This is an optimization exercise on Yosys and OpenROAD, whose aim is small area, a short achievable clock period and few clock cycles, not a production implementation.
Where RTL was checked, it was by simulation tests only, not by an equivalence proof against the original.
The series may have gaps, and a smaller design here may also do less where the tests do not look.
Only the layout flow was run in run 8; the RTL was not checked for function there.

**flow/flow/run.sh**
```bash
#!/bin/bash
set -euo pipefail
export SETUP_SLACK_MARGIN=5.6
export BUFFER_PORTS_ARGS="-buffer_cell sky130_fd_sc_hd__buf_2"
bash standard.sh > standard.log 2>&1
```
**flow/standard.sh**
```bash
#!/bin/bash
# synth_recipe.tcl (not shown) runs the flow's synth.tcl, then flattens the netlist and writes it again
# the make line also repeats each setting of config.mk as NAME=value (left out here)
make -C /OpenROAD-flow-scripts/flow DESIGN_CONFIG=/design/flow/config.mk WORK_HOME=/design/flow/orfs CLKGATE_MAP_FILE= SYNTH_SCRIPT=/design/flow/synth_recipe.tcl "${@:-finish}"
```
**flow/config.mk**
```make
export PLATFORM = sky130hd
export DESIGN_NAME = elc3_core
export DESIGN_NICKNAME = elc3_core
export VERILOG_FILES = /design/flow/design.v
export SDC_FILE = /design/flow/constraint.sdc
export NUM_CORES = 4
export LEC_CHECK = 0
export ABC_AREA = 1
export CAP_MARGIN = 20
export CORE_MARGIN = 2
export CORE_UTILIZATION = 60
export PLACE_DENSITY = 0.75
export SLEW_MARGIN = 20
export TNS_END_PERCENT = 100
```
**flow/constraint.sdc**
```tcl
create_clock -name core_clock -period 10.0 [get_ports {clk}]
set_input_delay 2.0000 -clock core_clock [delete_from_list [all_inputs] [get_ports {clk}]]
set_output_delay 2.0000 -clock core_clock [all_outputs]
set_load 0.01 [all_outputs]
```
**flow/design.v**
```verilog
module Register #(N = 16)
(
    input   logic           Clk, Reset,
    input   logic           Load,
    input   logic   [N-1:0] In,
    output  logic   [N-1:0] Out
);
    logic   [N-1:0] Next;
    always_ff @(posedge Clk) begin
        Out <= Next;
    end
    always_comb begin
        Next = Out;
        if (Reset)
            Next = {N{1'b0}};
        else if (Load)
            Next = In;
    end
endmodule
module RShiftRegister #(N = 16)
(
    input   logic           Clk, Reset,
    input   logic           Load,
    input   logic           ShiftEnable,
    input   logic           ShiftIn,
    input   logic   [N-1:0] In,
    output  logic           ShiftOut,
    output  logic   [N-1:0] Out
);
    logic   [N-1:0] Next;
    always_ff @(posedge Clk) begin
        Out <= Next;
    end
    always_comb begin
        Next = Out;
        if (Reset)
            Next = {N{1'b0}};
        else if (Load)
            Next = In;
        else if (ShiftEnable)
            Next = { ShiftIn, Out[N-1:1] };
    end
    assign ShiftOut = Out[0];
endmodule
module Mux_2to1 #(N = 16)
(
    input   logic           Select,
    input   logic   [N-1:0] In0, In1,
    output  logic   [N-1:0] Out
);
    always_comb begin
        case (Select)
            1'b0:   Out = In0;
            1'b1:   Out = In1;
        endcase
    end
endmodule
module Mux_4to1 #(N = 16)
(
    input   logic   [1:0]   Select,
    input   logic   [N-1:0] In0, In1, In2, In3,
    output  logic   [N-1:0] Out
);
    always_comb begin
        case (Select)
            2'b00:  Out = In0;
            2'b01:  Out = In1;
            2'b10:  Out = In2;
            2'b11:  Out = In3;
        endcase
    end
endmodule
module Mux_8to1 #(N = 16)
(
    input   logic   [2:0]   Select,
    input   logic   [N-1:0] In0, In1, In2, In3, In4, In5, In6, In7,
    output  logic   [N-1:0] Out
);
    always_comb begin
        case (Select)
            3'b000: Out = In0;
            3'b001: Out = In1;
            3'b010: Out = In2;
            3'b011: Out = In3;
            3'b100: Out = In4;
            3'b101: Out = In5;
            3'b110: Out = In6;
            3'b111: Out = In7;
        endcase
    end
endmodule
module DeMux_1to8 #(N = 16)
(
    input   logic   [2:0]   Select,
    input   logic   [N-1:0] In,
    output  logic   [N-1:0] Out0, Out1, Out2, Out3, Out4, Out5, Out6, Out7
);
    always_comb begin
        Out0 = {N{1'b0}};
        Out1 = {N{1'b0}};
        Out2 = {N{1'b0}};
        Out3 = {N{1'b0}};
        Out4 = {N{1'b0}};
        Out5 = {N{1'b0}};
        Out6 = {N{1'b0}};
        Out7 = {N{1'b0}};
        case (Select)
            3'b000: Out0 = In;
            3'b001: Out1 = In;
            3'b010: Out2 = In;
            3'b011: Out3 = In;
            3'b100: Out4 = In;
            3'b101: Out5 = In;
            3'b110: Out6 = In;
            3'b111: Out7 = In;
        endcase
    end
endmodule
module MuxOneHot_5to1 #(N = 16)
(
    input   logic   [4:0]   Select,
    input   logic   [N-1:0] In0, In1, In2, In3, In4,
    output  logic   [N-1:0] Out
);
    always_comb begin
        unique case (Select)
            5'b00001:   Out = In0;
            5'b00010:   Out = In1;
            5'b00100:   Out = In2;
            5'b01000:   Out = In3;
            5'b10000:   Out = In4;
            default:    Out = {N{1'b0}};
        endcase
    end
endmodule
module ALU
(
    input   logic   [1:0]   Fn,
    input   logic   [15:0]  A, B,
    output  logic   [15:0]  Out
);
    always_comb begin
        case (Fn)
            2'b00:  Out = A + B;     
            2'b01:  Out = A & B;     
            2'b10:  Out = ~A;        
            2'b11:  Out = A;         
        endcase
    end
endmodule
module RegisterFile
(
    input   logic           Clk, Reset,
    input   logic           LD_REG,              
    input   logic   [2:0]   DR, SR1, SR2,        
    input   logic   [15:0]  In,                  
    output  logic   [15:0]  SR1_Out, SR2_Out     
);
    logic           R0_Ld,  R1_Ld,  R2_Ld,  R3_Ld,  R4_Ld,  R5_Ld,  R6_Ld,  R7_Ld;
    logic   [15:0]  R0_In,  R1_In,  R2_In,  R3_In,  R4_In,  R5_In,  R6_In,  R7_In;
    logic   [15:0]  R0_Out, R1_Out, R2_Out, R3_Out, R4_Out, R5_Out, R6_Out, R7_Out;
    Register        _R0(.Clk(Clk), .Reset(Reset), .In(R0_In), .Out(R0_Out), .Load(R0_Ld));
    Register        _R1(.Clk(Clk), .Reset(Reset), .In(R1_In), .Out(R1_Out), .Load(R1_Ld));
    Register        _R2(.Clk(Clk), .Reset(Reset), .In(R2_In), .Out(R2_Out), .Load(R2_Ld));
    Register        _R3(.Clk(Clk), .Reset(Reset), .In(R3_In), .Out(R3_Out), .Load(R3_Ld));
    Register        _R4(.Clk(Clk), .Reset(Reset), .In(R4_In), .Out(R4_Out), .Load(R4_Ld));
    Register        _R5(.Clk(Clk), .Reset(Reset), .In(R5_In), .Out(R5_Out), .Load(R5_Ld));
    Register        _R6(.Clk(Clk), .Reset(Reset), .In(R6_In), .Out(R6_Out), .Load(R6_Ld));
    Register        _R7(.Clk(Clk), .Reset(Reset), .In(R7_In), .Out(R7_Out), .Load(R7_Ld));
    DeMux_1to8      _DRSelect
    (
        .In(In),
        .Out0(R0_In),
        .Out1(R1_In),
        .Out2(R2_In),
        .Out3(R3_In),
        .Out4(R4_In),
        .Out5(R5_In),
        .Out6(R6_In),
        .Out7(R7_In),
        .Select(DR)
    );
    DeMux_1to8 #(1) _LDSelect
    (
        .In(LD_REG),
        .Out0(R0_Ld),
        .Out1(R1_Ld),
        .Out2(R2_Ld),
        .Out3(R3_Ld),
        .Out4(R4_Ld),
        .Out5(R5_Ld),
        .Out6(R6_Ld),
        .Out7(R7_Ld),
        .Select(DR)
    );
    Mux_8to1        _SR1_OutMux
    (
        .In0(R0_Out),
        .In1(R1_Out),
        .In2(R2_Out),
        .In3(R3_Out),
        .In4(R4_Out),
        .In5(R5_Out),
        .In6(R6_Out),
        .In7(R7_Out),
        .Out(SR1_Out),
        .Select(SR1)
    );
    Mux_8to1        _SR2_OutMux
    (
        .In0(R0_Out),
        .In1(R1_Out),
        .In2(R2_Out),
        .In3(R3_Out),
        .In4(R4_Out),
        .In5(R5_Out),
        .In6(R6_Out),
        .In7(R7_Out),
        .Out(SR2_Out),
        .Select(SR2)
    );
endmodule
module Multiplier
(
    input   logic           Clk, Reset,
    input   logic           Run,
    input   logic   [7:0]   A, B,
    output  logic           Ready,
    output  logic   [15:0]  Out
);
    logic   [8:0]   Sum;             
    logic   [8:0]   MUL;             
    logic   [7:0]   A_Out, B_Out;    
    logic   [8:0]   A_Out_SEXT;      
    logic   [7:0]   AMUX_Out;        
    logic           A0;              
    logic           X;               
    logic           M;               
    logic           LD_A;            
    logic           LD_B;            
    logic           LD_MUL;          
    logic           LD_X;            
    logic           CLR_A;           
    logic           SH;              
    logic           AMUX;            
    logic           ADDMUX;          
    assign LD_X = M & LD_A;          
    assign AMUX = M;                 
    assign Out = { A_Out, B_Out };   
    RShiftRegister #(8) _A
    (
        .Clk(Clk),
        .Reset(Reset | CLR_A),   
        .In(AMUX_Out),
        .Out(A_Out),
        .Load(LD_A),             
        .ShiftIn(X),
        .ShiftOut(A0),
        .ShiftEnable(SH)
    );
    RShiftRegister #(8) _B
    (
        .Clk(Clk),
        .Reset(Reset),
        .In(B),
        .Out(B_Out),
        .Load(LD_B),             
        .ShiftIn(A0),
        .ShiftOut(M),
        .ShiftEnable(SH)
    );
    Register #(9)       _MUL
    (
        .Clk(Clk),
        .Reset(Reset),
        .In({ {1{A[7]}}, A }),    
        .Out(MUL),
        .Load(LD_MUL)
    );
    Register #(1)       _X
    (
        .Clk(Clk),
        .Reset(Reset | CLR_A),   
        .In(Sum[8]),
        .Out(X),
        .Load(LD_X)
    );
    Mux_2to1 #(8)       _AMUX
    (
        .In0(A_Out),
        .In1(Sum[7:0]),
        .Out(AMUX_Out),
        .Select(AMUX)
    );
    assign A_Out_SEXT = { {1{A_Out[7]}}, A_Out };    
    Mux_2to1 #(9)       _ADDMUX
    (
        .In0(A_Out_SEXT + MUL),  
        .In1(A_Out_SEXT - MUL),  
        .Out(Sum),
        .Select(ADDMUX)
    );
    logic   [3:0]   Counter, Counter_Next;
    logic           Done;
    enum logic [1:0]
    {
        Wait,
        Load,
        Multiply,
        Halt
    } State, Next_State;
    always_ff @(posedge Clk) begin
        if (Reset) begin
            Counter <= 4'h0;
            State <= Wait;
        end
        else begin
            Counter <= Counter_Next;
            State <= Next_State;
        end
    end
    always_comb begin
        Next_State = State;
        case (State)
            Wait:       Next_State = (Run) ? Load : Wait;
            Load:       Next_State = Multiply;
            Multiply:   Next_State = (Done) ? Halt : Multiply;
            Halt:       Next_State = Wait;
        endcase
    end
    always_comb begin
        CLR_A = 1'b0;
        LD_A = 1'b0;
        LD_B = 1'b0;
        LD_MUL = 1'b0;
        ADDMUX = 1'b0;
        SH = 1'b0;
        Ready = 1'b0;
        Done = 1'b0;
        Counter_Next = Counter;
        case (State)
            Wait: begin
            end
            Load: begin
                CLR_A = 1'b1;
                LD_B = 1'b1;
                LD_MUL = 1'b1;
                Counter_Next = 4'h0;
            end
            Multiply: begin
                if (Counter == 4'hE) begin
                    ADDMUX = 1'b1;
                end
                if (Counter == 4'hF) begin
                    Done = 1'b1;
                    SH = 1'b1;
                end
                else begin
                    Counter_Next = Counter + 4'h1;
                    if (Counter % 2 == 0)
                        LD_A = 1'b1;
                    else
                        SH = 1'b1;
                end
            end
            Halt: begin
                Ready = 1'b1;
            end
        endcase
    end
endmodule
module Datapath
(
    input   logic           Clk, Reset,
    input   logic   [15:0]  In,                                                   
    input   logic           LD_MAR, LD_MDR, LD_IR, LD_BEN, LD_REG, LD_CC, LD_PC,  
    input   logic           GatePC, GateMDR, GateMUL, GateALU, GateMARMUX,        
    input   logic           ADDR1MUX,                                             
    input   logic   [1:0]   ADDR2MUX, PCMUX, DRMUX, SR1MUX,                       
    input   logic           SR2MUX, MARMUX,                                       
    input   logic   [1:0]   ALUK,                                                 
    input   logic           MIO_EN,                                               
    input   logic           MUL_EN,                                               
    output  logic   [15:0]  Out,                                                  
    output  logic   [15:0]  Address,                                              
    output  logic           MUL_R,                                                
    output  logic           BEN,                                                  
    output  logic           IR_5,                                                 
	output  logic           IR_11,												  
    output  logic   [3:0]   IR_15_12,                                             
    output  logic   [15:0]  PC, IR,  
    input   logic   [15:0]  PC_In    
);
    logic   [15:0]  Bus;                                 
    logic   [3:0]   Gate;                                
    logic   [15:0]  MAR, MDR ;                    
    logic   [2:0]   SR1MUX_Out, DRMUX_Out;               
    logic   [15:0]  SR2MUX_Out;                          
    logic   [15:0]  MARMUX_Out, MDRMUX_Out, PCMUX_Out;   
    logic   [15:0]  ADDR1MUX_Out, ADDR2MUX_Out;          
    logic   [15:0]  ALU;                                 
    logic   [15:0]  MUL;                                 
    logic   [15:0]  SR1, SR2;                            
    logic           BEN_In;                              
    logic           N, Z, P;                             
    logic           N_In, Z_In, P_In;                    
    assign IR_5     = IR[5];
	assign IR_11	= IR[11];
    assign IR_15_12 = IR[15:12];
    assign Out      = MDR;                               
    assign Address  = MAR;                               
    assign N_In = Bus[15];
    assign Z_In = (Bus == 16'h0000) ? 1'b1 : 1'b0;
    assign P_In = ~N_In & ~Z_In;
    assign BEN_In = (IR[11] & N) | (IR[10] & Z) | (IR[9] & P);
    Register        _MAR
    (
        .Clk(Clk),
        .Reset(Reset),
        .In(Bus),
        .Out(MAR),
        .Load(LD_MAR)
    );
    Register        _MDR
    (
        .Clk(Clk),
        .Reset(Reset),
        .In(MDRMUX_Out),
        .Out(MDR),
        .Load(LD_MDR)
    );
    Register        _IR
    (
        .Clk(Clk),
        .Reset(Reset),
        .In(Bus),
        .Out(IR),
        .Load(LD_IR)
    );
    Register        _PC
    (
        .Clk(Clk),
        .Reset(Reset),
        .In(PCMUX_Out),
        .Out(PC),
        .Load(LD_PC)
    );
    Register #(1)   _BEN
    (
        .Clk(Clk),
        .Reset(Reset),
        .In(BEN_In),
        .Out(BEN),
        .Load(LD_BEN)
    );
    Register #(1)   _N
    (
        .Clk(Clk),
        .Reset(Reset),
        .In(N_In),
        .Out(N),
        .Load(LD_CC)
    );
    Register #(1)   _Z
    (
        .Clk(Clk),
        .Reset(Reset),
        .In(Z_In),
        .Out(Z),
        .Load(LD_CC)
    );
    Register #(1)   _P
    (
        .Clk(Clk),
        .Reset(Reset),
        .In(P_In),
        .Out(P),
        .Load(LD_CC)
    );
    RegisterFile    _GenPurposeRegs
    (
        .Clk(Clk),
        .Reset(Reset),
        .In(Bus),
        .LD_REG(LD_REG),
        .DR(DRMUX_Out),
        .SR1(SR1MUX_Out),
        .SR2(IR[2:0]),
        .SR1_Out(SR1),
        .SR2_Out(SR2)
    );
    ALU             _ALU
    (
        .A(SR1),
        .B(SR2MUX_Out),
        .Fn(ALUK),
        .Out(ALU)
    );
    Multiplier      _MUL
    (
        .Clk(Clk),
        .Reset(Reset),
        .A(SR1[7:0]),
        .B(SR2MUX_Out[7:0]),
        .Out(MUL),
        .Run(MUL_EN),
        .Ready(MUL_R)
    );
    Mux_4to1 #(3)   _DRMUX
    (
        .In0(IR[11:9]),
        .In1(3'b111),
        .In2(3'b110),
        .In3(3'b000),    
        .Out(DRMUX_Out),
        .Select(DRMUX)
    );
    Mux_4to1 #(3)   _SR1MUX
    (
        .In0(IR[11:9]),
        .In1(IR[8:6]),
        .In2(3'b110),
        .In3(3'b000),    
        .Out(SR1MUX_Out),
        .Select(SR1MUX)
    );
    Mux_2to1        _SR2MUX
    (
        .In0(SR2),
        .In1({ {11{IR[4]}}, IR[4:0] }),  
        .Out(SR2MUX_Out),
        .Select(SR2MUX)
    );
    Mux_4to1        _PCMUX
    (
        .In0(PC + 16'd1),
        .In1(Bus),
        .In2(ADDR1MUX_Out + ADDR2MUX_Out),
        .In3(PC_In),      
        .Out(PCMUX_Out),
        .Select(PCMUX)
    );
    Mux_2to1        _ADDR1MUX
    (
        .In0(PC),
        .In1(SR1),
        .Out(ADDR1MUX_Out),
        .Select(ADDR1MUX)
    );
    Mux_4to1        _ADDR2MUX
    (
        .In0(16'h0000),
        .In1({ {10{IR[ 5]}}, IR[ 5:0] }),    
        .In2({ { 7{IR[ 8]}}, IR[ 8:0] }),    
        .In3({ { 5{IR[10]}}, IR[10:0] }),    
        .Out(ADDR2MUX_Out),
        .Select(ADDR2MUX)
    );
    Mux_2to1        _MARMUX
    (
        .In0({ {8{1'b0}}, IR[7:0] }),        
        .In1(ADDR1MUX_Out + ADDR2MUX_Out),
        .Out(MARMUX_Out),
        .Select(MARMUX)
    );
    Mux_2to1        _MDRMUX
    (
        .In0(Bus),
        .In1(In),
        .Out(MDRMUX_Out),
        .Select(MIO_EN)
    );
    MuxOneHot_5to1  _GateMux
    (
        .In0(MARMUX_Out),
        .In1(ALU),
        .In2(MUL),
        .In3(MDR),
        .In4(PC),
        .Out(Bus),
        .Select({ GatePC, GateMDR, GateMUL, GateALU, GateMARMUX })
    );
endmodule
module ControlUnit
(
    input   logic           Clk, Reset,
    input   logic           Run, Continue, Step,
    input   logic           DoHalt,
    input   logic           MUL_R,
    input   logic           BEN,
    input   logic           IR_5,
    input   logic           IR_11,
    input   logic   [3:0]   IR_15_12,
    output  logic           LD_MAR, LD_MDR, LD_IR, LD_BEN, LD_REG, LD_CC, LD_PC,
    output  logic           GatePC, GateMDR, GateMUL, GateALU, GateMARMUX,
    output  logic           ADDR1MUX,
    output  logic   [1:0]   ADDR2MUX, PCMUX, DRMUX, SR1MUX,
    output  logic           SR2MUX, MARMUX,
    output  logic   [1:0]   ALUK,
    output  logic           MIO_EN, R_W,
    output  logic           MUL_EN,
    output  logic           Halted, Paused, InvalidOp,   
    output  logic   [3:0]   Opcode   
);
    assign Opcode = IR_15_12;
    assign SR2MUX = IR_5;
    enum logic [7:0]
    {
        State_00        = 8'd0,
        State_01        = 8'd1,
        State_02        = 8'd2,
        State_03        = 8'd3,
        State_04        = 8'd4,
        State_05        = 8'd5,
        State_06        = 8'd6,
        State_07        = 8'd7,
        State_09        = 8'd9,
        State_10        = 8'd10,
        State_11        = 8'd11,
        State_12        = 8'd12,
        State_13        = 8'd013,
        State_13_nR     = 8'd113,
        State_13_R      = 8'd213,
        State_14        = 8'd14,
        State_15        = 8'd15,
        State_16_nR1    = 8'd016,    
        State_16_nR2    = 8'd116,
        State_16_R      = 8'd216,    
        State_18        = 8'd18,
        State_20        = 8'd20,
        State_21        = 8'd21,
        State_22        = 8'd22,
        State_23        = 8'd23,
        State_24_nR1    = 8'd024,
        State_24_nR2    = 8'd124,
        State_24_R      = 8'd224,
        State_25_nR1    = 8'd025,
        State_25_nR2    = 8'd125,
        State_25_R      = 8'd225,
        State_26        = 8'd26,
        State_27        = 8'd27,
        State_28_nR1    = 8'd028,
        State_28_nR2    = 8'd128,
        State_28_R      = 8'd228,
        State_29_nR1    = 8'd029,
        State_29_nR2    = 8'd129,
        State_29_R      = 8'd229,
        State_30        = 8'd30,
        State_31        = 8'd31,
        State_32        = 8'd32,
        State_33_nR1    = 8'd033,
        State_33_nR2    = 8'd133,
        State_33_R      = 8'd233,
        State_35        = 8'd35,
        INVALID         = 8'd253,
        START           = 8'd254,
        HALT            = 8'd255
    } State, Next_State;
    always_ff @(posedge Clk) begin
        if (Reset || DoHalt)
            State <= HALT;
        else
            State <= Next_State;
    end
    always_comb begin
        Next_State = State;      
        case (State)
            State_18:       Next_State = State_33_nR1;
            State_33_nR1:   Next_State = State_33_nR2;
            State_33_nR2:   Next_State = State_33_R;
            State_33_R:     Next_State = State_35;
            State_35: begin
                if (Step && ~Continue)
                    Next_State = State_35;
                else
                    Next_State = State_32;
            end
            State_32: begin
                if (Step && Continue)
                    Next_State = State_32;
                else begin
                    case (Opcode)
                        4'b0000:    Next_State = State_00;       
                        4'b0001:    Next_State = State_01;       
                        4'b0010:    Next_State = State_02;       
                        4'b0011:    Next_State = State_03;       
                        4'b0100:    Next_State = State_04;       
                        4'b0101:    Next_State = State_05;       
                        4'b0110:    Next_State = State_06;       
                        4'b0111:    Next_State = State_07;       
                        4'b1001:    Next_State = State_09;       
                        4'b1010:    Next_State = State_10;       
                        4'b1011:    Next_State = State_11;       
                        4'b1100:    Next_State = State_12;       
                        4'b1101:    Next_State = State_13;       
                        4'b1110:    Next_State = State_14;       
                        4'b1111:    Next_State = State_15;       
                        default:    Next_State = INVALID;        
                    endcase
                end
            end
            State_00:       Next_State = (BEN) ? State_22 : State_18;    
            State_22:       Next_State = State_18;
            State_01:       Next_State = State_18;
            State_02:       Next_State = State_25_nR1;
            State_03:       Next_State = State_23;
            State_04:       Next_State = (IR_11) ? State_21 : State_20;  
            State_20:       Next_State = State_18;
            State_21:       Next_State = State_18;
            State_05:       Next_State = State_18;
            State_06:       Next_State = State_25_nR1;
            State_07:       Next_State = State_23;
            State_09:       Next_State = State_18;
            State_10:       Next_State = State_24_nR1;
            State_24_nR1:   Next_State = State_24_nR2;
            State_24_nR2:   Next_State = State_24_R;
            State_24_R:     Next_State = State_26;
            State_26:       Next_State = State_25_nR1;
            State_11:       Next_State = State_29_nR1;
            State_29_nR1:   Next_State = State_29_nR2;
            State_29_nR2:   Next_State = State_29_R;
            State_29_R:     Next_State = State_31;
            State_31:       Next_State = State_23;
            State_12:       Next_State = State_18;
            State_13:       Next_State = State_13_nR;
            State_13_nR:    Next_State = (MUL_R) ? State_13_R : State_13_nR;
            State_13_R:     Next_State = State_18;
            State_14:       Next_State = State_18;
            State_15:       Next_State = State_28_nR1;
            State_28_nR1:   Next_State = State_28_nR2;
            State_28_nR2:   Next_State = State_28_R;
            State_28_R:     Next_State = State_30;
            State_30:       Next_State = State_18;
            State_23:       Next_State = State_16_nR1;
            State_16_nR1:   Next_State = State_16_nR2;
            State_16_nR2:   Next_State = State_16_R;
            State_16_R:     Next_State = State_18;
            State_25_nR1:   Next_State = State_25_nR2;
            State_25_nR2:   Next_State = State_25_R;
            State_25_R:     Next_State = State_27;
            State_27:       Next_State = State_18;
            INVALID: begin
                if (Continue)
                    Next_State = HALT;
                else
                    Next_State = INVALID;
            end
            START: begin
                if (~Run)
                    Next_State = State_18;
                else
                    Next_State = START;
            end
            HALT: begin
                if (Run)
                    Next_State = START;
                else
                    Next_State = HALT;
            end
        endcase
    end
    always_comb begin
        LD_MAR      = 1'b0;
        LD_MDR      = 1'b0;
        LD_IR       = 1'b0;
        LD_BEN      = 1'b0;
        LD_REG      = 1'b0;
        LD_CC       = 1'b0;
        LD_PC       = 1'b0;
        GatePC      = 1'b0;
        GateMDR     = 1'b0;
        GateMUL     = 1'b0;
        GateALU     = 1'b0;
        GateMARMUX  = 1'b0;
        ADDR1MUX    = 1'b0;
        ADDR2MUX    = 2'b00;
        PCMUX       = 2'b00;
        DRMUX       = 2'b00;
        SR1MUX      = 2'b00;
        MARMUX      = 1'b0;
        ALUK        = 2'b00;
        MIO_EN      = 1'b0;
        R_W         = 1'b0;
        MUL_EN      = 1'b0;
        Halted      = 1'b0;
        Paused      = 1'b0;
        InvalidOp   = 1'b0;
        case (State)
            State_18: begin 
                GatePC = 1'b1;       
                LD_MAR = 1'b1;       
                PCMUX = 2'b00;       
                LD_PC = 1'b1;        
            end
            State_33_nR1:
                MIO_EN = 1'b1;       
            State_33_nR2:
                MIO_EN = 1'b1;       
            State_33_R: begin 
                MIO_EN = 1'b1;       
                LD_MDR = 1'b1;       
            end
            State_35: begin 
                GateMDR = 1'b1;      
                LD_IR = 1'b1;        
                Paused = 1'b1;
            end
            State_32:
                LD_BEN = 1'b1;       
            State_00: begin
            end
            State_22: begin
                ADDR1MUX = 1'b0;
                ADDR2MUX = 2'b10;
                PCMUX = 2'b10;
                LD_PC = 1'b1;
            end
            State_01: begin
                DRMUX = 2'b00;
                SR1MUX = 2'b01;
                ALUK = 2'b00;
                GateALU = 1'b1;
                LD_REG = 1'b1;
                LD_CC = 1'b1;
            end
            State_02: begin
                ADDR1MUX = 1'b0;
                ADDR2MUX = 2'b10;
                MARMUX = 1'b1;
                GateMARMUX = 1'b1;
                LD_MAR = 1'b1;
            end
            State_03: begin
                ADDR1MUX = 1'b0;
                ADDR2MUX = 2'b10;
                MARMUX = 1'b1;
                GateMARMUX = 1'b1;
                LD_MAR = 1'b1;
            end
            State_04: begin
                DRMUX = 2'b01;
                GatePC = 1'b1;
                LD_REG = 1'b1;
            end
            State_20: begin
                SR1MUX = 2'b01;
                ADDR1MUX = 1'b1;
                ADDR2MUX = 2'b00;
                PCMUX = 2'b10;
                LD_PC = 1'b1;
            end
            State_21: begin
                PCMUX = 2'b10;
                ADDR1MUX = 1'b0;
                ADDR2MUX = 2'b11;
                LD_PC = 1'b1;
            end
            State_05: begin
                DRMUX = 2'b00;
                SR1MUX = 2'b01;
                ALUK = 2'b01;
                GateALU = 1'b1;
                LD_REG = 1'b1;
                LD_CC = 1'b1;
            end
            State_06: begin
                SR1MUX = 2'b01;
                ADDR1MUX = 1'b1;
                ADDR2MUX = 2'b01;
                MARMUX = 1'b1;
                GateMARMUX = 1'b1;
                LD_MAR = 1'b1;
            end
            State_07: begin
                SR1MUX = 2'b01;
                ADDR1MUX = 1'b1;
                ADDR2MUX = 2'b01;
                MARMUX = 1'b1;
                GateMARMUX = 1'b1;
                LD_MAR = 1'b1;
            end
            State_09: begin
                DRMUX = 2'b00;
                SR1MUX = 2'b01;
                ALUK = 2'b10;
                GateALU = 1'b1;
                LD_REG = 1'b1;
                LD_CC = 1'b1;
            end
            State_10: begin
                ADDR1MUX = 1'b0;
                ADDR2MUX = 2'b10;
                MARMUX = 1'b1;
                GateMARMUX = 1'b1;
                LD_MAR = 1'b1;
            end
            State_24_nR1: begin
                MIO_EN = 1'b1;
            end
            State_24_nR2: begin
                MIO_EN = 1'b1;
            end
            State_24_R: begin
                MIO_EN = 1'b1;
                LD_MDR = 1'b1;
            end
            State_26: begin
                GateMDR = 1'b1;
                LD_MAR = 1'b1;
            end
            State_11: begin
                ADDR1MUX = 1'b0;
                ADDR2MUX = 2'b10;
                MARMUX = 1'b1;
                GateMARMUX = 1'b1;
                LD_MAR = 1'b1;
            end
            State_29_nR1: begin
                MIO_EN = 1'b1;
            end
            State_29_nR2: begin
                MIO_EN = 1'b1;
            end
            State_29_R: begin
                MIO_EN = 1'b1;
                LD_MDR = 1'b1;
            end
            State_31: begin
                LD_MAR = 1'b1;
                GateMDR = 1'b1;
            end
            State_12: begin
                SR1MUX = 2'b01;
                ADDR1MUX = 1'b1;
                ADDR2MUX = 2'b00;
                PCMUX = 2'b10;
                LD_PC = 1'b1;
            end
            State_13: begin
                SR1MUX = 2'b01;
                MUL_EN = 1'b1;
            end
            State_13_nR: begin
                SR1MUX = 2'b01;
            end
            State_13_R: begin
                DRMUX = 2'b00;
                GateMUL = 1'b1;
                LD_REG = 1'b1;
                LD_CC = 1'b1;
            end
            State_14: begin
                DRMUX = 2'b00;
                ADDR1MUX = 1'b0;
                ADDR2MUX = 2'b10;
                MARMUX = 1'b1;
                GateMARMUX = 1'b1;
                LD_REG = 1'b1;
                LD_CC = 1'b1;
            end
            State_15: begin
                MARMUX = 1'b0;
                GateMARMUX = 1'b1;
                LD_MAR = 1'b1;
            end
            State_28_nR1: begin
                MIO_EN = 1'b1;
                DRMUX = 2'b01;
                GatePC = 1'b1;
                LD_REG = 1'b1;
            end
            State_28_nR2: begin
                MIO_EN = 1'b1;
                DRMUX = 2'b01;
                GatePC = 1'b1;
                LD_REG = 1'b1;
            end
            State_28_R: begin
                MIO_EN = 1'b1;
                DRMUX = 2'b01;
                GatePC = 1'b1;
                LD_REG = 1'b1;
                LD_MDR = 1'b1;
            end
            State_30: begin
                GateMDR = 1'b1;
                PCMUX = 2'b01;
                LD_PC = 1'b1;
            end
            State_23: begin
                SR1MUX = 2'b00;
                ALUK = 2'b11;
                GateALU = 1'b1;
                LD_MDR = 1'b1;
            end
            State_16_nR1: begin
                MIO_EN = 1'b1;
                R_W = 1'b1;
            end
            State_16_nR2: begin
                MIO_EN = 1'b1;
                R_W = 1'b1;
            end
            State_16_R: begin
                MIO_EN = 1'b0;
                R_W = 1'b0;
            end
            State_25_nR1: begin
                MIO_EN = 1'b1;
            end
            State_25_nR2: begin
                MIO_EN = 1'b1;
            end
            State_25_R: begin
                MIO_EN = 1'b1;
                LD_MDR = 1'b1;
            end
            State_27: begin
                GateMDR = 1'b1;
                LD_REG = 1'b1;
                LD_CC = 1'b1;
            end
            INVALID:
                InvalidOp = 1'b1;
            HALT: begin
                Halted = 1'b1;
                PCMUX = 2'b11;   
                LD_PC = 1'b1;
                LD_CC = 1'b1;
            end
        endcase
    end
endmodule
module MemoryControlUnit
(
    input   logic           Clk, Reset,
    input   logic           MIO_EN,
    input   logic           R_W,
    input   logic   [15:0]  Address,
    input   logic   [15:0]  Data_FromSRAM,
    input   logic   [15:0]  Data_FromCPU,
    input   logic   [15:0]  Data_FromKeyboard,
    input   logic           Keypress,
    input   logic           DisplayReady,
    output  logic           DisplayWE,
    output  logic           Mem_CE, Mem_OE, Mem_WE,
    output  logic           Mem_LB, Mem_UB,
    output  logic           DoHalt,
    output  logic   [15:0]  Data_ToSRAM,
    output  logic   [15:0]  Data_ToCPU,
    output  logic   [15:0]  Data_ToVideo
);
    logic           LD_KBSR;
    logic           LD_DDR;
    logic           LD_DSR;
    logic           CLR_KBSR;
    logic           CLR_DSR;
    logic   [15:0]  KBDR, KBSR;
    logic   [15:0]  DDR, DSR;
    logic           DisplayWE_Out;
    assign LD_KBSR = Keypress && Data_FromKeyboard != 16'h0000;
    assign LD_DSR = DisplayReady;
    logic   [1:0]   INMUX;
    assign Data_ToSRAM = Data_FromCPU;
    assign Data_ToVideo = DDR;
    assign Mem_CE = 1'b1;
    assign Mem_LB = 1'b1;
    assign Mem_UB = 1'b1;
    always_ff @(posedge Clk) begin
        if (Reset)
            DisplayWE <= 1'b0;
        else
            DisplayWE <= DisplayWE_Out;
    end
    always_comb begin
        CLR_KBSR        = 1'b0;
        CLR_DSR         = 1'b0;
        LD_DDR          = 1'b0;
        INMUX           = 2'b00;
        Mem_OE          = 1'b0;
        Mem_WE          = 1'b0;
        DisplayWE_Out   = 1'b0;
        DoHalt          = 1'b0;
        unique case (Address)
            16'hFE00: begin
                if (MIO_EN) begin
                    INMUX = 2'b01;
                end
            end
            16'hFE02: begin
                if (MIO_EN && !R_W) begin
                    INMUX = 2'b10;
                    CLR_KBSR = 1'b1;
                end
            end
            16'hFE04: begin
                if (MIO_EN && !R_W) begin
                    INMUX = 2'b11;
                end
            end
            16'hFE06: begin
                if (MIO_EN && R_W) begin
                    LD_DDR = 1'b1;
                    CLR_DSR = 1'b1;
                    DisplayWE_Out = 1'b1;
                end
            end
            16'hFFFF: begin
                if (MIO_EN && R_W)
                    DoHalt = 1'b1;
            end
            default : begin
                if (MIO_EN) begin
                    if (R_W)
                        Mem_WE = 1'b1;
                    else begin
                        Mem_OE = 1'b1;
                        INMUX = 2'b00;
                    end
                end
            end
        endcase
    end
    Register        _KBDR
    (
        .Clk(Clk),
        .Reset(Reset),
        .In(Data_FromKeyboard),
        .Out(KBDR),
        .Load(~KBSR[15])
    );
    Register        _KBSR
    (
        .Clk(Clk),
        .Reset(Reset | CLR_KBSR),
        .In(16'h8000),
        .Out(KBSR),
        .Load(LD_KBSR)
    );
    Register        _DDR
    (
        .Clk(Clk),
        .Reset(Reset),
        .In(Data_FromCPU),
        .Out(DDR),
        .Load(LD_DDR)
    );
    Register        _DSR
    (
        .Clk(Clk),
        .Reset(Reset | CLR_DSR),
        .In(16'h8000),
        .Out(DSR),
        .Load(LD_DSR)
    );
    Mux_4to1        _INMUX
    (
        .In0(Data_FromSRAM),
        .In1(KBSR),
        .In2(KBDR),
        .In3(DSR),
        .Out(Data_ToCPU),
        .Select(INMUX)
    );
endmodule
module Synchronizer #(N = 1)
(
    input   logic           Clk,
    input   logic   [N-1:0] In,
    output  logic   [N-1:0] Out
);
    always_ff @(posedge Clk) begin
        Out <= In;
    end
endmodule
module elc3_core
(
    input   logic           clk,
    input   logic           reset,
    input   logic           run,
    input   logic           cont,
    input   logic           step,
    input   logic   [15:0]  start_pc,
    output  logic           halted,
    output  logic           paused,
    output  logic           invalid_op,
    output  logic   [15:0]  pc,
    output  logic   [15:0]  ir,
    output  logic   [15:0]  mem_addr,
    output  logic           mem_oe,
    output  logic           mem_we,
    output  logic   [15:0]  mem_wdata,
    input   logic   [15:0]  mem_rdata,
    input   logic   [7:0]   key_data,
    input   logic           key_valid,
    input   logic           disp_ready,
    output  logic           disp_we,
    output  logic   [7:0]   disp_data
);
    logic s_halt, s_f, s_e, s_p, s_ml, s_ms, s_mi, s_mt, s_inv;
    logic n_halt, n_f, n_e, n_p, n_ml, n_ms, n_mi, n_mt, n_inv;
    logic [15:0] PC, A, IR, WD;
    logic [7:0][15:0] R;
    logic N, Z, P;
    assign P = ~N & ~Z;
    logic [2:0] pdr;         
    logic       pst;         
    logic       oe, we, dwe, haltf;
    logic [1:0] rsel;        
    logic io_hi, io_kbsr, io_kbdr, io_dsr, io_ddr, io_halt, io_any;
    assign io_hi   = A[15:9] == 7'h7F;
    assign io_kbsr = io_hi & A[8:0] == 9'h000;
    assign io_kbdr = io_hi & A[8:0] == 9'h002;
    assign io_dsr  = io_hi & A[8:0] == 9'h004;
    assign io_ddr  = io_hi & A[8:0] == 9'h006;
    assign io_halt = io_hi & A[8:0] == 9'h1FF;
    assign io_any  = io_hi & ((A[8:3] == 6'd0 & ~A[0]) | A[8:0] == 9'h1FF);
    assign oe    = ~s_ms & ~io_any;
    assign we    = s_ms & ~io_any;
    assign dwe   = s_ms & io_ddr;
    assign haltf = io_halt;
    assign rsel  = io_kbdr ? 2'd2 : io_dsr ? 2'd3 : (io_kbsr | io_ddr | io_halt) ? 2'd1 : 2'd0;
    logic       kbsr, dsr;
    assign halted     = s_halt;
    assign paused     = s_p;
    assign invalid_op = s_inv;
    assign pc         = PC;
    assign ir         = IR;
    assign mem_addr   = A;
    assign mem_oe     = oe;
    assign mem_we     = we;
    assign mem_wdata  = WD;
    assign disp_we    = dwe;
    assign disp_data  = WD[7:0];
    logic [15:0] mem_in;
    always_comb begin
        case (rsel)
            2'd0: mem_in = mem_rdata;
            2'd1: mem_in = {kbsr, 15'd0};
            2'd2: mem_in = {8'd0, key_data};
            default: mem_in = {dsr, 15'd0};
        endcase
    end
    logic [3:0] op;
    assign op = IR[15:12];
    logic o_br, o_add, o_ld, o_st, o_jsr, o_and, o_ldr, o_str, o_rti, o_not,
          o_ldi, o_sti, o_jmp, o_mul, o_lea, o_trap;
    assign o_br   = op == 4'd0;
    assign o_add  = op == 4'd1;
    assign o_ld   = op == 4'd2;
    assign o_st   = op == 4'd3;
    assign o_jsr  = op == 4'd4;
    assign o_and  = op == 4'd5;
    assign o_ldr  = op == 4'd6;
    assign o_str  = op == 4'd7;
    assign o_rti  = op == 4'd8;
    assign o_not  = op == 4'd9;
    assign o_ldi  = op == 4'd10;
    assign o_sti  = op == 4'd11;
    assign o_jmp  = op == 4'd12;
    assign o_mul  = op == 4'd13;
    assign o_lea  = op == 4'd14;
    assign o_trap = op == 4'd15;
    logic [2:0]  sr2a;       
    logic [15:0] sr1, sr2, op2;
    assign sr1  = R[IR[8:6]];
    assign sr2  = R[sr2a];
    assign op2  = IR[5] ? {{11{IR[4]}}, IR[4:0]} : sr2;
    logic        pd_base_sr1, pd_sr2;
    logic [15:0] base, offs, immv, sum;
    logic [3:0]  pd_imm;     
    assign immv = ({16{pd_imm[0]}} & {{11{IR[4]}}, IR[4:0]}) |
                  ({16{pd_imm[1]}} & {{10{IR[5]}}, IR[5:0]}) |
                  ({16{pd_imm[2]}} & {{7{IR[8]}}, IR[8:0]}) |
                  ({16{pd_imm[3]}} & {{5{IR[10]}}, IR[10:0]});
    assign offs = pd_sr2 ? sr2 : immv;
    assign base = pd_base_sr1 ? sr1 : PC;
    add16 u_add (.a(base), .b(offs), .s(sum));
    logic [15:0] a_xor_b, a_or_b;
    assign a_xor_b = base ^ offs;
    assign a_or_b  = base | offs;
    logic [1:0]  mcnt;
    logic        mlast;
    logic [2:0]  mdig;
    logic        b_one, b_two, b_neg;
    logic [9:0]  mh, mpp, mhn;
    logic [15:0] prod;
    assign mlast = mcnt == 2'd3;
    always_comb begin
        case (mcnt)
            2'd0: mdig = {op2[1:0], 1'b0};
            2'd1: mdig = op2[3:1];
            2'd2: mdig = op2[5:3];
            default: mdig = op2[7:5];
        endcase
    end
    assign b_one = mdig[1] ^ mdig[0];
    assign b_two = (mdig[2] & ~mdig[1] & ~mdig[0]) | (~mdig[2] & mdig[1] & mdig[0]);
    assign b_neg = mdig[2] & ~(mdig[1] & mdig[0]);
    assign mh    = (mcnt == 2'd0) ? 10'd0 : WD[15:6];
    assign mpp   = ((b_one ? {{2{sr1[7]}}, sr1[7:0]} : 10'd0) |
                    (b_two ? {sr1[7], sr1[7:0], 1'b0} : 10'd0)) ^ {10{b_neg}};
    add10 u_madd (.a(mh), .b(mpp), .cin(b_neg), .s(mhn));
    assign prod  = {mhn, WD[5:0]};
    logic [15:0] eres, andv;
    logic        sel_sum, sel_and, sel_not, sel_mul, sel_pc, sel_ld;
    assign andv    = sr1 & op2;
    assign sel_ld  = s_ml & ~reset;
    assign sel_and = s_e & o_and & ~reset;
    assign sel_not = s_e & o_not & ~reset;
    assign sel_mul = s_e & o_mul & ~reset;
    assign sel_pc  = s_e & (o_jsr | o_trap) & ~reset;
    assign sel_sum = s_e & (o_add | o_lea) & ~reset;
    assign eres = ({16{sel_and}} & andv) | ({16{sel_not}} & ~sr1) |
                  ({16{sel_mul}} & prod) | ({16{sel_pc}} & PC);
    logic z_sum, z_oth;
    assign z_sum = &(~(a_xor_b ^ {a_or_b[14:0], 1'b0}));    
    assign z_oth = ~|(eres | ({16{sel_ld}} & mem_in));
    logic ben;
    assign ben = (IR[11] & N) | (IR[10] & Z) | (IR[9] & P);
    logic e_mem, e_redirect, e_wr, e_cc;
    assign e_mem      = o_ld | o_st | o_ldr | o_str | o_ldi | o_sti;
    assign e_redirect = (o_br & ben) | o_jmp | (o_jsr & (IR[11] | IR[8:6] != 3'd7));
    assign e_wr       = o_add | o_and | o_not | o_mul | o_lea | o_jsr | o_trap;
    assign e_cc       = o_add | o_and | o_not | o_mul | o_lea;
    logic        wr_en, cc_en;
    logic [2:0]  wr_a;
    logic [15:0] wr_d;
    assign wr_en = (s_e & e_wr & (~o_mul | mlast)) | s_ml;
    assign cc_en = (s_e & e_cc & (~o_mul | mlast)) | s_ml;
    assign wr_a  = s_ml ? pdr : ((o_jsr | o_trap) ? 3'd7 : IR[11:9]);
    assign wr_d  = eres | ({16{sel_ld}} & mem_in) | ({16{sel_sum}} & sum);
    logic [15:0] PC1;
    inc16 u_inc (.a(PC), .s(PC1));
    logic [15:0] nA, nPC;
    logic refetch;
    logic a_start, a_pc1, a_sum, a_pc, a_min, a_vect, a_hold;
    assign refetch = A == PC;
    assign a_start = s_halt;
    assign a_pc1   = (s_f & ~run) | s_ml | (s_ms & ~haltf & ~refetch) |
                     (s_e & ~o_rti & ~o_trap & ~e_mem & ~e_redirect & (~o_mul | mlast));
    assign a_sum   = s_e & ~o_rti & ~o_trap & (e_mem | e_redirect);
    assign a_pc    = s_ms & ~haltf & refetch;
    assign a_min   = s_mi | s_mt;
    assign a_vect  = s_e & o_trap;
    assign a_hold  = ~(a_start | a_pc1 | a_sum | a_pc | a_min | a_vect);
    assign nPC = ({16{a_start}} & start_pc) | ({16{a_pc1}} & PC1) |
                 ({16{a_sum & e_redirect}} & sum) | ({16{s_mt}} & mem_in);
    assign nA = ({16{a_start}} & start_pc) | ({16{a_pc1}} & PC1) | ({16{a_sum}} & sum) |
                ({16{a_pc}} & PC) | ({16{a_min}} & mem_in) | ({16{a_vect}} & {8'd0, IR[7:0]}) |
                ({16{a_hold}} & A);
    logic        ld_ir, ld_pc;
    always_comb begin
        n_halt = 1'b0; n_f = 1'b0; n_e = 1'b0; n_p = 1'b0; n_ml = 1'b0;
        n_ms = 1'b0; n_mi = 1'b0; n_mt = 1'b0; n_inv = 1'b0;
        ld_ir = 1'b0;
        ld_pc = 1'b0;
        if (s_halt) begin
            ld_pc = 1'b1;
            if (run) n_f = 1'b1; else n_halt = 1'b1;
        end
        if (s_f) begin
            ld_ir = 1'b1;
            if (run) n_f = 1'b1;
            else begin
                ld_pc = 1'b1;
                if (step) n_p = 1'b1; else n_e = 1'b1;
            end
        end
        if (s_p) begin
            if (cont) n_e = 1'b1; else n_p = 1'b1;
        end
        if (s_e) begin
            if (o_rti) n_inv = 1'b1;
            else if (o_trap) begin
                n_mt = 1'b1;
            end else if (e_mem) begin
                ld_ir = 1'b1;
                if (o_ldi | o_sti) n_mi = 1'b1;
                else if (o_ld | o_ldr) n_ml = 1'b1;
                else n_ms = 1'b1;
            end else if (e_redirect) begin
                ld_pc = 1'b1;
                n_f = 1'b1;
            end else if (o_mul & ~mlast) begin
                n_e = 1'b1;
            end else begin
                ld_pc = 1'b1; ld_ir = 1'b1;
                if (step) n_p = 1'b1; else n_e = 1'b1;
            end
        end
        if (s_ml) begin
            ld_pc = 1'b1;
            if (step) n_p = 1'b1; else n_e = 1'b1;
        end
        if (s_ms) begin
            if (haltf) n_halt = 1'b1;
            else if (refetch) begin
                n_f = 1'b1;      
            end else begin
                ld_pc = 1'b1;
                if (step) n_p = 1'b1; else n_e = 1'b1;
            end
        end
        if (s_mi) begin
            if (pst) n_ms = 1'b1; else n_ml = 1'b1;
        end
        if (s_mt) begin
            ld_pc = 1'b1;
            n_f = 1'b1;
        end
        if (s_inv) begin
            if (cont) n_halt = 1'b1; else n_inv = 1'b1;
        end
    end
    always_ff @(posedge clk) begin
        if (reset) begin
            s_halt <= 1'b1; s_f <= 1'b0; s_e <= 1'b0; s_p <= 1'b0; s_ml <= 1'b0;
            s_ms <= 1'b0; s_mi <= 1'b0; s_mt <= 1'b0; s_inv <= 1'b0;
        end else begin
            s_halt <= n_halt; s_f <= n_f; s_e <= n_e; s_p <= n_p; s_ml <= n_ml;
            s_ms <= n_ms; s_mi <= n_mi; s_mt <= n_mt; s_inv <= n_inv;
        end
        A <= nA;
        if (ld_pc) PC <= nPC;
        if (ld_ir) begin
            IR   <= mem_in;
            sr2a <= (mem_in[13] & mem_in[12]) ? mem_in[11:9] : mem_in[2:0];
            pd_sr2 <= mem_in[15:12] == 4'd1 && !mem_in[5];
            pd_imm[0] <= mem_in[15:12] == 4'd1;
            pd_imm[1] <= mem_in[15:12] == 4'd6 || mem_in[15:12] == 4'd7;
            pd_imm[2] <= mem_in[15:12] != 4'd1 && mem_in[15:12] != 4'd6 &&
                         mem_in[15:12] != 4'd7 && mem_in[15:12] != 4'd4 &&
                         mem_in[15:12] != 4'd12;
            pd_imm[3] <= mem_in[15:12] == 4'd4 && mem_in[11];
            pd_base_sr1 <= mem_in[15:12] == 4'd1 || mem_in[15:12] == 4'd6 ||
                           mem_in[15:12] == 4'd7 || mem_in[15:12] == 4'd12 ||
                           (mem_in[15:12] == 4'd4 && !mem_in[11]);
        end
        if (s_e & e_mem) begin
            pdr <= IR[11:9];
            pst <= o_sti;
        end
        if (s_e & e_mem)
            WD <= sr2;
        else if (s_e & o_mul)
            WD <= {mhn[9], mhn[9], mhn[9:2], mhn[1:0], WD[5:2]};
        mcnt <= (s_e & o_mul) ? mcnt + 2'd1 : 2'd0;
    end
    always_ff @(posedge clk) begin
        if (s_halt) begin
            N <= 1'b0; Z <= 1'b1;
        end else if (cc_en) begin
            N <= wr_d[15];
            Z <= sel_sum ? z_sum : z_oth;
        end
    end
    logic [15:0] wr_d0;
    assign wr_d0 = wr_d;     
    genvar gi;
    generate
        for (gi = 0; gi < 8; gi++) begin : g_r
            always_ff @(posedge clk)
                if (reset | (wr_en & wr_a == gi)) R[gi] <= wr_d0;
        end
    endgenerate
    always_ff @(posedge clk) begin
        if (reset | (s_mi | s_ml | s_mt | s_f | s_e) & rsel == 2'd2)
            kbsr <= 1'b0;
        else if (key_valid && key_data != 8'd0)
            kbsr <= 1'b1;
        if (reset | dwe)
            dsr <= 1'b0;
        else if (disp_ready)
            dsr <= 1'b1;
    end
endmodule
module add16
(
    input   logic   [15:0]  a, b,
    output  logic   [15:0]  s
);
    logic [15:0] g0, p0, g1, p1, g2, p2, g3, p3, g4;
    assign g0 = a & b;
    assign p0 = a ^ b;
    assign g1 = g0 | (p0 & {g0[14:0], 1'b0});
    assign p1 = p0 & {p0[14:0], 1'b0};
    assign g2 = g1 | (p1 & {g1[13:0], 2'b0});
    assign p2 = p1 & {p1[13:0], 2'b0};
    assign g3 = g2 | (p2 & {g2[11:0], 4'b0});
    assign p3 = p2 & {p2[11:0], 4'b0};
    assign g4 = g3 | (p3 & {g3[7:0], 8'b0});
    assign s  = p0 ^ {g4[14:0], 1'b0};
endmodule
module add10
(
    input   logic   [9:0]   a, b,
    input   logic           cin,
    output  logic   [9:0]   s
);
    logic [10:0] g0, p0, g1, p1, g2, p2, g3, p3, g4;
    assign g0 = {a & b, cin};
    assign p0 = {a ^ b, 1'b0};
    assign g1 = g0 | (p0 & {g0[9:0], 1'b0});
    assign p1 = p0 & {p0[9:0], 1'b0};
    assign g2 = g1 | (p1 & {g1[8:0], 2'b0});
    assign p2 = p1 & {p1[8:0], 2'b0};
    assign g3 = g2 | (p2 & {g2[6:0], 4'b0});
    assign p3 = p2 & {p2[6:0], 4'b0};
    assign g4 = g3 | (p3 & {g3[2:0], 8'b0});
    assign s  = p0[10:1] ^ g4[9:0];
endmodule
module inc16
(
    input   logic   [15:0]  a,
    output  logic   [15:0]  s
);
    logic [15:0] c1, c2, c4, c8;
    assign c1 = {a[14:0], 1'b1};
    assign c2 = c1 & {c1[14:0], 1'b1};
    assign c4 = c2 & {c2[13:0], 2'b11};
    assign c8 = c4 & {c4[11:0], 4'hF};
    assign s  = a ^ (c8 & {c8[7:0], 8'hFF});
endmodule
```
Fig. 1: run 1, ports around the boundary
Pins as bars across the die edge, other pins in gray.
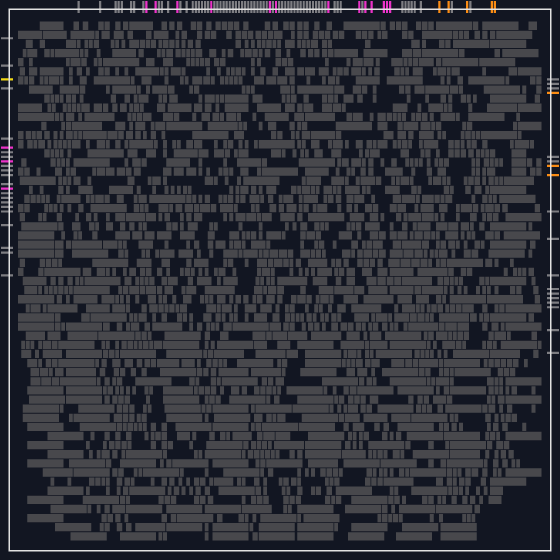
Key: orange = `disp_data` [pins 8, direction output, edge 5 top, 3 right]; yellow = `paused` [pins 1, direction output, edge left]; magenta = `pc` [pins 16, direction output, edge 13 top, 3 left]
All pins by edge: 84 top, 23 left, 18 right.
die width: 161 um
Die Y: 161 um
port buffer count: 124

Fig. 2: run 1, clock network drawn from the DEF
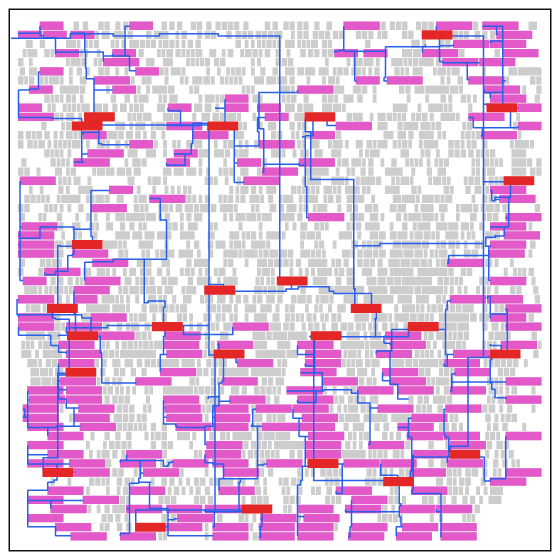
Key: red = cells driving clock nets [count 25]; blue = clock wires [length 2860 um]; magenta = flip-flops [count 220]
There are 26 routed clock nets.

Fig. 3: run 1, a small window of the routed layout
Window x 20 to 60, y 20 to 60 um. Cells in gray, sequential cells in the stronger gray; small squares are vias.
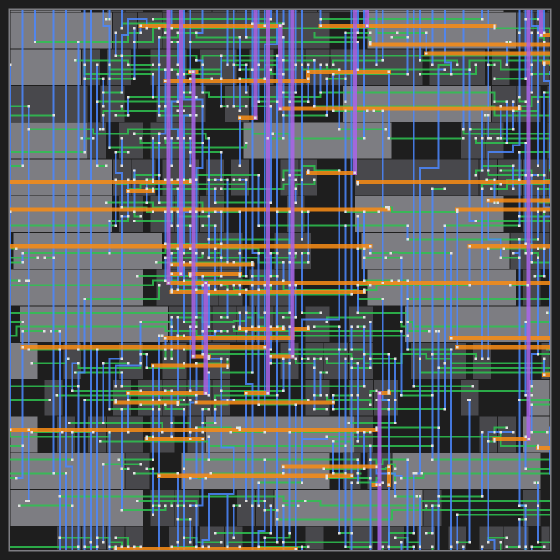
Key: purple = met4; blue = met2; green = met1; orange = met3
Netlist names of flops here include `R` (20). 141 logic cells have their middle in the window. Sequential cells in the window: 20. Most frequent: nand2_1 (31), o21ai_0 (28), a21oi_1 (25).

Fig. 4: run 1, cell placement
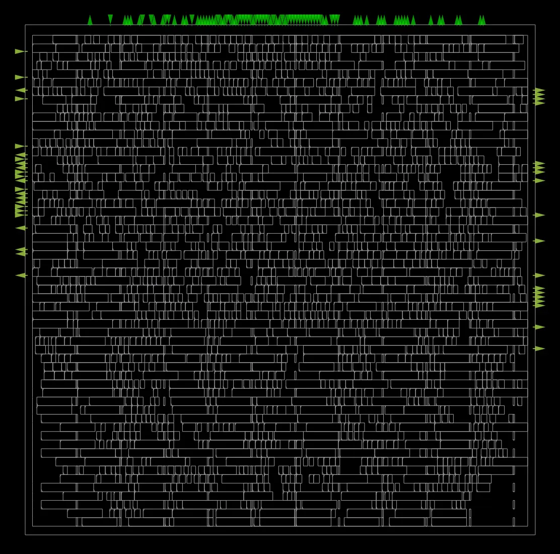
tap cell count: 324
cell row count: 57
sequential cell area share: 0.362
Layout Cells excl Fill: 2393
fillers: 1950

==> flow_metrics.tcl, run 1 <==
set metrics [dict create \
    drv_slew 0 \
    synth_area_sq_um 14800 \
    drtIter0Drc 2354 \
    cp_top_family "simple AND/OR/NAND/NOR gates" \
    async_reset_ff_frac 0 \
    finalHoldViolations 0 \
    cts_root_buffer "clkbuf_16" \
    wl_per_cell_um 22.7 \
    fmax_mhz 232 \
    gr-total-overflow 0 \
    synth_ff_type "edfxtp_1" \
    maxCapViolCount 0 \
    setup_viol 0 \
    top_layer "met4" \
    synthAdderAreaFrac 0.0394 \
    syn_avg_cell_area_sq_um 7.73 \
    route.detailed.drc 0 \
    fin_crit_sh 0.432 \
    drt_pass1_iterations 8 \
    slowest_stage "edfxtp_1" \
    status "timing/DRC/antenna clean" \
    fin_setup_tns_ps 0 \
    final_cell_mix "nand2_1 (359), inv_1 (283), edfxtp_1 (189)" \
    crit_path_end_kind "flip-flop" \
    dpl-instance-area_sq_um 15600 \
    grt_max_degree 93 \
    wl_met1_um 19700 \
    maxSlewHeadroom 0.124 \
    synth_nets 2009 \
    final_core_util 0.716 \
    cp.required_ps 10480 \
    cts_buffers 25 \
    synth_cell_type_count 60 \
    cts.sinks 220 \
    synth-simple-area-share 0.216 \
]
Testbench counts for the RTL of run 1, summed over its fixed seeds: cycles 232,092.
[run 1: timing repair]
action                                  in CTS  in global routing
setup buffers                                4                 32
gates cloned                                 0                 11
endpoints found under the hold margin        0                  0
endpoints found under the setup margin     146                 72
pin swaps                                    1                 39
resized for setup                           36                124
[run 1: registers in the layout, summed over array words and instances (netlist names), 2 cells and up]
| name | flops |
|---|---|
| IR | 16 |
| PC | 16 |
| sr2a | 3 |
| mcnt | 2 |
| WD | 16 |
| R | 128 |
| pd_imm | 4 |
| A | 16 |
| pdr | 3 |
[run 1: kinds of logic (layout without fill, tap and decap cells)]
logic type                 after synthesis  in the layout
other                                    0              1
DFF                                    220            220
buffers and inverters                  389            540
AOI/OAI and AO/OA                      472            472
adders and majority gates               46             46
and+or+nand+nor                        748            749
xor gates and xnor gates                41             41
[run 1: layer usage]
| metal | up-vias | track usage |
|---|---|---|
| met5 | - | 0 |
| met4 | 0 | 0.170 |
| met3 | 221 | 0.0958 |
| met2 | 1181 | 0.604 |
| met1 | 7002 | 0.522 |
| li1 | 6758 | - |
[run 1: worst reg2reg max path, delay by kind of cell (launching register included)]
| kind | cells | cell delay [ps] |
|---|---|---|
| adders and majority gates | 2 | 460 |
| buffers and inverters | 5 | 650 |
| DFF | 1 | 470 |
| and+or+nand+nor | 28 | 2680 |
[run 1: cells in the mapped netlist, drive strengths merged (7+ instances only)]
cell type and instances:
a22oi 9, o2111ai 9, ha 45, xor2 31
o21ai 185, clkbuf 38, o221ai 16, xnor2 10
nor3 22, edfxtp 189, inv 302, nand4 7
a211oi 9, a21oi 154, buf 47, nand2 400
dfxtp 31, nor2 156, a32oi 8, a221oi 7
o211ai 34, nand3 147, o22ai 17
[run 1: final timing paths]
path | start | slack [ps] | to | depth (start not counted)
min | mcnt[0] | 470 | mcnt[0] | 1
min reg2reg | mcnt[0] | 470 | mcnt[0] | 1
max reg2reg | sr2a[0] | 5680 | Z | 35
max | sr2a[0] | 5680 | Z | 35
[run 1: cell type report]
type	instances	area, sq um
clock buffers	29	641
diodes	1	2.50
well taps	324	405
repair buffers	190	1310
multi-input cells	1308	7370
repair inverters	2	32.5
fillers	1950	6880
clock inverters	15	88.8
flip-flops and latches	220	6300
inverters	304	1220
Fig. 5: run 1, placement by cell class
The bar under the picture is 50 um long.
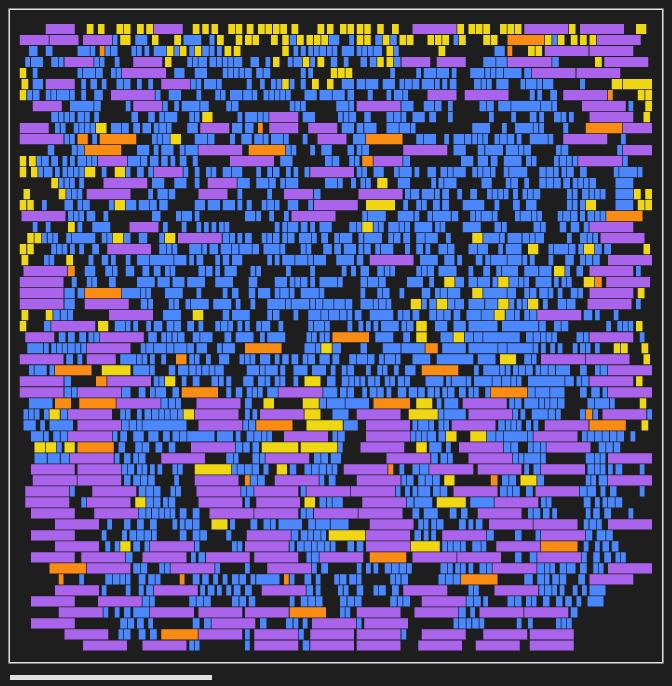

==> run 2, diff against run 1 <==
--- a/flow/config.mk
+++ b/flow/config.mk
@@ -8,7 +8,7 @@
 export ABC_AREA = 1
 export CAP_MARGIN = 20
 export CORE_MARGIN = 2
-export CORE_UTILIZATION = 60
-export PLACE_DENSITY = 0.75
+export CORE_UTILIZATION = 55
+export PLACE_DENSITY = 0.72
 export SLEW_MARGIN = 20
-export TNS_END_PERCENT = 100
+export TNS_END_PERCENT = 25
Fig. 6: run 2, placement by cell class
The bar under the picture is 50 um long.
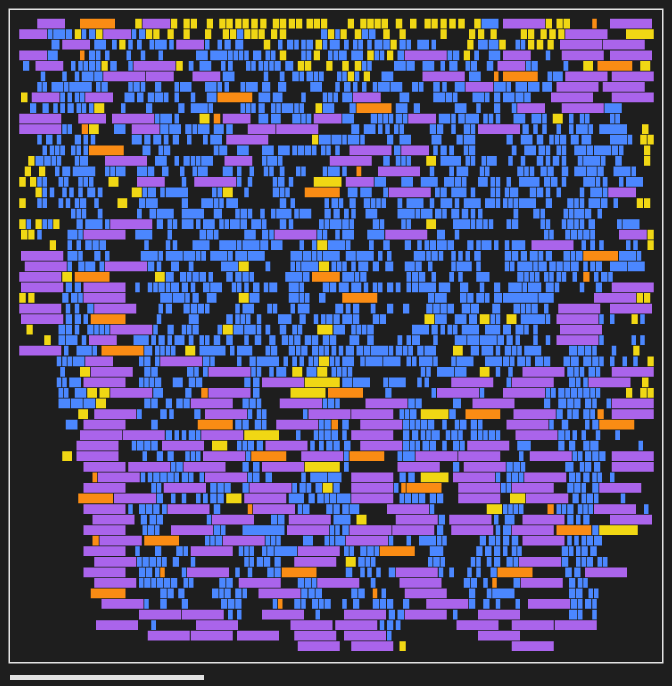
Key: purple = flops [cells 220]; orange = clock drivers and dummy loads [cells 46]; yellow = other buffers and delay cells [cells 175]; blue = all other logic [cells 1613]

Fig. 7: run 2, ports around the boundary
Pins as bars across the die edge, other pins in gray.
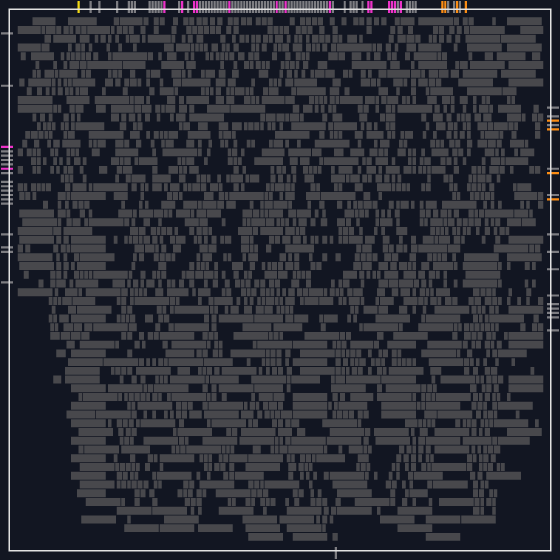
Key: orange = `disp_data` [pins 8, direction output, edge 4 top, 4 right]; magenta = `pc` [pins 16, direction output, edge 14 top, 2 left]; yellow = `paused` [pins 1, direction output, edge top]
All pins by edge: 87 top, 19 left, 18 right, 1 bottom.

Fig. 8: run 2, clock network drawn from the DEF
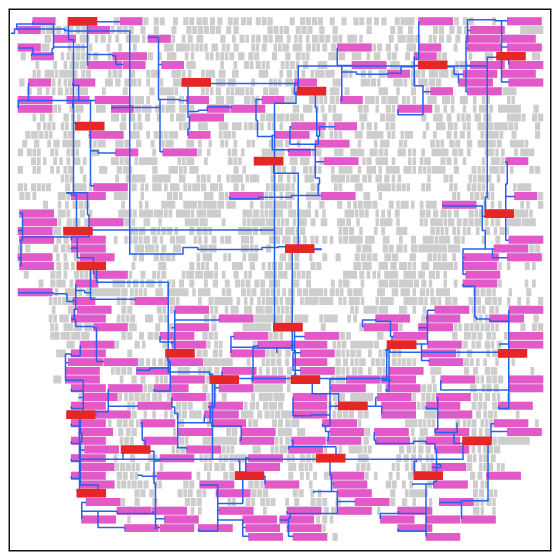
clock skew: 20.2 ps
Worst-Skew Late Latency: 570 ps

==> flow_metrics.tcl, run 2 <==
set metrics [dict create \
    status "timing/DRC/antenna clean" \
    min_to "mcnt[0]" \
    r2r_cells 28 \
    fin_crit_sh 0.431 \
    drv_slew 0 \
    top_layer "met5" \
    hold_start "mcnt[0]" \
    r2r_setup_slack_ps 5730 \
    synth_common_cells "nand2_1 (388), inv_1 (291), edfxtp_1 (189), o21ai_0 (172), a21oi_1 (152)" \
    final_cell_mix "nand2_1 (373), inv_1 (285), edfxtp_1 (189)" \
    route.detailed.drc 0 \
    r2r_end "Z" \
    top_register "R" \
    largest_reg_flops 128 \
    port_buffers 124 \
    antenna_cells 0 \
    rows 60 \
    whs_path_depth 1 \
    synth_ff_type "edfxtp_1" \
    synth_area_sq_um 14800 \
    die_w_um 168 \
    grt_max_degree 93 \
    async_reset_ff_frac 0 \
    dpl-instance-area_sq_um 15600 \
    cts_root_buffer "clkbuf_16" \
    wl_per_cell_um 22.1 \
]
-- run 2: cell count changes in the layout (fill, tap and decap cells not counted), moves of 4 or more --
cell        change
nand2_1        +14
buf_4          -10
nand2_2         -9
nand3_1         +8
nand3_2         -8
nand2_4         -6
o21ai_2         +6
clkinvlp_4      -4
nor2_1          +4
-- run 2: worst max path at each step --
stage / from / endpoint / slack, ps
finish: reset / Z / 5690
global route: sr2a[0] / Z / 5500
CTS: IR[7] / R[29] / 5610
detailed placement: sr2a[0] / R[108] / 4590
global placement: sr2a[0] / R[108] / 4690
floorplan: sr2a[0] / R[111] / 6180
-- run 2: cell families after synthesis --
kind of cell               count (synthesis)  share of synthesized area
adders and majority gates                 46                     0.0394
and+or+nand+nor                          748                      0.216
DFF                                      220                      0.425
buffers and inverters                    389                      0.107
AOI/OAI and AO/OA                        472                      0.188
xor gates and xnor gates                  41                     0.0243
-- run 2: cell type report --
cell class              count  area [sq um]
clock buffers              31           648
clock inverters            15           109
fillers                  2371          9700
inverters                 304          1210
multi-input cells        1307          7160
flip-flops and latches    220          6300
well taps                 341           427
repair buffers            175          1160
repair inverters            2          17.5
-- run 2: repair_timing --
| action | CTS | global route |
|---|---|---|
| pin swaps | 0 | 17 |
| hold buffers | 0 | 0 |
| setup buffers | 4 | 19 |
| endpoints found under the setup margin | 130 | 81 |
| gates resized for setup | 36 | 69 |
| cloned | 0 | 9 |
-- run 2: routing by layer --
metal,GRT usage,vias up
li1,-,6726
met1,0.498,6919
met2,0.530,1046
met3,0.0792,169
met4,0.131,2
met5,0,-
-- run 2: worst max-delay path, cell delays in order --
cell and delay, ps:
buf_2 190, nor2_2 250, nand2_1 120, nor2_2 280, inv_1 230, nor2_4 240
inv_1 200, nor3b_1 310, nor2_1 100, nand2_1 70, nor2_1 40, nand2_1 50
nor2_1 70, nand3_1 80, nor2_1 50, nand2_1 70, nor2_1 60, nand3_1 80
nor2_1 50, nand2_1 60, nand2_1 60, nand2_1 50, nand2_1 40
-- run 2: stage by stage --
| stage | setup slack, ps | util |
|---|---|---|
| after CTS | 5610 | 0.617 |
| after global placement | 4690 | 0.584 |
| final | 5690 | 0.637 |
| after global routing | 5500 | 0.637 |
| after floorplan | 6180 | - |
| after detailed placement | 4590 | 0.584 |
Fig. 9: run 2, a small window of the routed layout
Window x 22 to 62, y 22 to 62 um. Cells in gray, sequential cells in the stronger gray; small squares are vias.
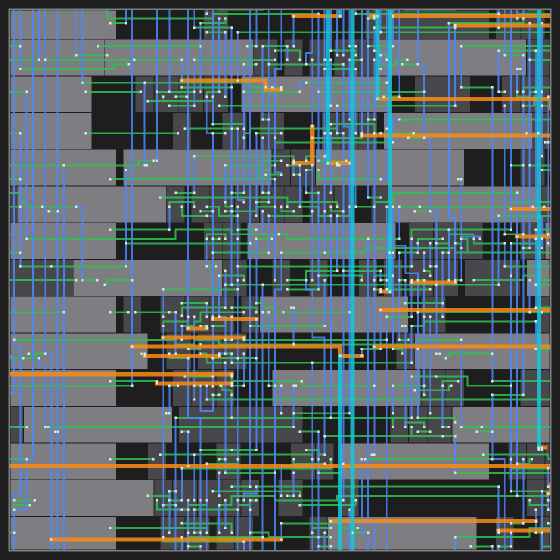

==> run 3, diff against run 2 <==
--- a/flow/config.mk
+++ b/flow/config.mk
@@ -11,4 +11,4 @@
 export CORE_UTILIZATION = 55
 export PLACE_DENSITY = 0.72
 export SLEW_MARGIN = 20
-export TNS_END_PERCENT = 25
+export TNS_END_PERCENT = 0
Fig. 10: run 3, a small window of the routed layout
Window x 22 to 62, y 22 to 62 um. Cells in gray, sequential cells in the stronger gray; small squares are vias.
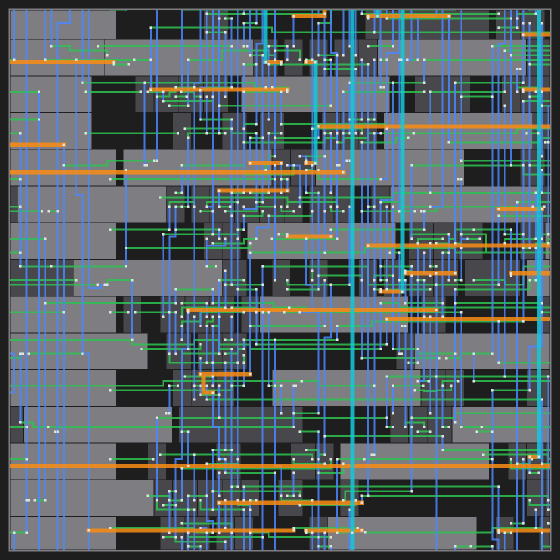
Key: orange = met3; cyan = met4; blue = met2; green = met1
Sequential cells in the window: 29. 122 logic cells have their middle in the window. Most frequent: edfxtp_1 (29), nand2_1 (27), o21ai_0 (18). Netlist names of flops here include `R` (29).

Fig. 11: run 3, clock network drawn from the DEF
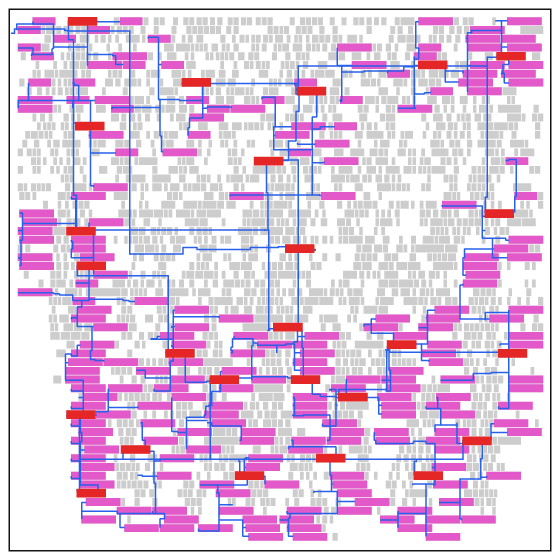

Fig. 12: run 3, cell placement
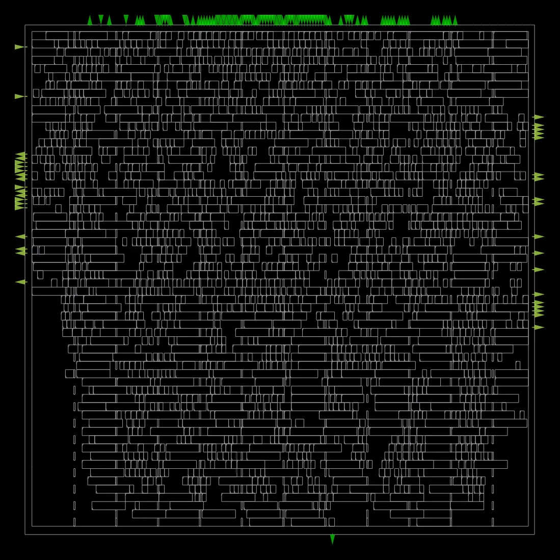
tap cell count: 341
sequential cell area share: 0.369
cell row count: 60
core box area: 26700 sq um

==> flow_metrics.tcl, run 3 <==
set metrics [dict create \
    path_cells "buf_2, nor2_2, nand2_1, nor2_2, inv_1, nor2_4, inv_1, nor3b_1, nor2_1, nand2_1, nor2_1, nand2_1, nor2_1, nand3_1, nor2_1, nand2_1, nor2_1, nand3_1, nor2_1, nand2_1, nand2_1, nand2_1, nand2_1" \
    async_reset_ff_frac 0 \
    fin_setup_tns_ps 0 \
    crit_path_end_kind "flip-flop" \
    r2r_end "Z" \
    r2r_setup_slack_ps 5740 \
    die_w_um 168 \
    cts_root_buffer "clkbuf_16" \
    n_fill_cell 2353 \
    hold_buffers 0 \
    reg2reg_from "sr2a[0]" \
    largest_reg_flops 128 \
    slowest_stage "nor3b_1" \
    synth_area_sq_um 14800 \
    grt_max_degree 93 \
    whs_path_depth 1 \
    port_buffers 124 \
    synth_cell_type_count 60 \
    fin_crit_sh 0.429 \
    final_cell_mix "nand2_1 (370), inv_1 (284), edfxtp_1 (189)" \
    status "timing/DRC/antenna clean" \
    drv_slew 0 \
    synth_common_cells "nand2_1 (388), inv_1 (291), edfxtp_1 (189), o21ai_0 (172), a21oi_1 (152)" \
    cts_buffers 25 \
    synth_most_common_cell "nand2_1" \
    maxSlewHeadroom 0.160 \
    r2r_cells 34 \
    insertion_delay_ps 560 \
    register_area_sq_um 6300 \
    drt_pass1_iterations 6 \
    top_register "R" \
    stdcell_count 2396 \
    synth_ff_type "edfxtp_1" \
    synth_nets 2009 \
    hold_start "mcnt[0]" \
    wl_per_cell_um 22.2 \
    cp.required_ps 10450 \
    cts.sinks 220 \
    fp.dieH_um 168 \
    fmax_mhz 233 \
    gr-total-overflow 0 \
]
-- run 3: cell counts after synthesis --
Identical to the previous run, type by type.
-- run 3: kinds of logic (layout without fill, tap and decap cells) --
logic type                 Yosys count  after routing  share of synthesized area
AOI/OAI and AO/OA                  472            472                      0.188
buffers and inverters              389            528                      0.107
adders and majority gates           46             46                     0.0394
and+or+nand+nor                    748            748                      0.216
xor gates and xnor gates            41             41                     0.0243
DFF                                220            220                      0.425
-- run 3: area by class of cell --
class,instances,share of cell area
Sequential cell,220,0.369
Clock inverter,15,0.00638
Multi-Input combinational cell,1307,0.421
Tap cell,341,0.0250
Clock buffer,31,0.0380
Timing Repair Buffer,177,0.0693
Inverter,304,0.0709
Timing Repair inverter,1,0.000660
-- run 3: routing by layer --
layer,share of wire,global-route usage
met1,0.40,0.498
met4,0.038,0.131
met2,0.44,0.530
met5,0.00024,0
met3,0.13,0.0792
-- run 3: repair_timing --
action	4_1_cts	5_1_grt
gates resized for setup	30	85
cloned	0	9
pin swaps	0	22
buffers inserted	4	20
setup endpoints to repair	130	89
-- run 3: worst max-delay path by stage --
stage / end / cells past startpoint / slack [ps]
finish: Z / 23 / 5710
global route: Z / 32 / 5530
CTS: R[31] / 26 / 5530
detailed placement: R[108] / 27 / 4590
global placement: R[108] / 27 / 4690
floorplan: R[111] / 24 / 6180
-- run 3: stage by stage --
| step | util | worst slack [ps] |
|---|---|---|
| 4_1_cts | 0.617 | 5530 |
| 5_1_grt | 0.639 | 5530 |
| 3_5_place_dp | 0.584 | 4590 |
| 2_1_floorplan | - | 6180 |
| 6_report | 0.639 | 5710 |
| 3_3_place_gp | 0.584 | 4690 |
-- run 3: critical path: cells and delay by family --
kind | cells | cell delay, ps
buf+inv | 3 | 620
simple gates | 20 | 2110
==> run 4, diff against run 3 <==
--- a/flow/config.mk
+++ b/flow/config.mk
@@ -11,4 +11,4 @@
 export CORE_UTILIZATION = 55
 export PLACE_DENSITY = 0.72
 export SLEW_MARGIN = 20
-export TNS_END_PERCENT = 0
+export TNS_END_PERCENT = 100
Fig. 13: run 4, cell placement
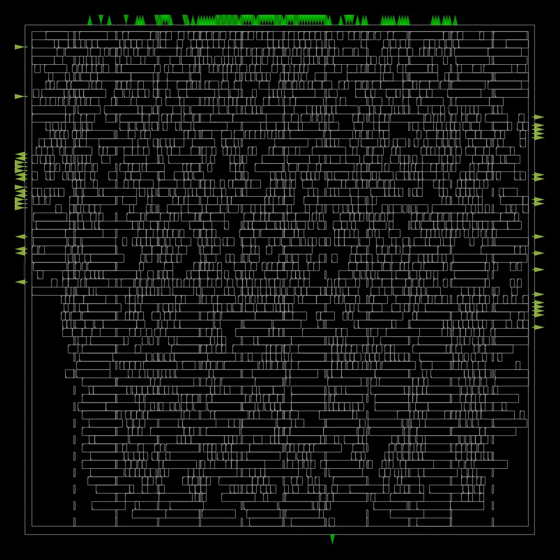
Final Core Density: 0.637
sequential cell area share: 0.370
Layout Cells excl Fill: 2395

==> flow_metrics.tcl, run 4 <==
set metrics [dict create \
    multi_input_area_sq_um 7160 \
    synth_area_sq_um 14800 \
    cts_buffers 25 \
    synth_cell_type_count 60 \
    route.detailed.drc 0 \
    synth_most_common_cell "nand2_1" \
    synth_edf_count 189 \
    syn_avg_cell_area_sq_um 7.73 \
    top_register "R" \
    core-area_sq_um 26700 \
    hold_buffers 0 \
    n_fill_cell 2371 \
    synth_nets 2009 \
    largest_reg_flops 128 \
    drv_slew 0 \
    port_buffers 124 \
    register_area_sq_um 6300 \
    cp.required_ps 10450 \
    antenna_cells 0 \
    die_w_um 168 \
    cts.sinks 220 \
    insertion_delay_ps 570 \
    fp.dieH_um 168 \
    rows 60 \
    maxCapViolCount 0 \
    synth_ff_type "edfxtp_1" \
    avgViaCountPerCell 6.21 \
    gr-total-overflow 0 \
    status "timing/DRC/antenna clean" \
    final_cell_mix "nand2_1 (373), inv_1 (285), edfxtp_1 (189)" \
    drtIter0Drc 2209 \
    crit_path_end_kind "flip-flop" \
    setup_viol 0 \
    fin_setup_tns_ps 0 \
    async_reset_ff_frac 0 \
    grt_max_degree 93 \
    wl_per_cell_um 22.1 \
    clock_skew_ps 20.2 \
    cts_root_buffer "clkbuf_16" \
    fmax_mhz 232 \
    maxSlewHeadroom 0.173 \
    finalHoldViolations 0 \
]
==> run 4: cell type report <==
cell class                      count  area share
Multi-Input combinational cell   1307       0.420
Sequential cell                   220       0.370
Inverter                          304      0.0712
Timing Repair Buffer              175      0.0683
Clock buffer                       31      0.0381
Tap cell                          341      0.0251
Clock inverter                     15     0.00639
Timing Repair inverter              2     0.00103
==> run 4: kinds of logic after synthesis <==
family          count (synthesis)  synth area share
compound gates                472             0.188
xor+xnor                       41            0.0243
fa+ha+maj                      46            0.0394
buf+inv                       389             0.107
flops                         220             0.425
simple gates                  748             0.216
==> run 4: worst max-delay path: stages <==
cell     delay [ps]
buf_2           190
nor2_2          250
nand2_1         120
nor2_2          280
inv_1           230
nor2_4          240
inv_1           200
nor3b_1         310
nor2_1          100
nand2_1          70
nor2_1           40
nand2_1          50
nor2_1           70
nand3_1          80
nor2_1           50
nand2_1          70
nor2_1           60
nand3_1          80
nor2_1           50
nand2_1          60
nand2_1          60
nand2_1          50
nand2_1          40
==> run 4: metal layers <==
metal  track usage  share of wire  up-vias
met5             0        0.00025        -
met1         0.498           0.39     6919
met2         0.530           0.43     1046
met4         0.131          0.043        2
met3        0.0792           0.13      169
li1              -              -     6726
==> run 4: path summary, 6_finish.rpt <==
path	slack [ps]	to	cells after the start	from
max	5690	Z	23	reset
max reg2reg	5730	Z	28	sr2a[2]
min	470	mcnt[0]	1	mcnt[0]
min reg2reg	470	mcnt[0]	1	mcnt[0]
==> run 4: through the flow <==
stage	std cells	setup slack, ps	hold WS [ps]	area (sq um)
after floorplan	1916	6180	433	14800
after global placement	2316	4690	447	15600
after detailed placement	2316	4590	463	15600
after CTS	2366	5610	475	16500
after global routing	2395	5500	485	17000
final	2395	5690	465	17000
==> run 4: timing repair <==
item,CTS,global route
endpoints found under the setup margin,130,81
gates cloned,0,9
pin swaps,0,17
setup buffers,4,19
gates resized for setup,36,69
==> run 5, diff against run 4 <==
--- a/flow/config.mk
+++ b/flow/config.mk
@@ -9,6 +9,8 @@
 export CAP_MARGIN = 20
 export CORE_MARGIN = 2
 export CORE_UTILIZATION = 55
+export CTS_CLUSTER_DIAMETER = 100
+export CTS_CLUSTER_SIZE = 18
 export PLACE_DENSITY = 0.72
 export SLEW_MARGIN = 20
 export TNS_END_PERCENT = 100
Fig. 14: run 5, placement by cell class
The bar under the picture is 50 um long.
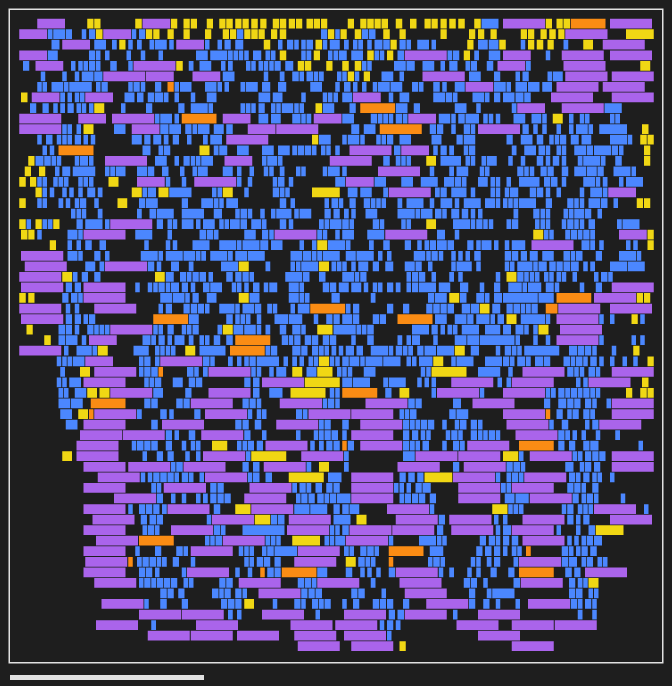
Key: yellow = other buffers and delay cells [cells 184]; blue = all other logic [cells 1612]; orange = clock drivers and dummy loads [cells 28]; purple = flops [cells 220]
post-route cell area: 16900 sq um
sequential cell area share: 0.372
Final Core Density: 0.633

Fig. 15: run 5, cell placement
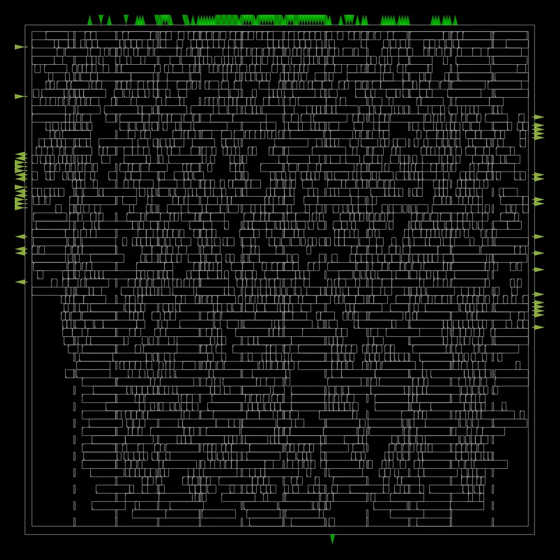
fillers: 2368
Layout Cells excl Fill: 2387
seq_cells: 220

Fig. 16: run 5, clock network drawn from the DEF
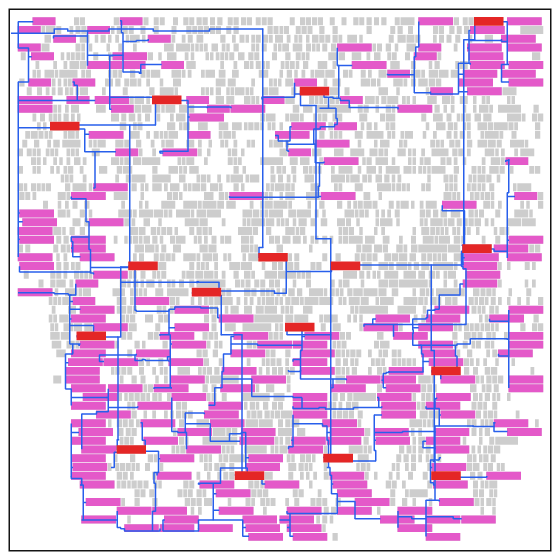
clock skew: 29.4 ps
Worst-Skew Late Latency: 520 ps

==> flow_metrics.tcl, run 5 <==
set metrics [dict create \
    r2r_end "Z" \
    core-area_sq_um 26700 \
    syn_avg_cell_area_sq_um 7.73 \
    synth_xor_area_frac 0.0243 \
    synth_common_cells "nand2_1 (388), inv_1 (291), edfxtp_1 (189), o21ai_0 (172), a21oi_1 (152)" \
    final_cell_mix "nand2_1 (371), inv_1 (283), edfxtp_1 (189)" \
    synthAdderAreaFrac 0.0394 \
    synth_ff_type "edfxtp_1" \
    synth-simple-area-share 0.216 \
    cts_root_buffer "clkbuf_16" \
    finalHoldViolations 0 \
    maxCapViolCount 0 \
    crit_cells 28 \
    fin_setup_tns_ps 0 \
    maxSlewHeadroom 0.120 \
    hold_start "mcnt[0]" \
    critical_path.startpoint "sr2a[0]" \
    gr-total-overflow 0 \
    route.detailed.drc 0 \
    rows 60 \
    synth_cell_type_count 60 \
    synth_top_family_by_area "simple AND/OR/NAND/NOR gates" \
    path_common_cell "nand2_1" \
    r2r_cells 28 \
    synth_edf_count 189 \
    crit_path_end_kind "flip-flop" \
    synth_mux_area_frac 0 \
    avgViaCountPerCell 6.21 \
    status "timing/DRC/antenna clean" \
    drtIter0Drc 2178 \
    fp.dieH_um 168 \
    fmax_mhz 231 \
    port_buffers 124 \
    reg2reg_from "sr2a[0]" \
    fin_crit_sh 0.433 \
    setup_viol 0 \
    synth_most_common_cell "nand2_1" \
    cts_buffers 16 \
    cp_top_family "simple AND/OR/NAND/NOR gates" \
    hold_buffers 0 \
]
run 5: cell counts after synthesis:
Identical to the previous run, type by type.
run 5: timing repair:
| action | in CTS | in global routing |
|---|---|---|
| pin swaps | 0 | 27 |
| resized for setup | 37 | 79 |
| cloned | 0 | 9 |
| endpoints found under the setup margin | 130 | 81 |
| buffers inserted | 5 | 26 |
run 5: cell families after synthesis:
| group | count (synthesis) |
|---|---|
| compound gates | 472 |
| flops | 220 |
| buf+inv | 389 |
| xor+xnor | 41 |
| fa+ha+maj | 46 |
| simple gates | 748 |
run 5: area by class of cell:
cell class,instances,area [sq um]
diodes,2,5.00
repair buffers,184,1250
well taps,341,427
repair inverters,1,11.3
multi-input cells,1307,7210
clock buffers,25,455
flip-flops and latches,220,6300
fillers,2368,9820
clock inverters,3,43.8
inverters,304,1210
run 5: how the worst min path moves through the flow:
stage	end	slack, ps	cells past startpoint
global route	mcnt[0]	490	1
CTS	mcnt[0]	480	1
detailed placement	mcnt[0]	460	1
finish	mcnt[0]	470	1
floorplan	mcnt[0]	430	1
global placement	mcnt[0]	450	1
run 5: per-layer routing:
metal	vias to the layer above	global-route usage	routed length [um]	part of all wire
met3	182	0.0668	6950	0.13
met2	1042	0.530	22800	0.43
met5	-	0	13	0.00024
met4	2	0.124	2510	0.047
met1	6878	0.505	20800	0.39
li1	6711	-	-	-
run 5: through the flow:
stage | hold WS (ps) | std cells | setup slack (ps) | util | cell area, sq um
after detailed placement | 463 | 2316 | 4590 | 0.584 | 15600
after CTS | 479 | 2349 | 5590 | 0.608 | 16200
after global placement | 447 | 2316 | 4690 | 0.584 | 15600
final | 470 | 2387 | 5670 | 0.633 | 16900
after global routing | 489 | 2385 | 5430 | 0.633 | 16900
after floorplan | 433 | 1916 | 6180 | - | 14800
run 5: worst register-to-register path, delay by kind of cell (launching register included):
| kind | cells | cell delay [ps] |
|---|---|---|
| buffers and inverters | 6 | 790 |
| xor gates and xnor gates | 1 | 230 |
| and+or+nand+nor | 15 | 1460 |
| AOI/OAI and AO/OA | 4 | 770 |
| DFF | 1 | 510 |
| adders and majority gates | 2 | 510 |
Fig. 17: run 5, ports around the boundary
Pins as bars across the die edge, other pins in gray.
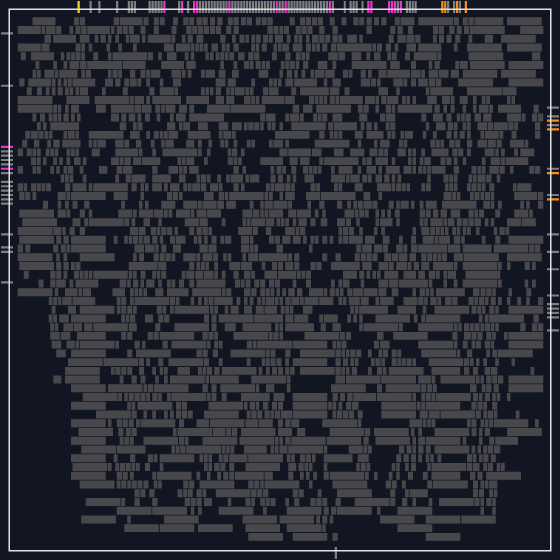

==> run 6, diff against run 5 <==
--- a/flow/config.mk
+++ b/flow/config.mk
@@ -9,8 +9,8 @@
 export CAP_MARGIN = 20
 export CORE_MARGIN = 2
 export CORE_UTILIZATION = 55
-export CTS_CLUSTER_DIAMETER = 100
-export CTS_CLUSTER_SIZE = 18
+export CTS_CLUSTER_DIAMETER = 90
+export CTS_CLUSTER_SIZE = 28
 export PLACE_DENSITY = 0.72
 export SLEW_MARGIN = 20
 export TNS_END_PERCENT = 100
Fig. 18: run 6, ports around the boundary
Pins as bars across the die edge, other pins in gray.
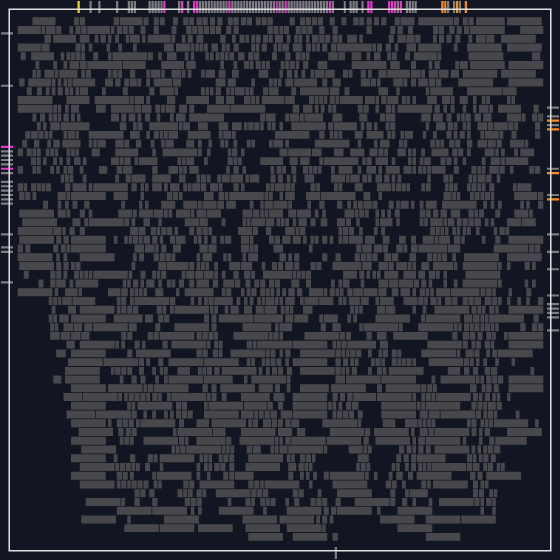
Key: orange = `disp_data` [pins 8, direction output, edge 4 top, 4 right]; yellow = `paused` [pins 1, direction output, edge top]; magenta = `pc` [pins 16, direction output, edge 14 top, 2 left]
All pins by edge: 87 top, 19 left, 18 right, 1 bottom.

Fig. 19: run 6, cell placement
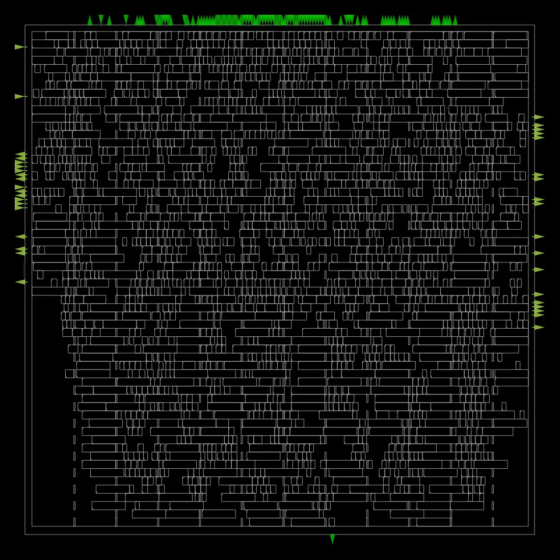
Layout Cells excl Fill: 2379
sequential cell area share: 0.374
Final Core Density: 0.630
fillers: 2371

==> flow_metrics.tcl, run 6 <==
set metrics [dict create \
    status "timing/DRC/antenna clean" \
    r2r_end "Z" \
    min_to "mcnt[0]" \
    wl_met3_um 7130 \
    fin_crit_sh 0.435 \
    fin_setup_tns_ps 0 \
    slowest_stage "nor3b_1" \
    clock_skew_ps 38.1 \
    r2r_setup_slack_ps 5710 \
    synth_most_common_cell "nand2_1" \
    synth_ff_type "edfxtp_1" \
    whs_ps 476 \
    register_area_sq_um 6300 \
    synth_edf_count 189 \
    fp.dieH_um 168 \
    path_common_cell "nand2_1" \
    insertion_delay_ps 510 \
    crit_path_end_kind "flip-flop" \
    r2r_cells 33 \
    rows 60 \
    antenna_cells 0 \
    gr-total-overflow 0 \
    maxSlewHeadroom 0.145 \
    final_area_sq_um 16800 \
    drt_pass1_iterations 9 \
    top_layer "met5" \
    whs_path_depth 1 \
    wl_per_cell_um 22.3 \
    drtIter0Drc 2458 \
    synth_common_cells "nand2_1 (388), inv_1 (291), edfxtp_1 (189), o21ai_0 (172), a21oi_1 (152)" \
    syn_avg_cell_area_sq_um 7.73 \
    place_worst_setup_slack_ps 4590 \
    worst_slack_ps 5650 \
    cts_root_buffer "clkbuf_16" \
    finalHoldViolations 0 \
    final_cell_mix "nand2_1 (370), inv_1 (285), edfxtp_1 (189)" \
    route.detailed.drc 0 \
    synth_area_sq_um 14800 \
    die_w_um 168 \
    grt_max_degree 93 \
    largest_reg_flops 128 \
    reg2reg_from "sr2a[0]" \
    async_reset_ff_frac 0 \
    synth_top_cell_by_area "edfxtp_1" \
    multi_input_area_sq_um 7180 \
    synth_cell_type_count 60 \
    fmax_mhz 230 \
    critPathMaxStageDelay_ps 310 \
    port_buffers 124 \
    hold_start "mcnt[0]" \
    top_register "R" \
    dpl-instance-area_sq_um 15600 \
    cts.sinks 220 \
]
Fig. 20: run 6, clock network drawn from the DEF
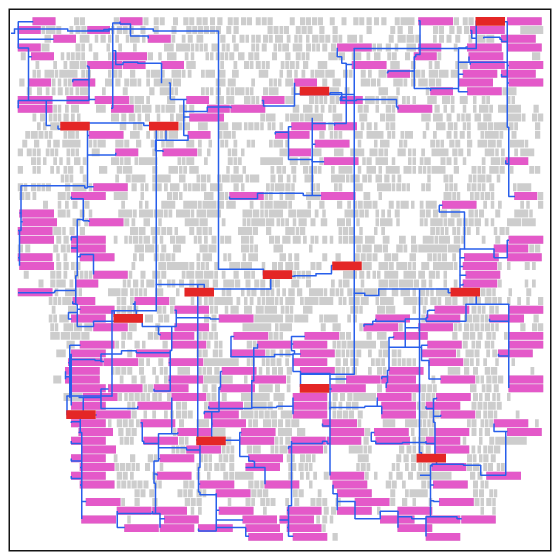
Key: blue = clock wires [length 2600 um]; red = cells driving clock nets [count 13]; magenta = flip-flops [count 220]
There are 14 routed clock nets. Position of the flops: widely spread.

run 6: cell counts after synthesis:
No cell type changed its count.
run 6: kinds of logic (layout without fill, tap and decap cells):
family,Yosys count,count (layout),synth area share
AND/OR/NAND/NOR,748,748,0.216
buffers and inverters,389,511,0.107
XOR/XNOR,41,41,0.0243
AO/OA/AOI/OAI,472,472,0.188
flip-flops,220,220,0.425
adder cells (fa/ha/maj),46,46,0.0394
run 6: worst max-delay path by stage:
stage	start	to	slack, ps	depth (start not counted)
4_1_cts	IR[8]	R[45]	5600	17
3_3_place_gp	sr2a[0]	R[108]	4690	27
3_5_place_dp	sr2a[0]	R[108]	4590	27
6_report	reset	Z	5650	23
5_1_grt	sr2a[0]	Z	5470	31
2_1_floorplan	sr2a[0]	R[111]	6180	24
run 6: metal layers:
metal | global-route usage | vias up
met4 | 0.119 | 2
met1 | 0.494 | 6881
met2 | 0.534 | 1066
met5 | 0 | -
li1 | - | 6710
met3 | 0.0740 | 158
run 6: worst max-delay path, delay by kind of cell:
| kind | cells | cell delay (ps) |
|---|---|---|
| buffers and inverters | 3 | 630 |
| AND/OR/NAND/NOR | 20 | 2110 |
run 6: area by class of cell:
cell class                      count  share of cell area
Tap cell                          341              0.0253
Multi-Input combinational cell   1307               0.427
Clock inverter                      6             0.00572
Timing Repair inverter              1            0.000669
Timing Repair Buffer              186              0.0757
Sequential cell                   220               0.374
Clock buffer                       14              0.0195
Inverter                          304              0.0723
run 6: timing repair:
| action | CTS | global route |
|---|---|---|
| buffers inserted | 4 | 28 |
| hold endpoints to repair | 0 | 0 |
| gates cloned | 0 | 10 |
| endpoints found under the setup margin | 130 | 81 |
| pin swaps | 0 | 21 |
| resized for setup | 38 | 80 |
run 6: metrics by stage:
| step | std cells |
|---|---|
| 4_1_cts | 2340 |
| 3_3_place_gp | 2316 |
| 5_1_grt | 2379 |
| 2_1_floorplan | 1916 |
| 3_5_place_dp | 2316 |
| 6_report | 2379 |
Fig. 21: run 6, a small window of the routed layout
Window x 22 to 62, y 22 to 62 um. Cells in gray, sequential cells in the stronger gray; small squares are vias.
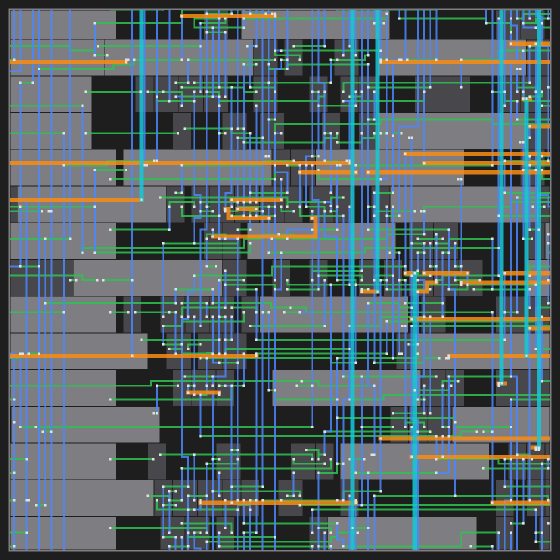

==> run 7, diff against run 6 <==
--- a/flow/config.mk
+++ b/flow/config.mk
@@ -9,8 +9,8 @@
 export CAP_MARGIN = 20
 export CORE_MARGIN = 2
 export CORE_UTILIZATION = 55
-export CTS_CLUSTER_DIAMETER = 90
-export CTS_CLUSTER_SIZE = 28
+export CTS_CLUSTER_DIAMETER = 80
+export CTS_CLUSTER_SIZE = 24
 export PLACE_DENSITY = 0.72
 export SLEW_MARGIN = 20
 export TNS_END_PERCENT = 100
Fig. 22: run 7, a small window of the routed layout
Window x 22 to 62, y 22 to 62 um. Cells in gray, sequential cells in the stronger gray; small squares are vias.
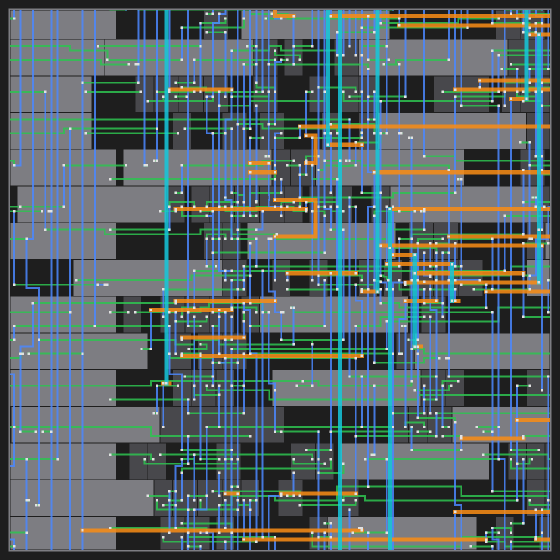

Fig. 23: run 7, placement by cell class
The bar under the picture is 50 um long.
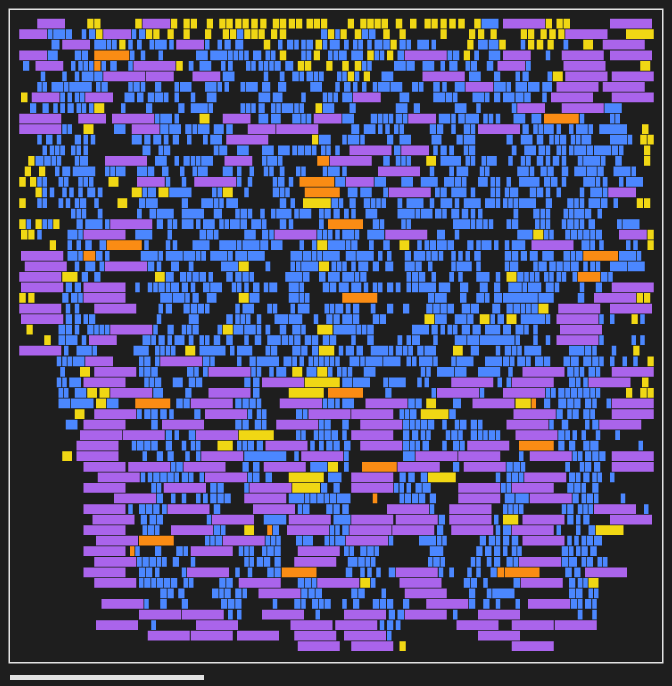
Key: yellow = other buffers and delay cells [cells 180]; orange = clock drivers and dummy loads [cells 24]; blue = all other logic [cells 1613]; purple = flops [cells 220]

Fig. 24: run 7, cell placement
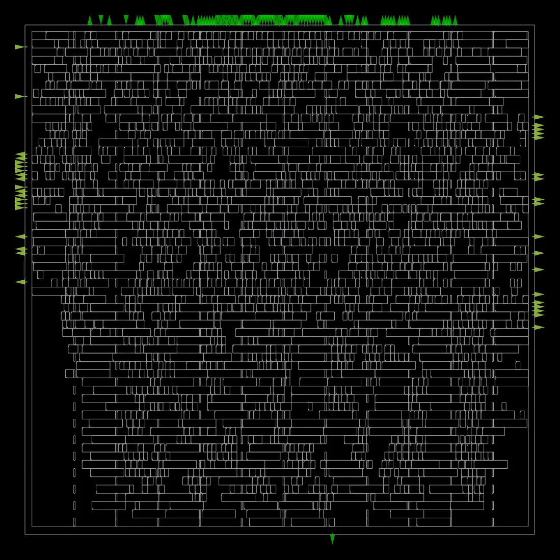
fillers: 2370
sequential cell area share: 0.374
Layout Cells excl Fill: 2378

==> flow_metrics.tcl, run 7 <==
set metrics [dict create \
    maxSlewHeadroom 0.184 \
    async_reset_ff_frac 0 \
    status "timing/DRC/antenna clean" \
    grt_max_degree 93 \
    fin_crit_sh 0.427 \
    final_cell_mix "nand2_1 (370), inv_1 (283), edfxtp_1 (189)" \
    fin_setup_tns_ps 0 \
    route.detailed.drc 0 \
    crit_path_end_kind "flip-flop" \
    slowest_stage "edfxtp_1" \
    final_core_util 0.629 \
    drv_slew 0 \
    antenna_cells 0 \
    gr-total-overflow 0 \
    wl_met1_um 21200 \
    finalHoldViolations 0 \
    clock_skew_ps 24.7 \
    dp.cells 2316 \
    top_register "R" \
    fp.dieH_um 168 \
    final_area_sq_um 16800 \
    die_w_um 168 \
    synth_common_cells "nand2_1 (388), inv_1 (291), edfxtp_1 (189), o21ai_0 (172), a21oi_1 (152)" \
    synth_most_common_cell "nand2_1" \
    wl_per_cell_um 22.2 \
    path_common_cell "nand2_1" \
]
[run 7: final timing paths]
kind | depth (start not counted) | slack, ps | startpoint | end
worst max-delay path | 33 | 5730 | sr2a[0] | Z
worst min-delay path | 1 | 490 | mcnt[0] | mcnt[0]
worst max register to register | 33 | 5730 | sr2a[0] | Z
worst min register to register | 1 | 490 | mcnt[0] | mcnt[0]
[run 7: through the flow]
| step | setup WS [ps] | hold slack, ps |
|---|---|---|
| 2_1_floorplan | 6180 | 433 |
| 3_3_place_gp | 4690 | 447 |
| 6_report | 5730 | 485 |
| 4_1_cts | 5610 | 478 |
| 3_5_place_dp | 4590 | 463 |
| 5_1_grt | 5510 | 488 |
[run 7: logic make-up (layout without fill, tap and decap cells)]
kind of cell | after synthesis | in the layout | synth area share
AOI/OAI and AO/OA | 472 | 472 | 0.188
and+or+nand+nor | 748 | 748 | 0.216
buffers and inverters | 389 | 510 | 0.107
xor gates and xnor gates | 41 | 41 | 0.0243
adders and majority gates | 46 | 46 | 0.0394
DFF | 220 | 220 | 0.425
[run 7: area by class of cell]
type | instances | area share
multi-input cells | 1307 | 0.429
flip-flops and latches | 220 | 0.374
inverters | 304 | 0.0722
repair buffers | 180 | 0.0719
well taps | 341 | 0.0254
clock buffers | 19 | 0.0232
clock inverters | 5 | 0.00260
repair inverters | 2 | 0.00104
[run 7: worst max-delay path: cells and delay by family (launching register included)]
kind	cells	cell delay (ps)
and+or+nand+nor	23	1970
buffers and inverters	5	600
DFF	1	510
adders and majority gates	1	310
AOI/OAI and AO/OA	3	550
xor gates and xnor gates	1	200
[run 7: layer usage]
layer  vias up  GRT usage
met2      1048      0.533
met3       166     0.0693
met5         -          0
met1      6930      0.499
li1       6703          -
met4         2      0.117
[run 7: timing repair]
item	CTS	global route
hold buffers	0	0
setup buffers	5	24
pin swaps	0	21
gates cloned	0	9
resized for setup	34	87
setup endpoints to repair	130	89
Fig. 25: run 7, ports around the boundary
Pins as bars across the die edge, other pins in gray.
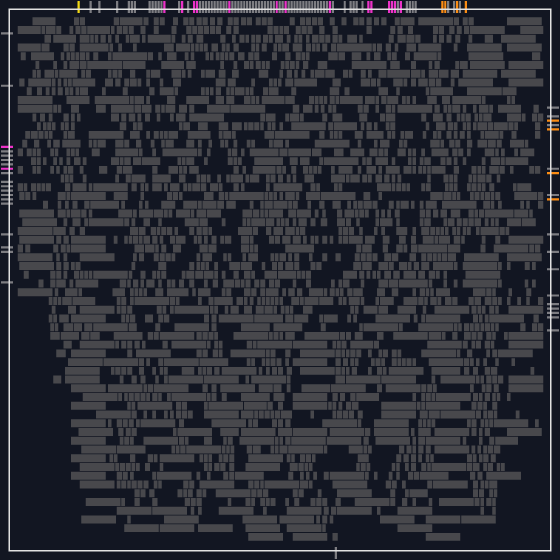

==> run 8, diff against run 7 <==
--- a/flow/design.v
+++ b/flow/design.v
@@ -1199,7 +1199,8 @@
 );
     logic s_halt, s_f, s_e, s_p, s_ml, s_ms, s_mi, s_mt, s_inv;
     logic n_halt, n_f, n_e, n_p, n_ml, n_ms, n_mi, n_mt, n_inv;
-    logic [15:0] PC, A, IR, WD;
+    logic [15:0] PC, IR, WD;     
+    logic        ud;             
     logic [7:0][15:0] R;
     logic N, Z, P;
     assign P = ~N & ~Z;
@@ -1208,19 +1209,37 @@
     logic       oe, we, dwe, haltf;
     logic [1:0] rsel;        
     logic io_hi, io_kbsr, io_kbdr, io_dsr, io_ddr, io_halt, io_any;
-    assign io_hi   = A[15:9] == 7'h7F;
-    assign io_kbsr = io_hi & A[8:0] == 9'h000;
-    assign io_kbdr = io_hi & A[8:0] == 9'h002;
-    assign io_dsr  = io_hi & A[8:0] == 9'h004;
-    assign io_ddr  = io_hi & A[8:0] == 9'h006;
-    assign io_halt = io_hi & A[8:0] == 9'h1FF;
-    assign io_any  = io_hi & ((A[8:3] == 6'd0 & ~A[0]) | A[8:0] == 9'h1FF);
+    logic [15:0] A;
+    assign A = ud ? WD : PC;
+    logic [15:0] dA;             
+    logic wh, wl0, wl2, wl4, wl6, wlf, ph, pl0, pl2, pl4, pl6, plf;
+    assign wh  = WD[15:9] == 7'h7F;
+    assign wl0 = WD[8:0] == 9'h000;
+    assign wl2 = WD[8:0] == 9'h002;
+    assign wl4 = WD[8:0] == 9'h004;
+    assign wl6 = WD[8:0] == 9'h006;
+    assign wlf = WD[8:0] == 9'h1FF;
+    assign ph  = PC[15:9] == 7'h7F;
+    assign pl0 = PC[8:0] == 9'h000;
+    assign pl2 = PC[8:0] == 9'h002;
+    assign pl4 = PC[8:0] == 9'h004;
+    assign pl6 = PC[8:0] == 9'h006;
+    assign plf = PC[8:0] == 9'h1FF;
+    assign io_hi   = ud ? wh : ph;
+    assign io_kbsr = io_hi & (ud ? wl0 : pl0);
+    assign io_kbdr = io_hi & (ud ? wl2 : pl2);
+    assign io_dsr  = io_hi & (ud ? wl4 : pl4);
+    assign io_ddr  = io_hi & (ud ? wl6 : pl6);
+    assign io_halt = io_hi & (ud ? wlf : plf);
+    assign io_any  = io_kbsr | io_kbdr | io_dsr | io_ddr | io_halt;
     assign oe    = ~s_ms & ~io_any;
     assign we    = s_ms & ~io_any;
     assign dwe   = s_ms & io_ddr;
     assign haltf = io_halt;
     assign rsel  = io_kbdr ? 2'd2 : io_dsr ? 2'd3 : (io_kbsr | io_ddr | io_halt) ? 2'd1 : 2'd0;
     logic       kbsr, dsr;
+    logic [2:0]  sr2a;       
+    logic [15:0] sr1, sr2;
     assign halted     = s_halt;
     assign paused     = s_p;
     assign invalid_op = s_inv;
@@ -1229,9 +1248,9 @@
     assign mem_addr   = A;
     assign mem_oe     = oe;
     assign mem_we     = we;
-    assign mem_wdata  = WD;
+    assign mem_wdata  = sr2;     
     assign disp_we    = dwe;
-    assign disp_data  = WD[7:0];
+    assign disp_data  = sr2[7:0];
     logic [15:0] mem_in;
     always_comb begin
         case (rsel)
@@ -1261,8 +1280,7 @@
     assign o_mul  = op == 4'd13;
     assign o_lea  = op == 4'd14;
     assign o_trap = op == 4'd15;
-    logic [2:0]  sr2a;       
-    logic [15:0] sr1, sr2, op2;
+    logic [15:0] op2;
     assign sr1  = R[IR[8:6]];
     assign sr2  = R[sr2a];
     assign op2  = IR[5] ? {{11{IR[4]}}, IR[4:0]} : sr2;
@@ -1332,23 +1350,25 @@
     assign wr_d  = eres | ({16{sel_ld}} & mem_in) | ({16{sel_sum}} & sum);
     logic [15:0] PC1;
     inc16 u_inc (.a(PC), .s(PC1));
-    logic [15:0] nA, nPC;
+    logic [15:0] nPC;
     logic refetch;
-    logic a_start, a_pc1, a_sum, a_pc, a_min, a_vect, a_hold;
-    assign refetch = A == PC;
+    logic a_start, a_pc1, a_sum;
+    assign refetch = WD == PC;
     assign a_start = s_halt;
     assign a_pc1   = (s_f & ~run) | s_ml | (s_ms & ~haltf & ~refetch) |
                      (s_e & ~o_rti & ~o_trap & ~e_mem & ~e_redirect & (~o_mul | mlast));
     assign a_sum   = s_e & ~o_rti & ~o_trap & (e_mem | e_redirect);
-    assign a_pc    = s_ms & ~haltf & refetch;
-    assign a_min   = s_mi | s_mt;
-    assign a_vect  = s_e & o_trap;
-    assign a_hold  = ~(a_start | a_pc1 | a_sum | a_pc | a_min | a_vect);
     assign nPC = ({16{a_start}} & start_pc) | ({16{a_pc1}} & PC1) |
                  ({16{a_sum & e_redirect}} & sum) | ({16{s_mt}} & mem_in);
-    assign nA = ({16{a_start}} & start_pc) | ({16{a_pc1}} & PC1) | ({16{a_sum}} & sum) |
-                ({16{a_pc}} & PC) | ({16{a_min}} & mem_in) | ({16{a_vect}} & {8'd0, IR[7:0]}) |
-                ({16{a_hold}} & A);
+    logic w_sum, w_min, w_vect, w_mul, w_ld;
+    logic [15:0] nWD;
+    assign w_sum  = s_e & e_mem;
+    assign w_vect = s_e & o_trap;
+    assign w_mul  = s_e & o_mul;
+    assign w_min  = s_mi;
+    assign w_ld   = w_sum | w_vect | w_mul | w_min;
+    assign nWD = ({16{w_sum}} & sum) | ({16{w_vect}} & {8'd0, IR[7:0]}) | ({16{w_min}} & mem_in) |
+                 ({16{w_mul}} & {mhn[9], mhn[9], mhn[9:2], mhn[1:0], WD[5:2]});
     logic        ld_ir, ld_pc;
     always_comb begin
         n_halt = 1'b0; n_f = 1'b0; n_e = 1'b0; n_p = 1'b0; n_ml = 1'b0;
@@ -1421,11 +1441,12 @@
             s_halt <= n_halt; s_f <= n_f; s_e <= n_e; s_p <= n_p; s_ml <= n_ml;
             s_ms <= n_ms; s_mi <= n_mi; s_mt <= n_mt; s_inv <= n_inv;
         end
-        A <= nA;
+        if (reset) ud <= 1'b0;
+        else       ud <= n_ml | n_ms | n_mi | n_mt;
+        if (w_ld) WD <= nWD;
         if (ld_pc) PC <= nPC;
         if (ld_ir) begin
             IR   <= mem_in;
-            sr2a <= (mem_in[13] & mem_in[12]) ? mem_in[11:9] : mem_in[2:0];
             pd_sr2 <= mem_in[15:12] == 4'd1 && !mem_in[5];
             pd_imm[0] <= mem_in[15:12] == 4'd1;
             pd_imm[1] <= mem_in[15:12] == 4'd6 || mem_in[15:12] == 4'd7;
@@ -1441,10 +1462,12 @@
             pdr <= IR[11:9];
             pst <= o_sti;
         end
-        if (s_e & e_mem)
-            WD <= sr2;
-        else if (s_e & o_mul)
-            WD <= {mhn[9], mhn[9], mhn[9:2], mhn[1:0], WD[5:2]};
+        if (s_e & (o_st | o_str | o_sti))
+            sr2a <= IR[11:9];
+        else if (s_ms)
+            sr2a <= (IR[13] & IR[12]) ? IR[11:9] : IR[2:0];
+        else if (ld_ir)
+            sr2a <= (mem_in[13] & mem_in[12]) ? mem_in[11:9] : mem_in[2:0];
         mcnt <= (s_e & o_mul) ? mcnt + 2'd1 : 2'd0;
     end
     always_ff @(posedge clk) begin
@@ -1452,7 +1475,7 @@
             N <= 1'b0; Z <= 1'b1;
         end else if (cc_en) begin
             N <= wr_d[15];
-            Z <= sel_sum ? z_sum : z_oth;
+            Z <= ~|wr_d;
         end
     end
     logic [15:0] wr_d0;
--- a/flow/config.mk
+++ b/flow/config.mk
@@ -8,9 +8,8 @@
 export ABC_AREA = 1
 export CAP_MARGIN = 20
 export CORE_MARGIN = 2
-export CORE_UTILIZATION = 55
-export CTS_CLUSTER_DIAMETER = 80
-export CTS_CLUSTER_SIZE = 24
-export PLACE_DENSITY = 0.72
+export CORE_UTILIZATION = 40
+export CTS_BUF_LIST = sky130_fd_sc_hd__clkbuf_4
+export PLACE_DENSITY = 0.6
 export SLEW_MARGIN = 20
 export TNS_END_PERCENT = 100
Fig. 26: run 8, ports around the boundary
Pins as bars across the die edge, other pins in gray.
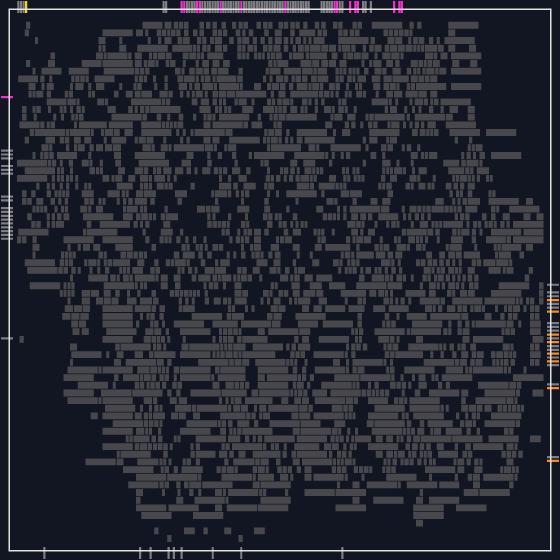
die width: 192 um
Die Y: 192 um

Fig. 27: run 8, placement by cell class
The bar under the picture is 50 um long.
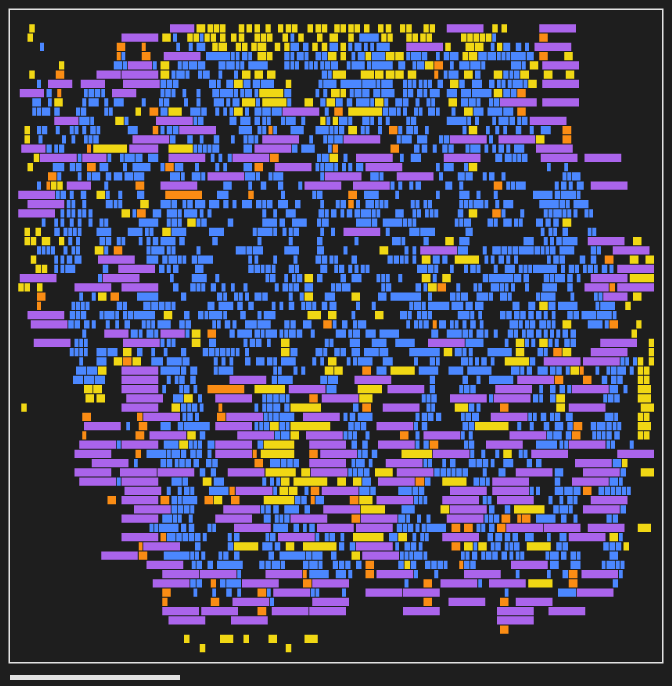
Key: purple = flops [cells 205]; yellow = other buffers and delay cells [cells 281]; blue = all other logic [cells 1559]; orange = clock drivers and dummy loads [cells 110]

==> flow_metrics.tcl, run 8 <==
set metrics [dict create \
    fin_setup_tns_ps 0 \
    reg2reg_from "IR[6]" \
    grt_max_degree 53 \
    synth_nets 1927 \
    cts_buffers 59 \
    synth_cell_type_count 59 \
    fmax_mhz 221 \
    drt_pass1_iterations 5 \
    synth_ff_type "edfxtp_1" \
    slowest_stage "dfxtp_4" \
    path_common_cell "nor2_4" \
    top_usage_layer "met2" \
    final_cell_mix "nand2_1 (370), inv_1 (227), edfxtp_1 (189)" \
    maxSlewHeadroom 0.251 \
    synth_top_cell_by_area "edfxtp_1" \
    r2r_end "Z" \
    port_buffers 124 \
    crit_cells 11 \
    dpl-instance-area_sq_um 15100 \
    final_core_util 0.526 \
    synth_most_common_cell "nand2_1" \
    path_cells "buf_12, buf_16, o21ai_4, nand3_2, nor2_4, nand2_4, nand2_2, nor2_4, nand2_8, nor2_1, buf_2" \
    synth_common_cells "nand2_1 (406), inv_1 (249), edfxtp_1 (189), nor2_1 (169), o21ai_0 (166)" \
    synth_edf_count 189 \
    status "timing/DRC/antenna clean" \
    maxCapViolCount 0 \
    async_reset_ff_frac 0 \
    gr-usage-met3 0.0625 \
    syn_avg_cell_area_sq_um 7.63 \
    largest_reg_flops 128 \
    use_met2 0.472 \
    min_to "mcnt[0]" \
    cp.required_ps 8000 \
    critPathMaxStageDelay_ps 410 \
]
Fig. 28: run 8, clock network drawn from the DEF
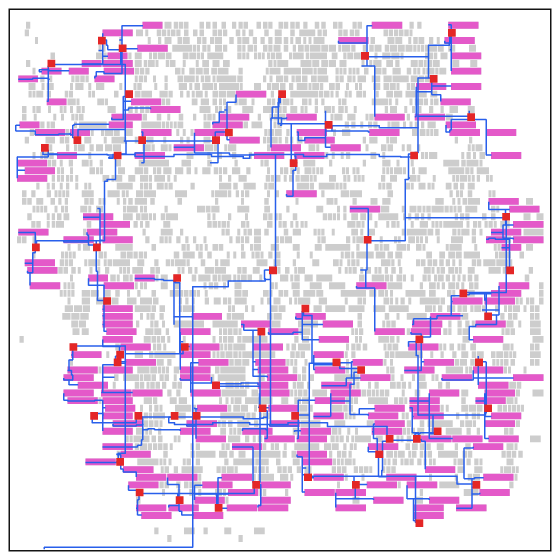
Key: red = cells driving clock nets [count 59]; blue = clock wires [length 3430 um]; magenta = flip-flops [count 205]
There are 60 routed clock nets.
Worst-Skew Late Latency: 830 ps
clock skew: 55.1 ps

-- run 8: how the worst max path moves through the flow --
stage                 start             to  slack (ps)
global route          IR[6]              Z        5360
detailed placement  sr2a[0]              Z        4410
CTS                 sr2a[1]  mem_wdata[14]        5510
floorplan           sr2a[0]         R[111]        6080
finish                   ud         mem_we        5480
global placement    sr2a[0]              Z        4450
-- run 8: repair_timing --
action	in CTS	in global routing
gates cloned	8	10
setup buffers	76	35
endpoints found under the setup margin	146	102
gates resized for setup	134	156
pin swaps	34	54
-- run 8: cell families (layout without fill, tap and decap cells) --
family,Yosys count,after routing,synth area share
adder cells (fa/ha/maj),33,33,0.0298
buffers and inverters,344,651,0.103
flip-flops,205,205,0.425
other,0,4,0
XOR/XNOR,32,32,0.0199
AO/OA/AOI/OAI,423,423,0.175
AND/OR/NAND/NOR,810,811,0.247
-- run 8: layer usage --
metal,wire length [um],share of wire,up-vias
li1,-,-,6863
met3,6350,0.11,196
met5,0,0,-
met1,24600,0.41,7147
met4,2560,0.043,0
met2,26300,0.44,984
-- run 8: metrics by stage --
stage	hold WS [ps]	instances	setup WS, ps
6_report	471	2614	5480
3_5_place_dp	463	2370	4410
2_1_floorplan	433	1847	6080
5_1_grt	476	2611	5360
3_3_place_gp	451	2370	4450
4_1_cts	470	2564	5510
-- run 8: final cells by class --
class                      instances  area (sq um)
timing repair buffer             281          2340
multi-input combinational       1299          7470
tap                              455           569
clock buffer                      77           578
fill                            3317         16400
clock inverter                    33           198
inverter                         258          1020
antenna                            4          10.0
sequential                       205          6000
timing repair inverter             2          12.5

## static timing again, ports no longer ideal
The results above use ideal ports. As a check the final layouts listed here were re-extracted and re-timed, cells and wires unchanged. Step 1 (the two cells are an assumption about what drives the block):
set clk [get_ports {clk}]
set_driving_cell -lib_cell sky130_fd_sc_hd__clkbuf_16 $clk
set_driving_cell -lib_cell sky130_fd_sc_hd__buf_2 [delete_from_list [all_inputs] $clk]
Step 2 moves the port delays by t, midway between the first and last clock arrival at a register: inputs arrive t later, outputs are due t later. That takes back most of the time a late clock gives input paths. Three values: no drivers, after step 1, after step 2; two values: the first two.
run | t, ns | setup WS [ns] | worst setup path after step 2 | latest minus earliest clock arrival (ns) | worst data-port slew with drivers (ns)
run 1 | 0.592 | 5.684 / 5.684 / 5.201 | input to register | 0.020 / 0.020 | 0.04
run 2 | 0.613 | 5.687 / 5.723 / 5.110 | input to register | 0.020 / 0.020 | 0.05
run 3 | 0.607 | 5.710 / 5.741 / 5.139 | input to register | 0.023 / 0.022 | 0.05
run 4 | 0.613 | 5.687 / 5.723 / 5.110 | input to register | 0.020 / 0.020 | 0.05
run 5 | 0.552 | 5.671 / 5.671 / 5.224 | input to register | 0.030 / 0.029 | 0.05
run 6 | 0.540 | 5.653 / 5.687 / 5.147 | input to register | 0.038 / 0.038 | 0.05
run 7 | 0.544 | 5.729 / 5.729 / 5.255 | input to register | 0.025 / 0.025 | 0.05
run 8 | 0.851 | 5.476 / 5.428 / 4.741 | input to register | 0.055 / 0.055 | 0.07
After both steps setup and hold are still met in every run listed. For run 8, which loses most, drivers alone change the setup slack by -0.048 ns; drivers and shift together by -0.735 ns.
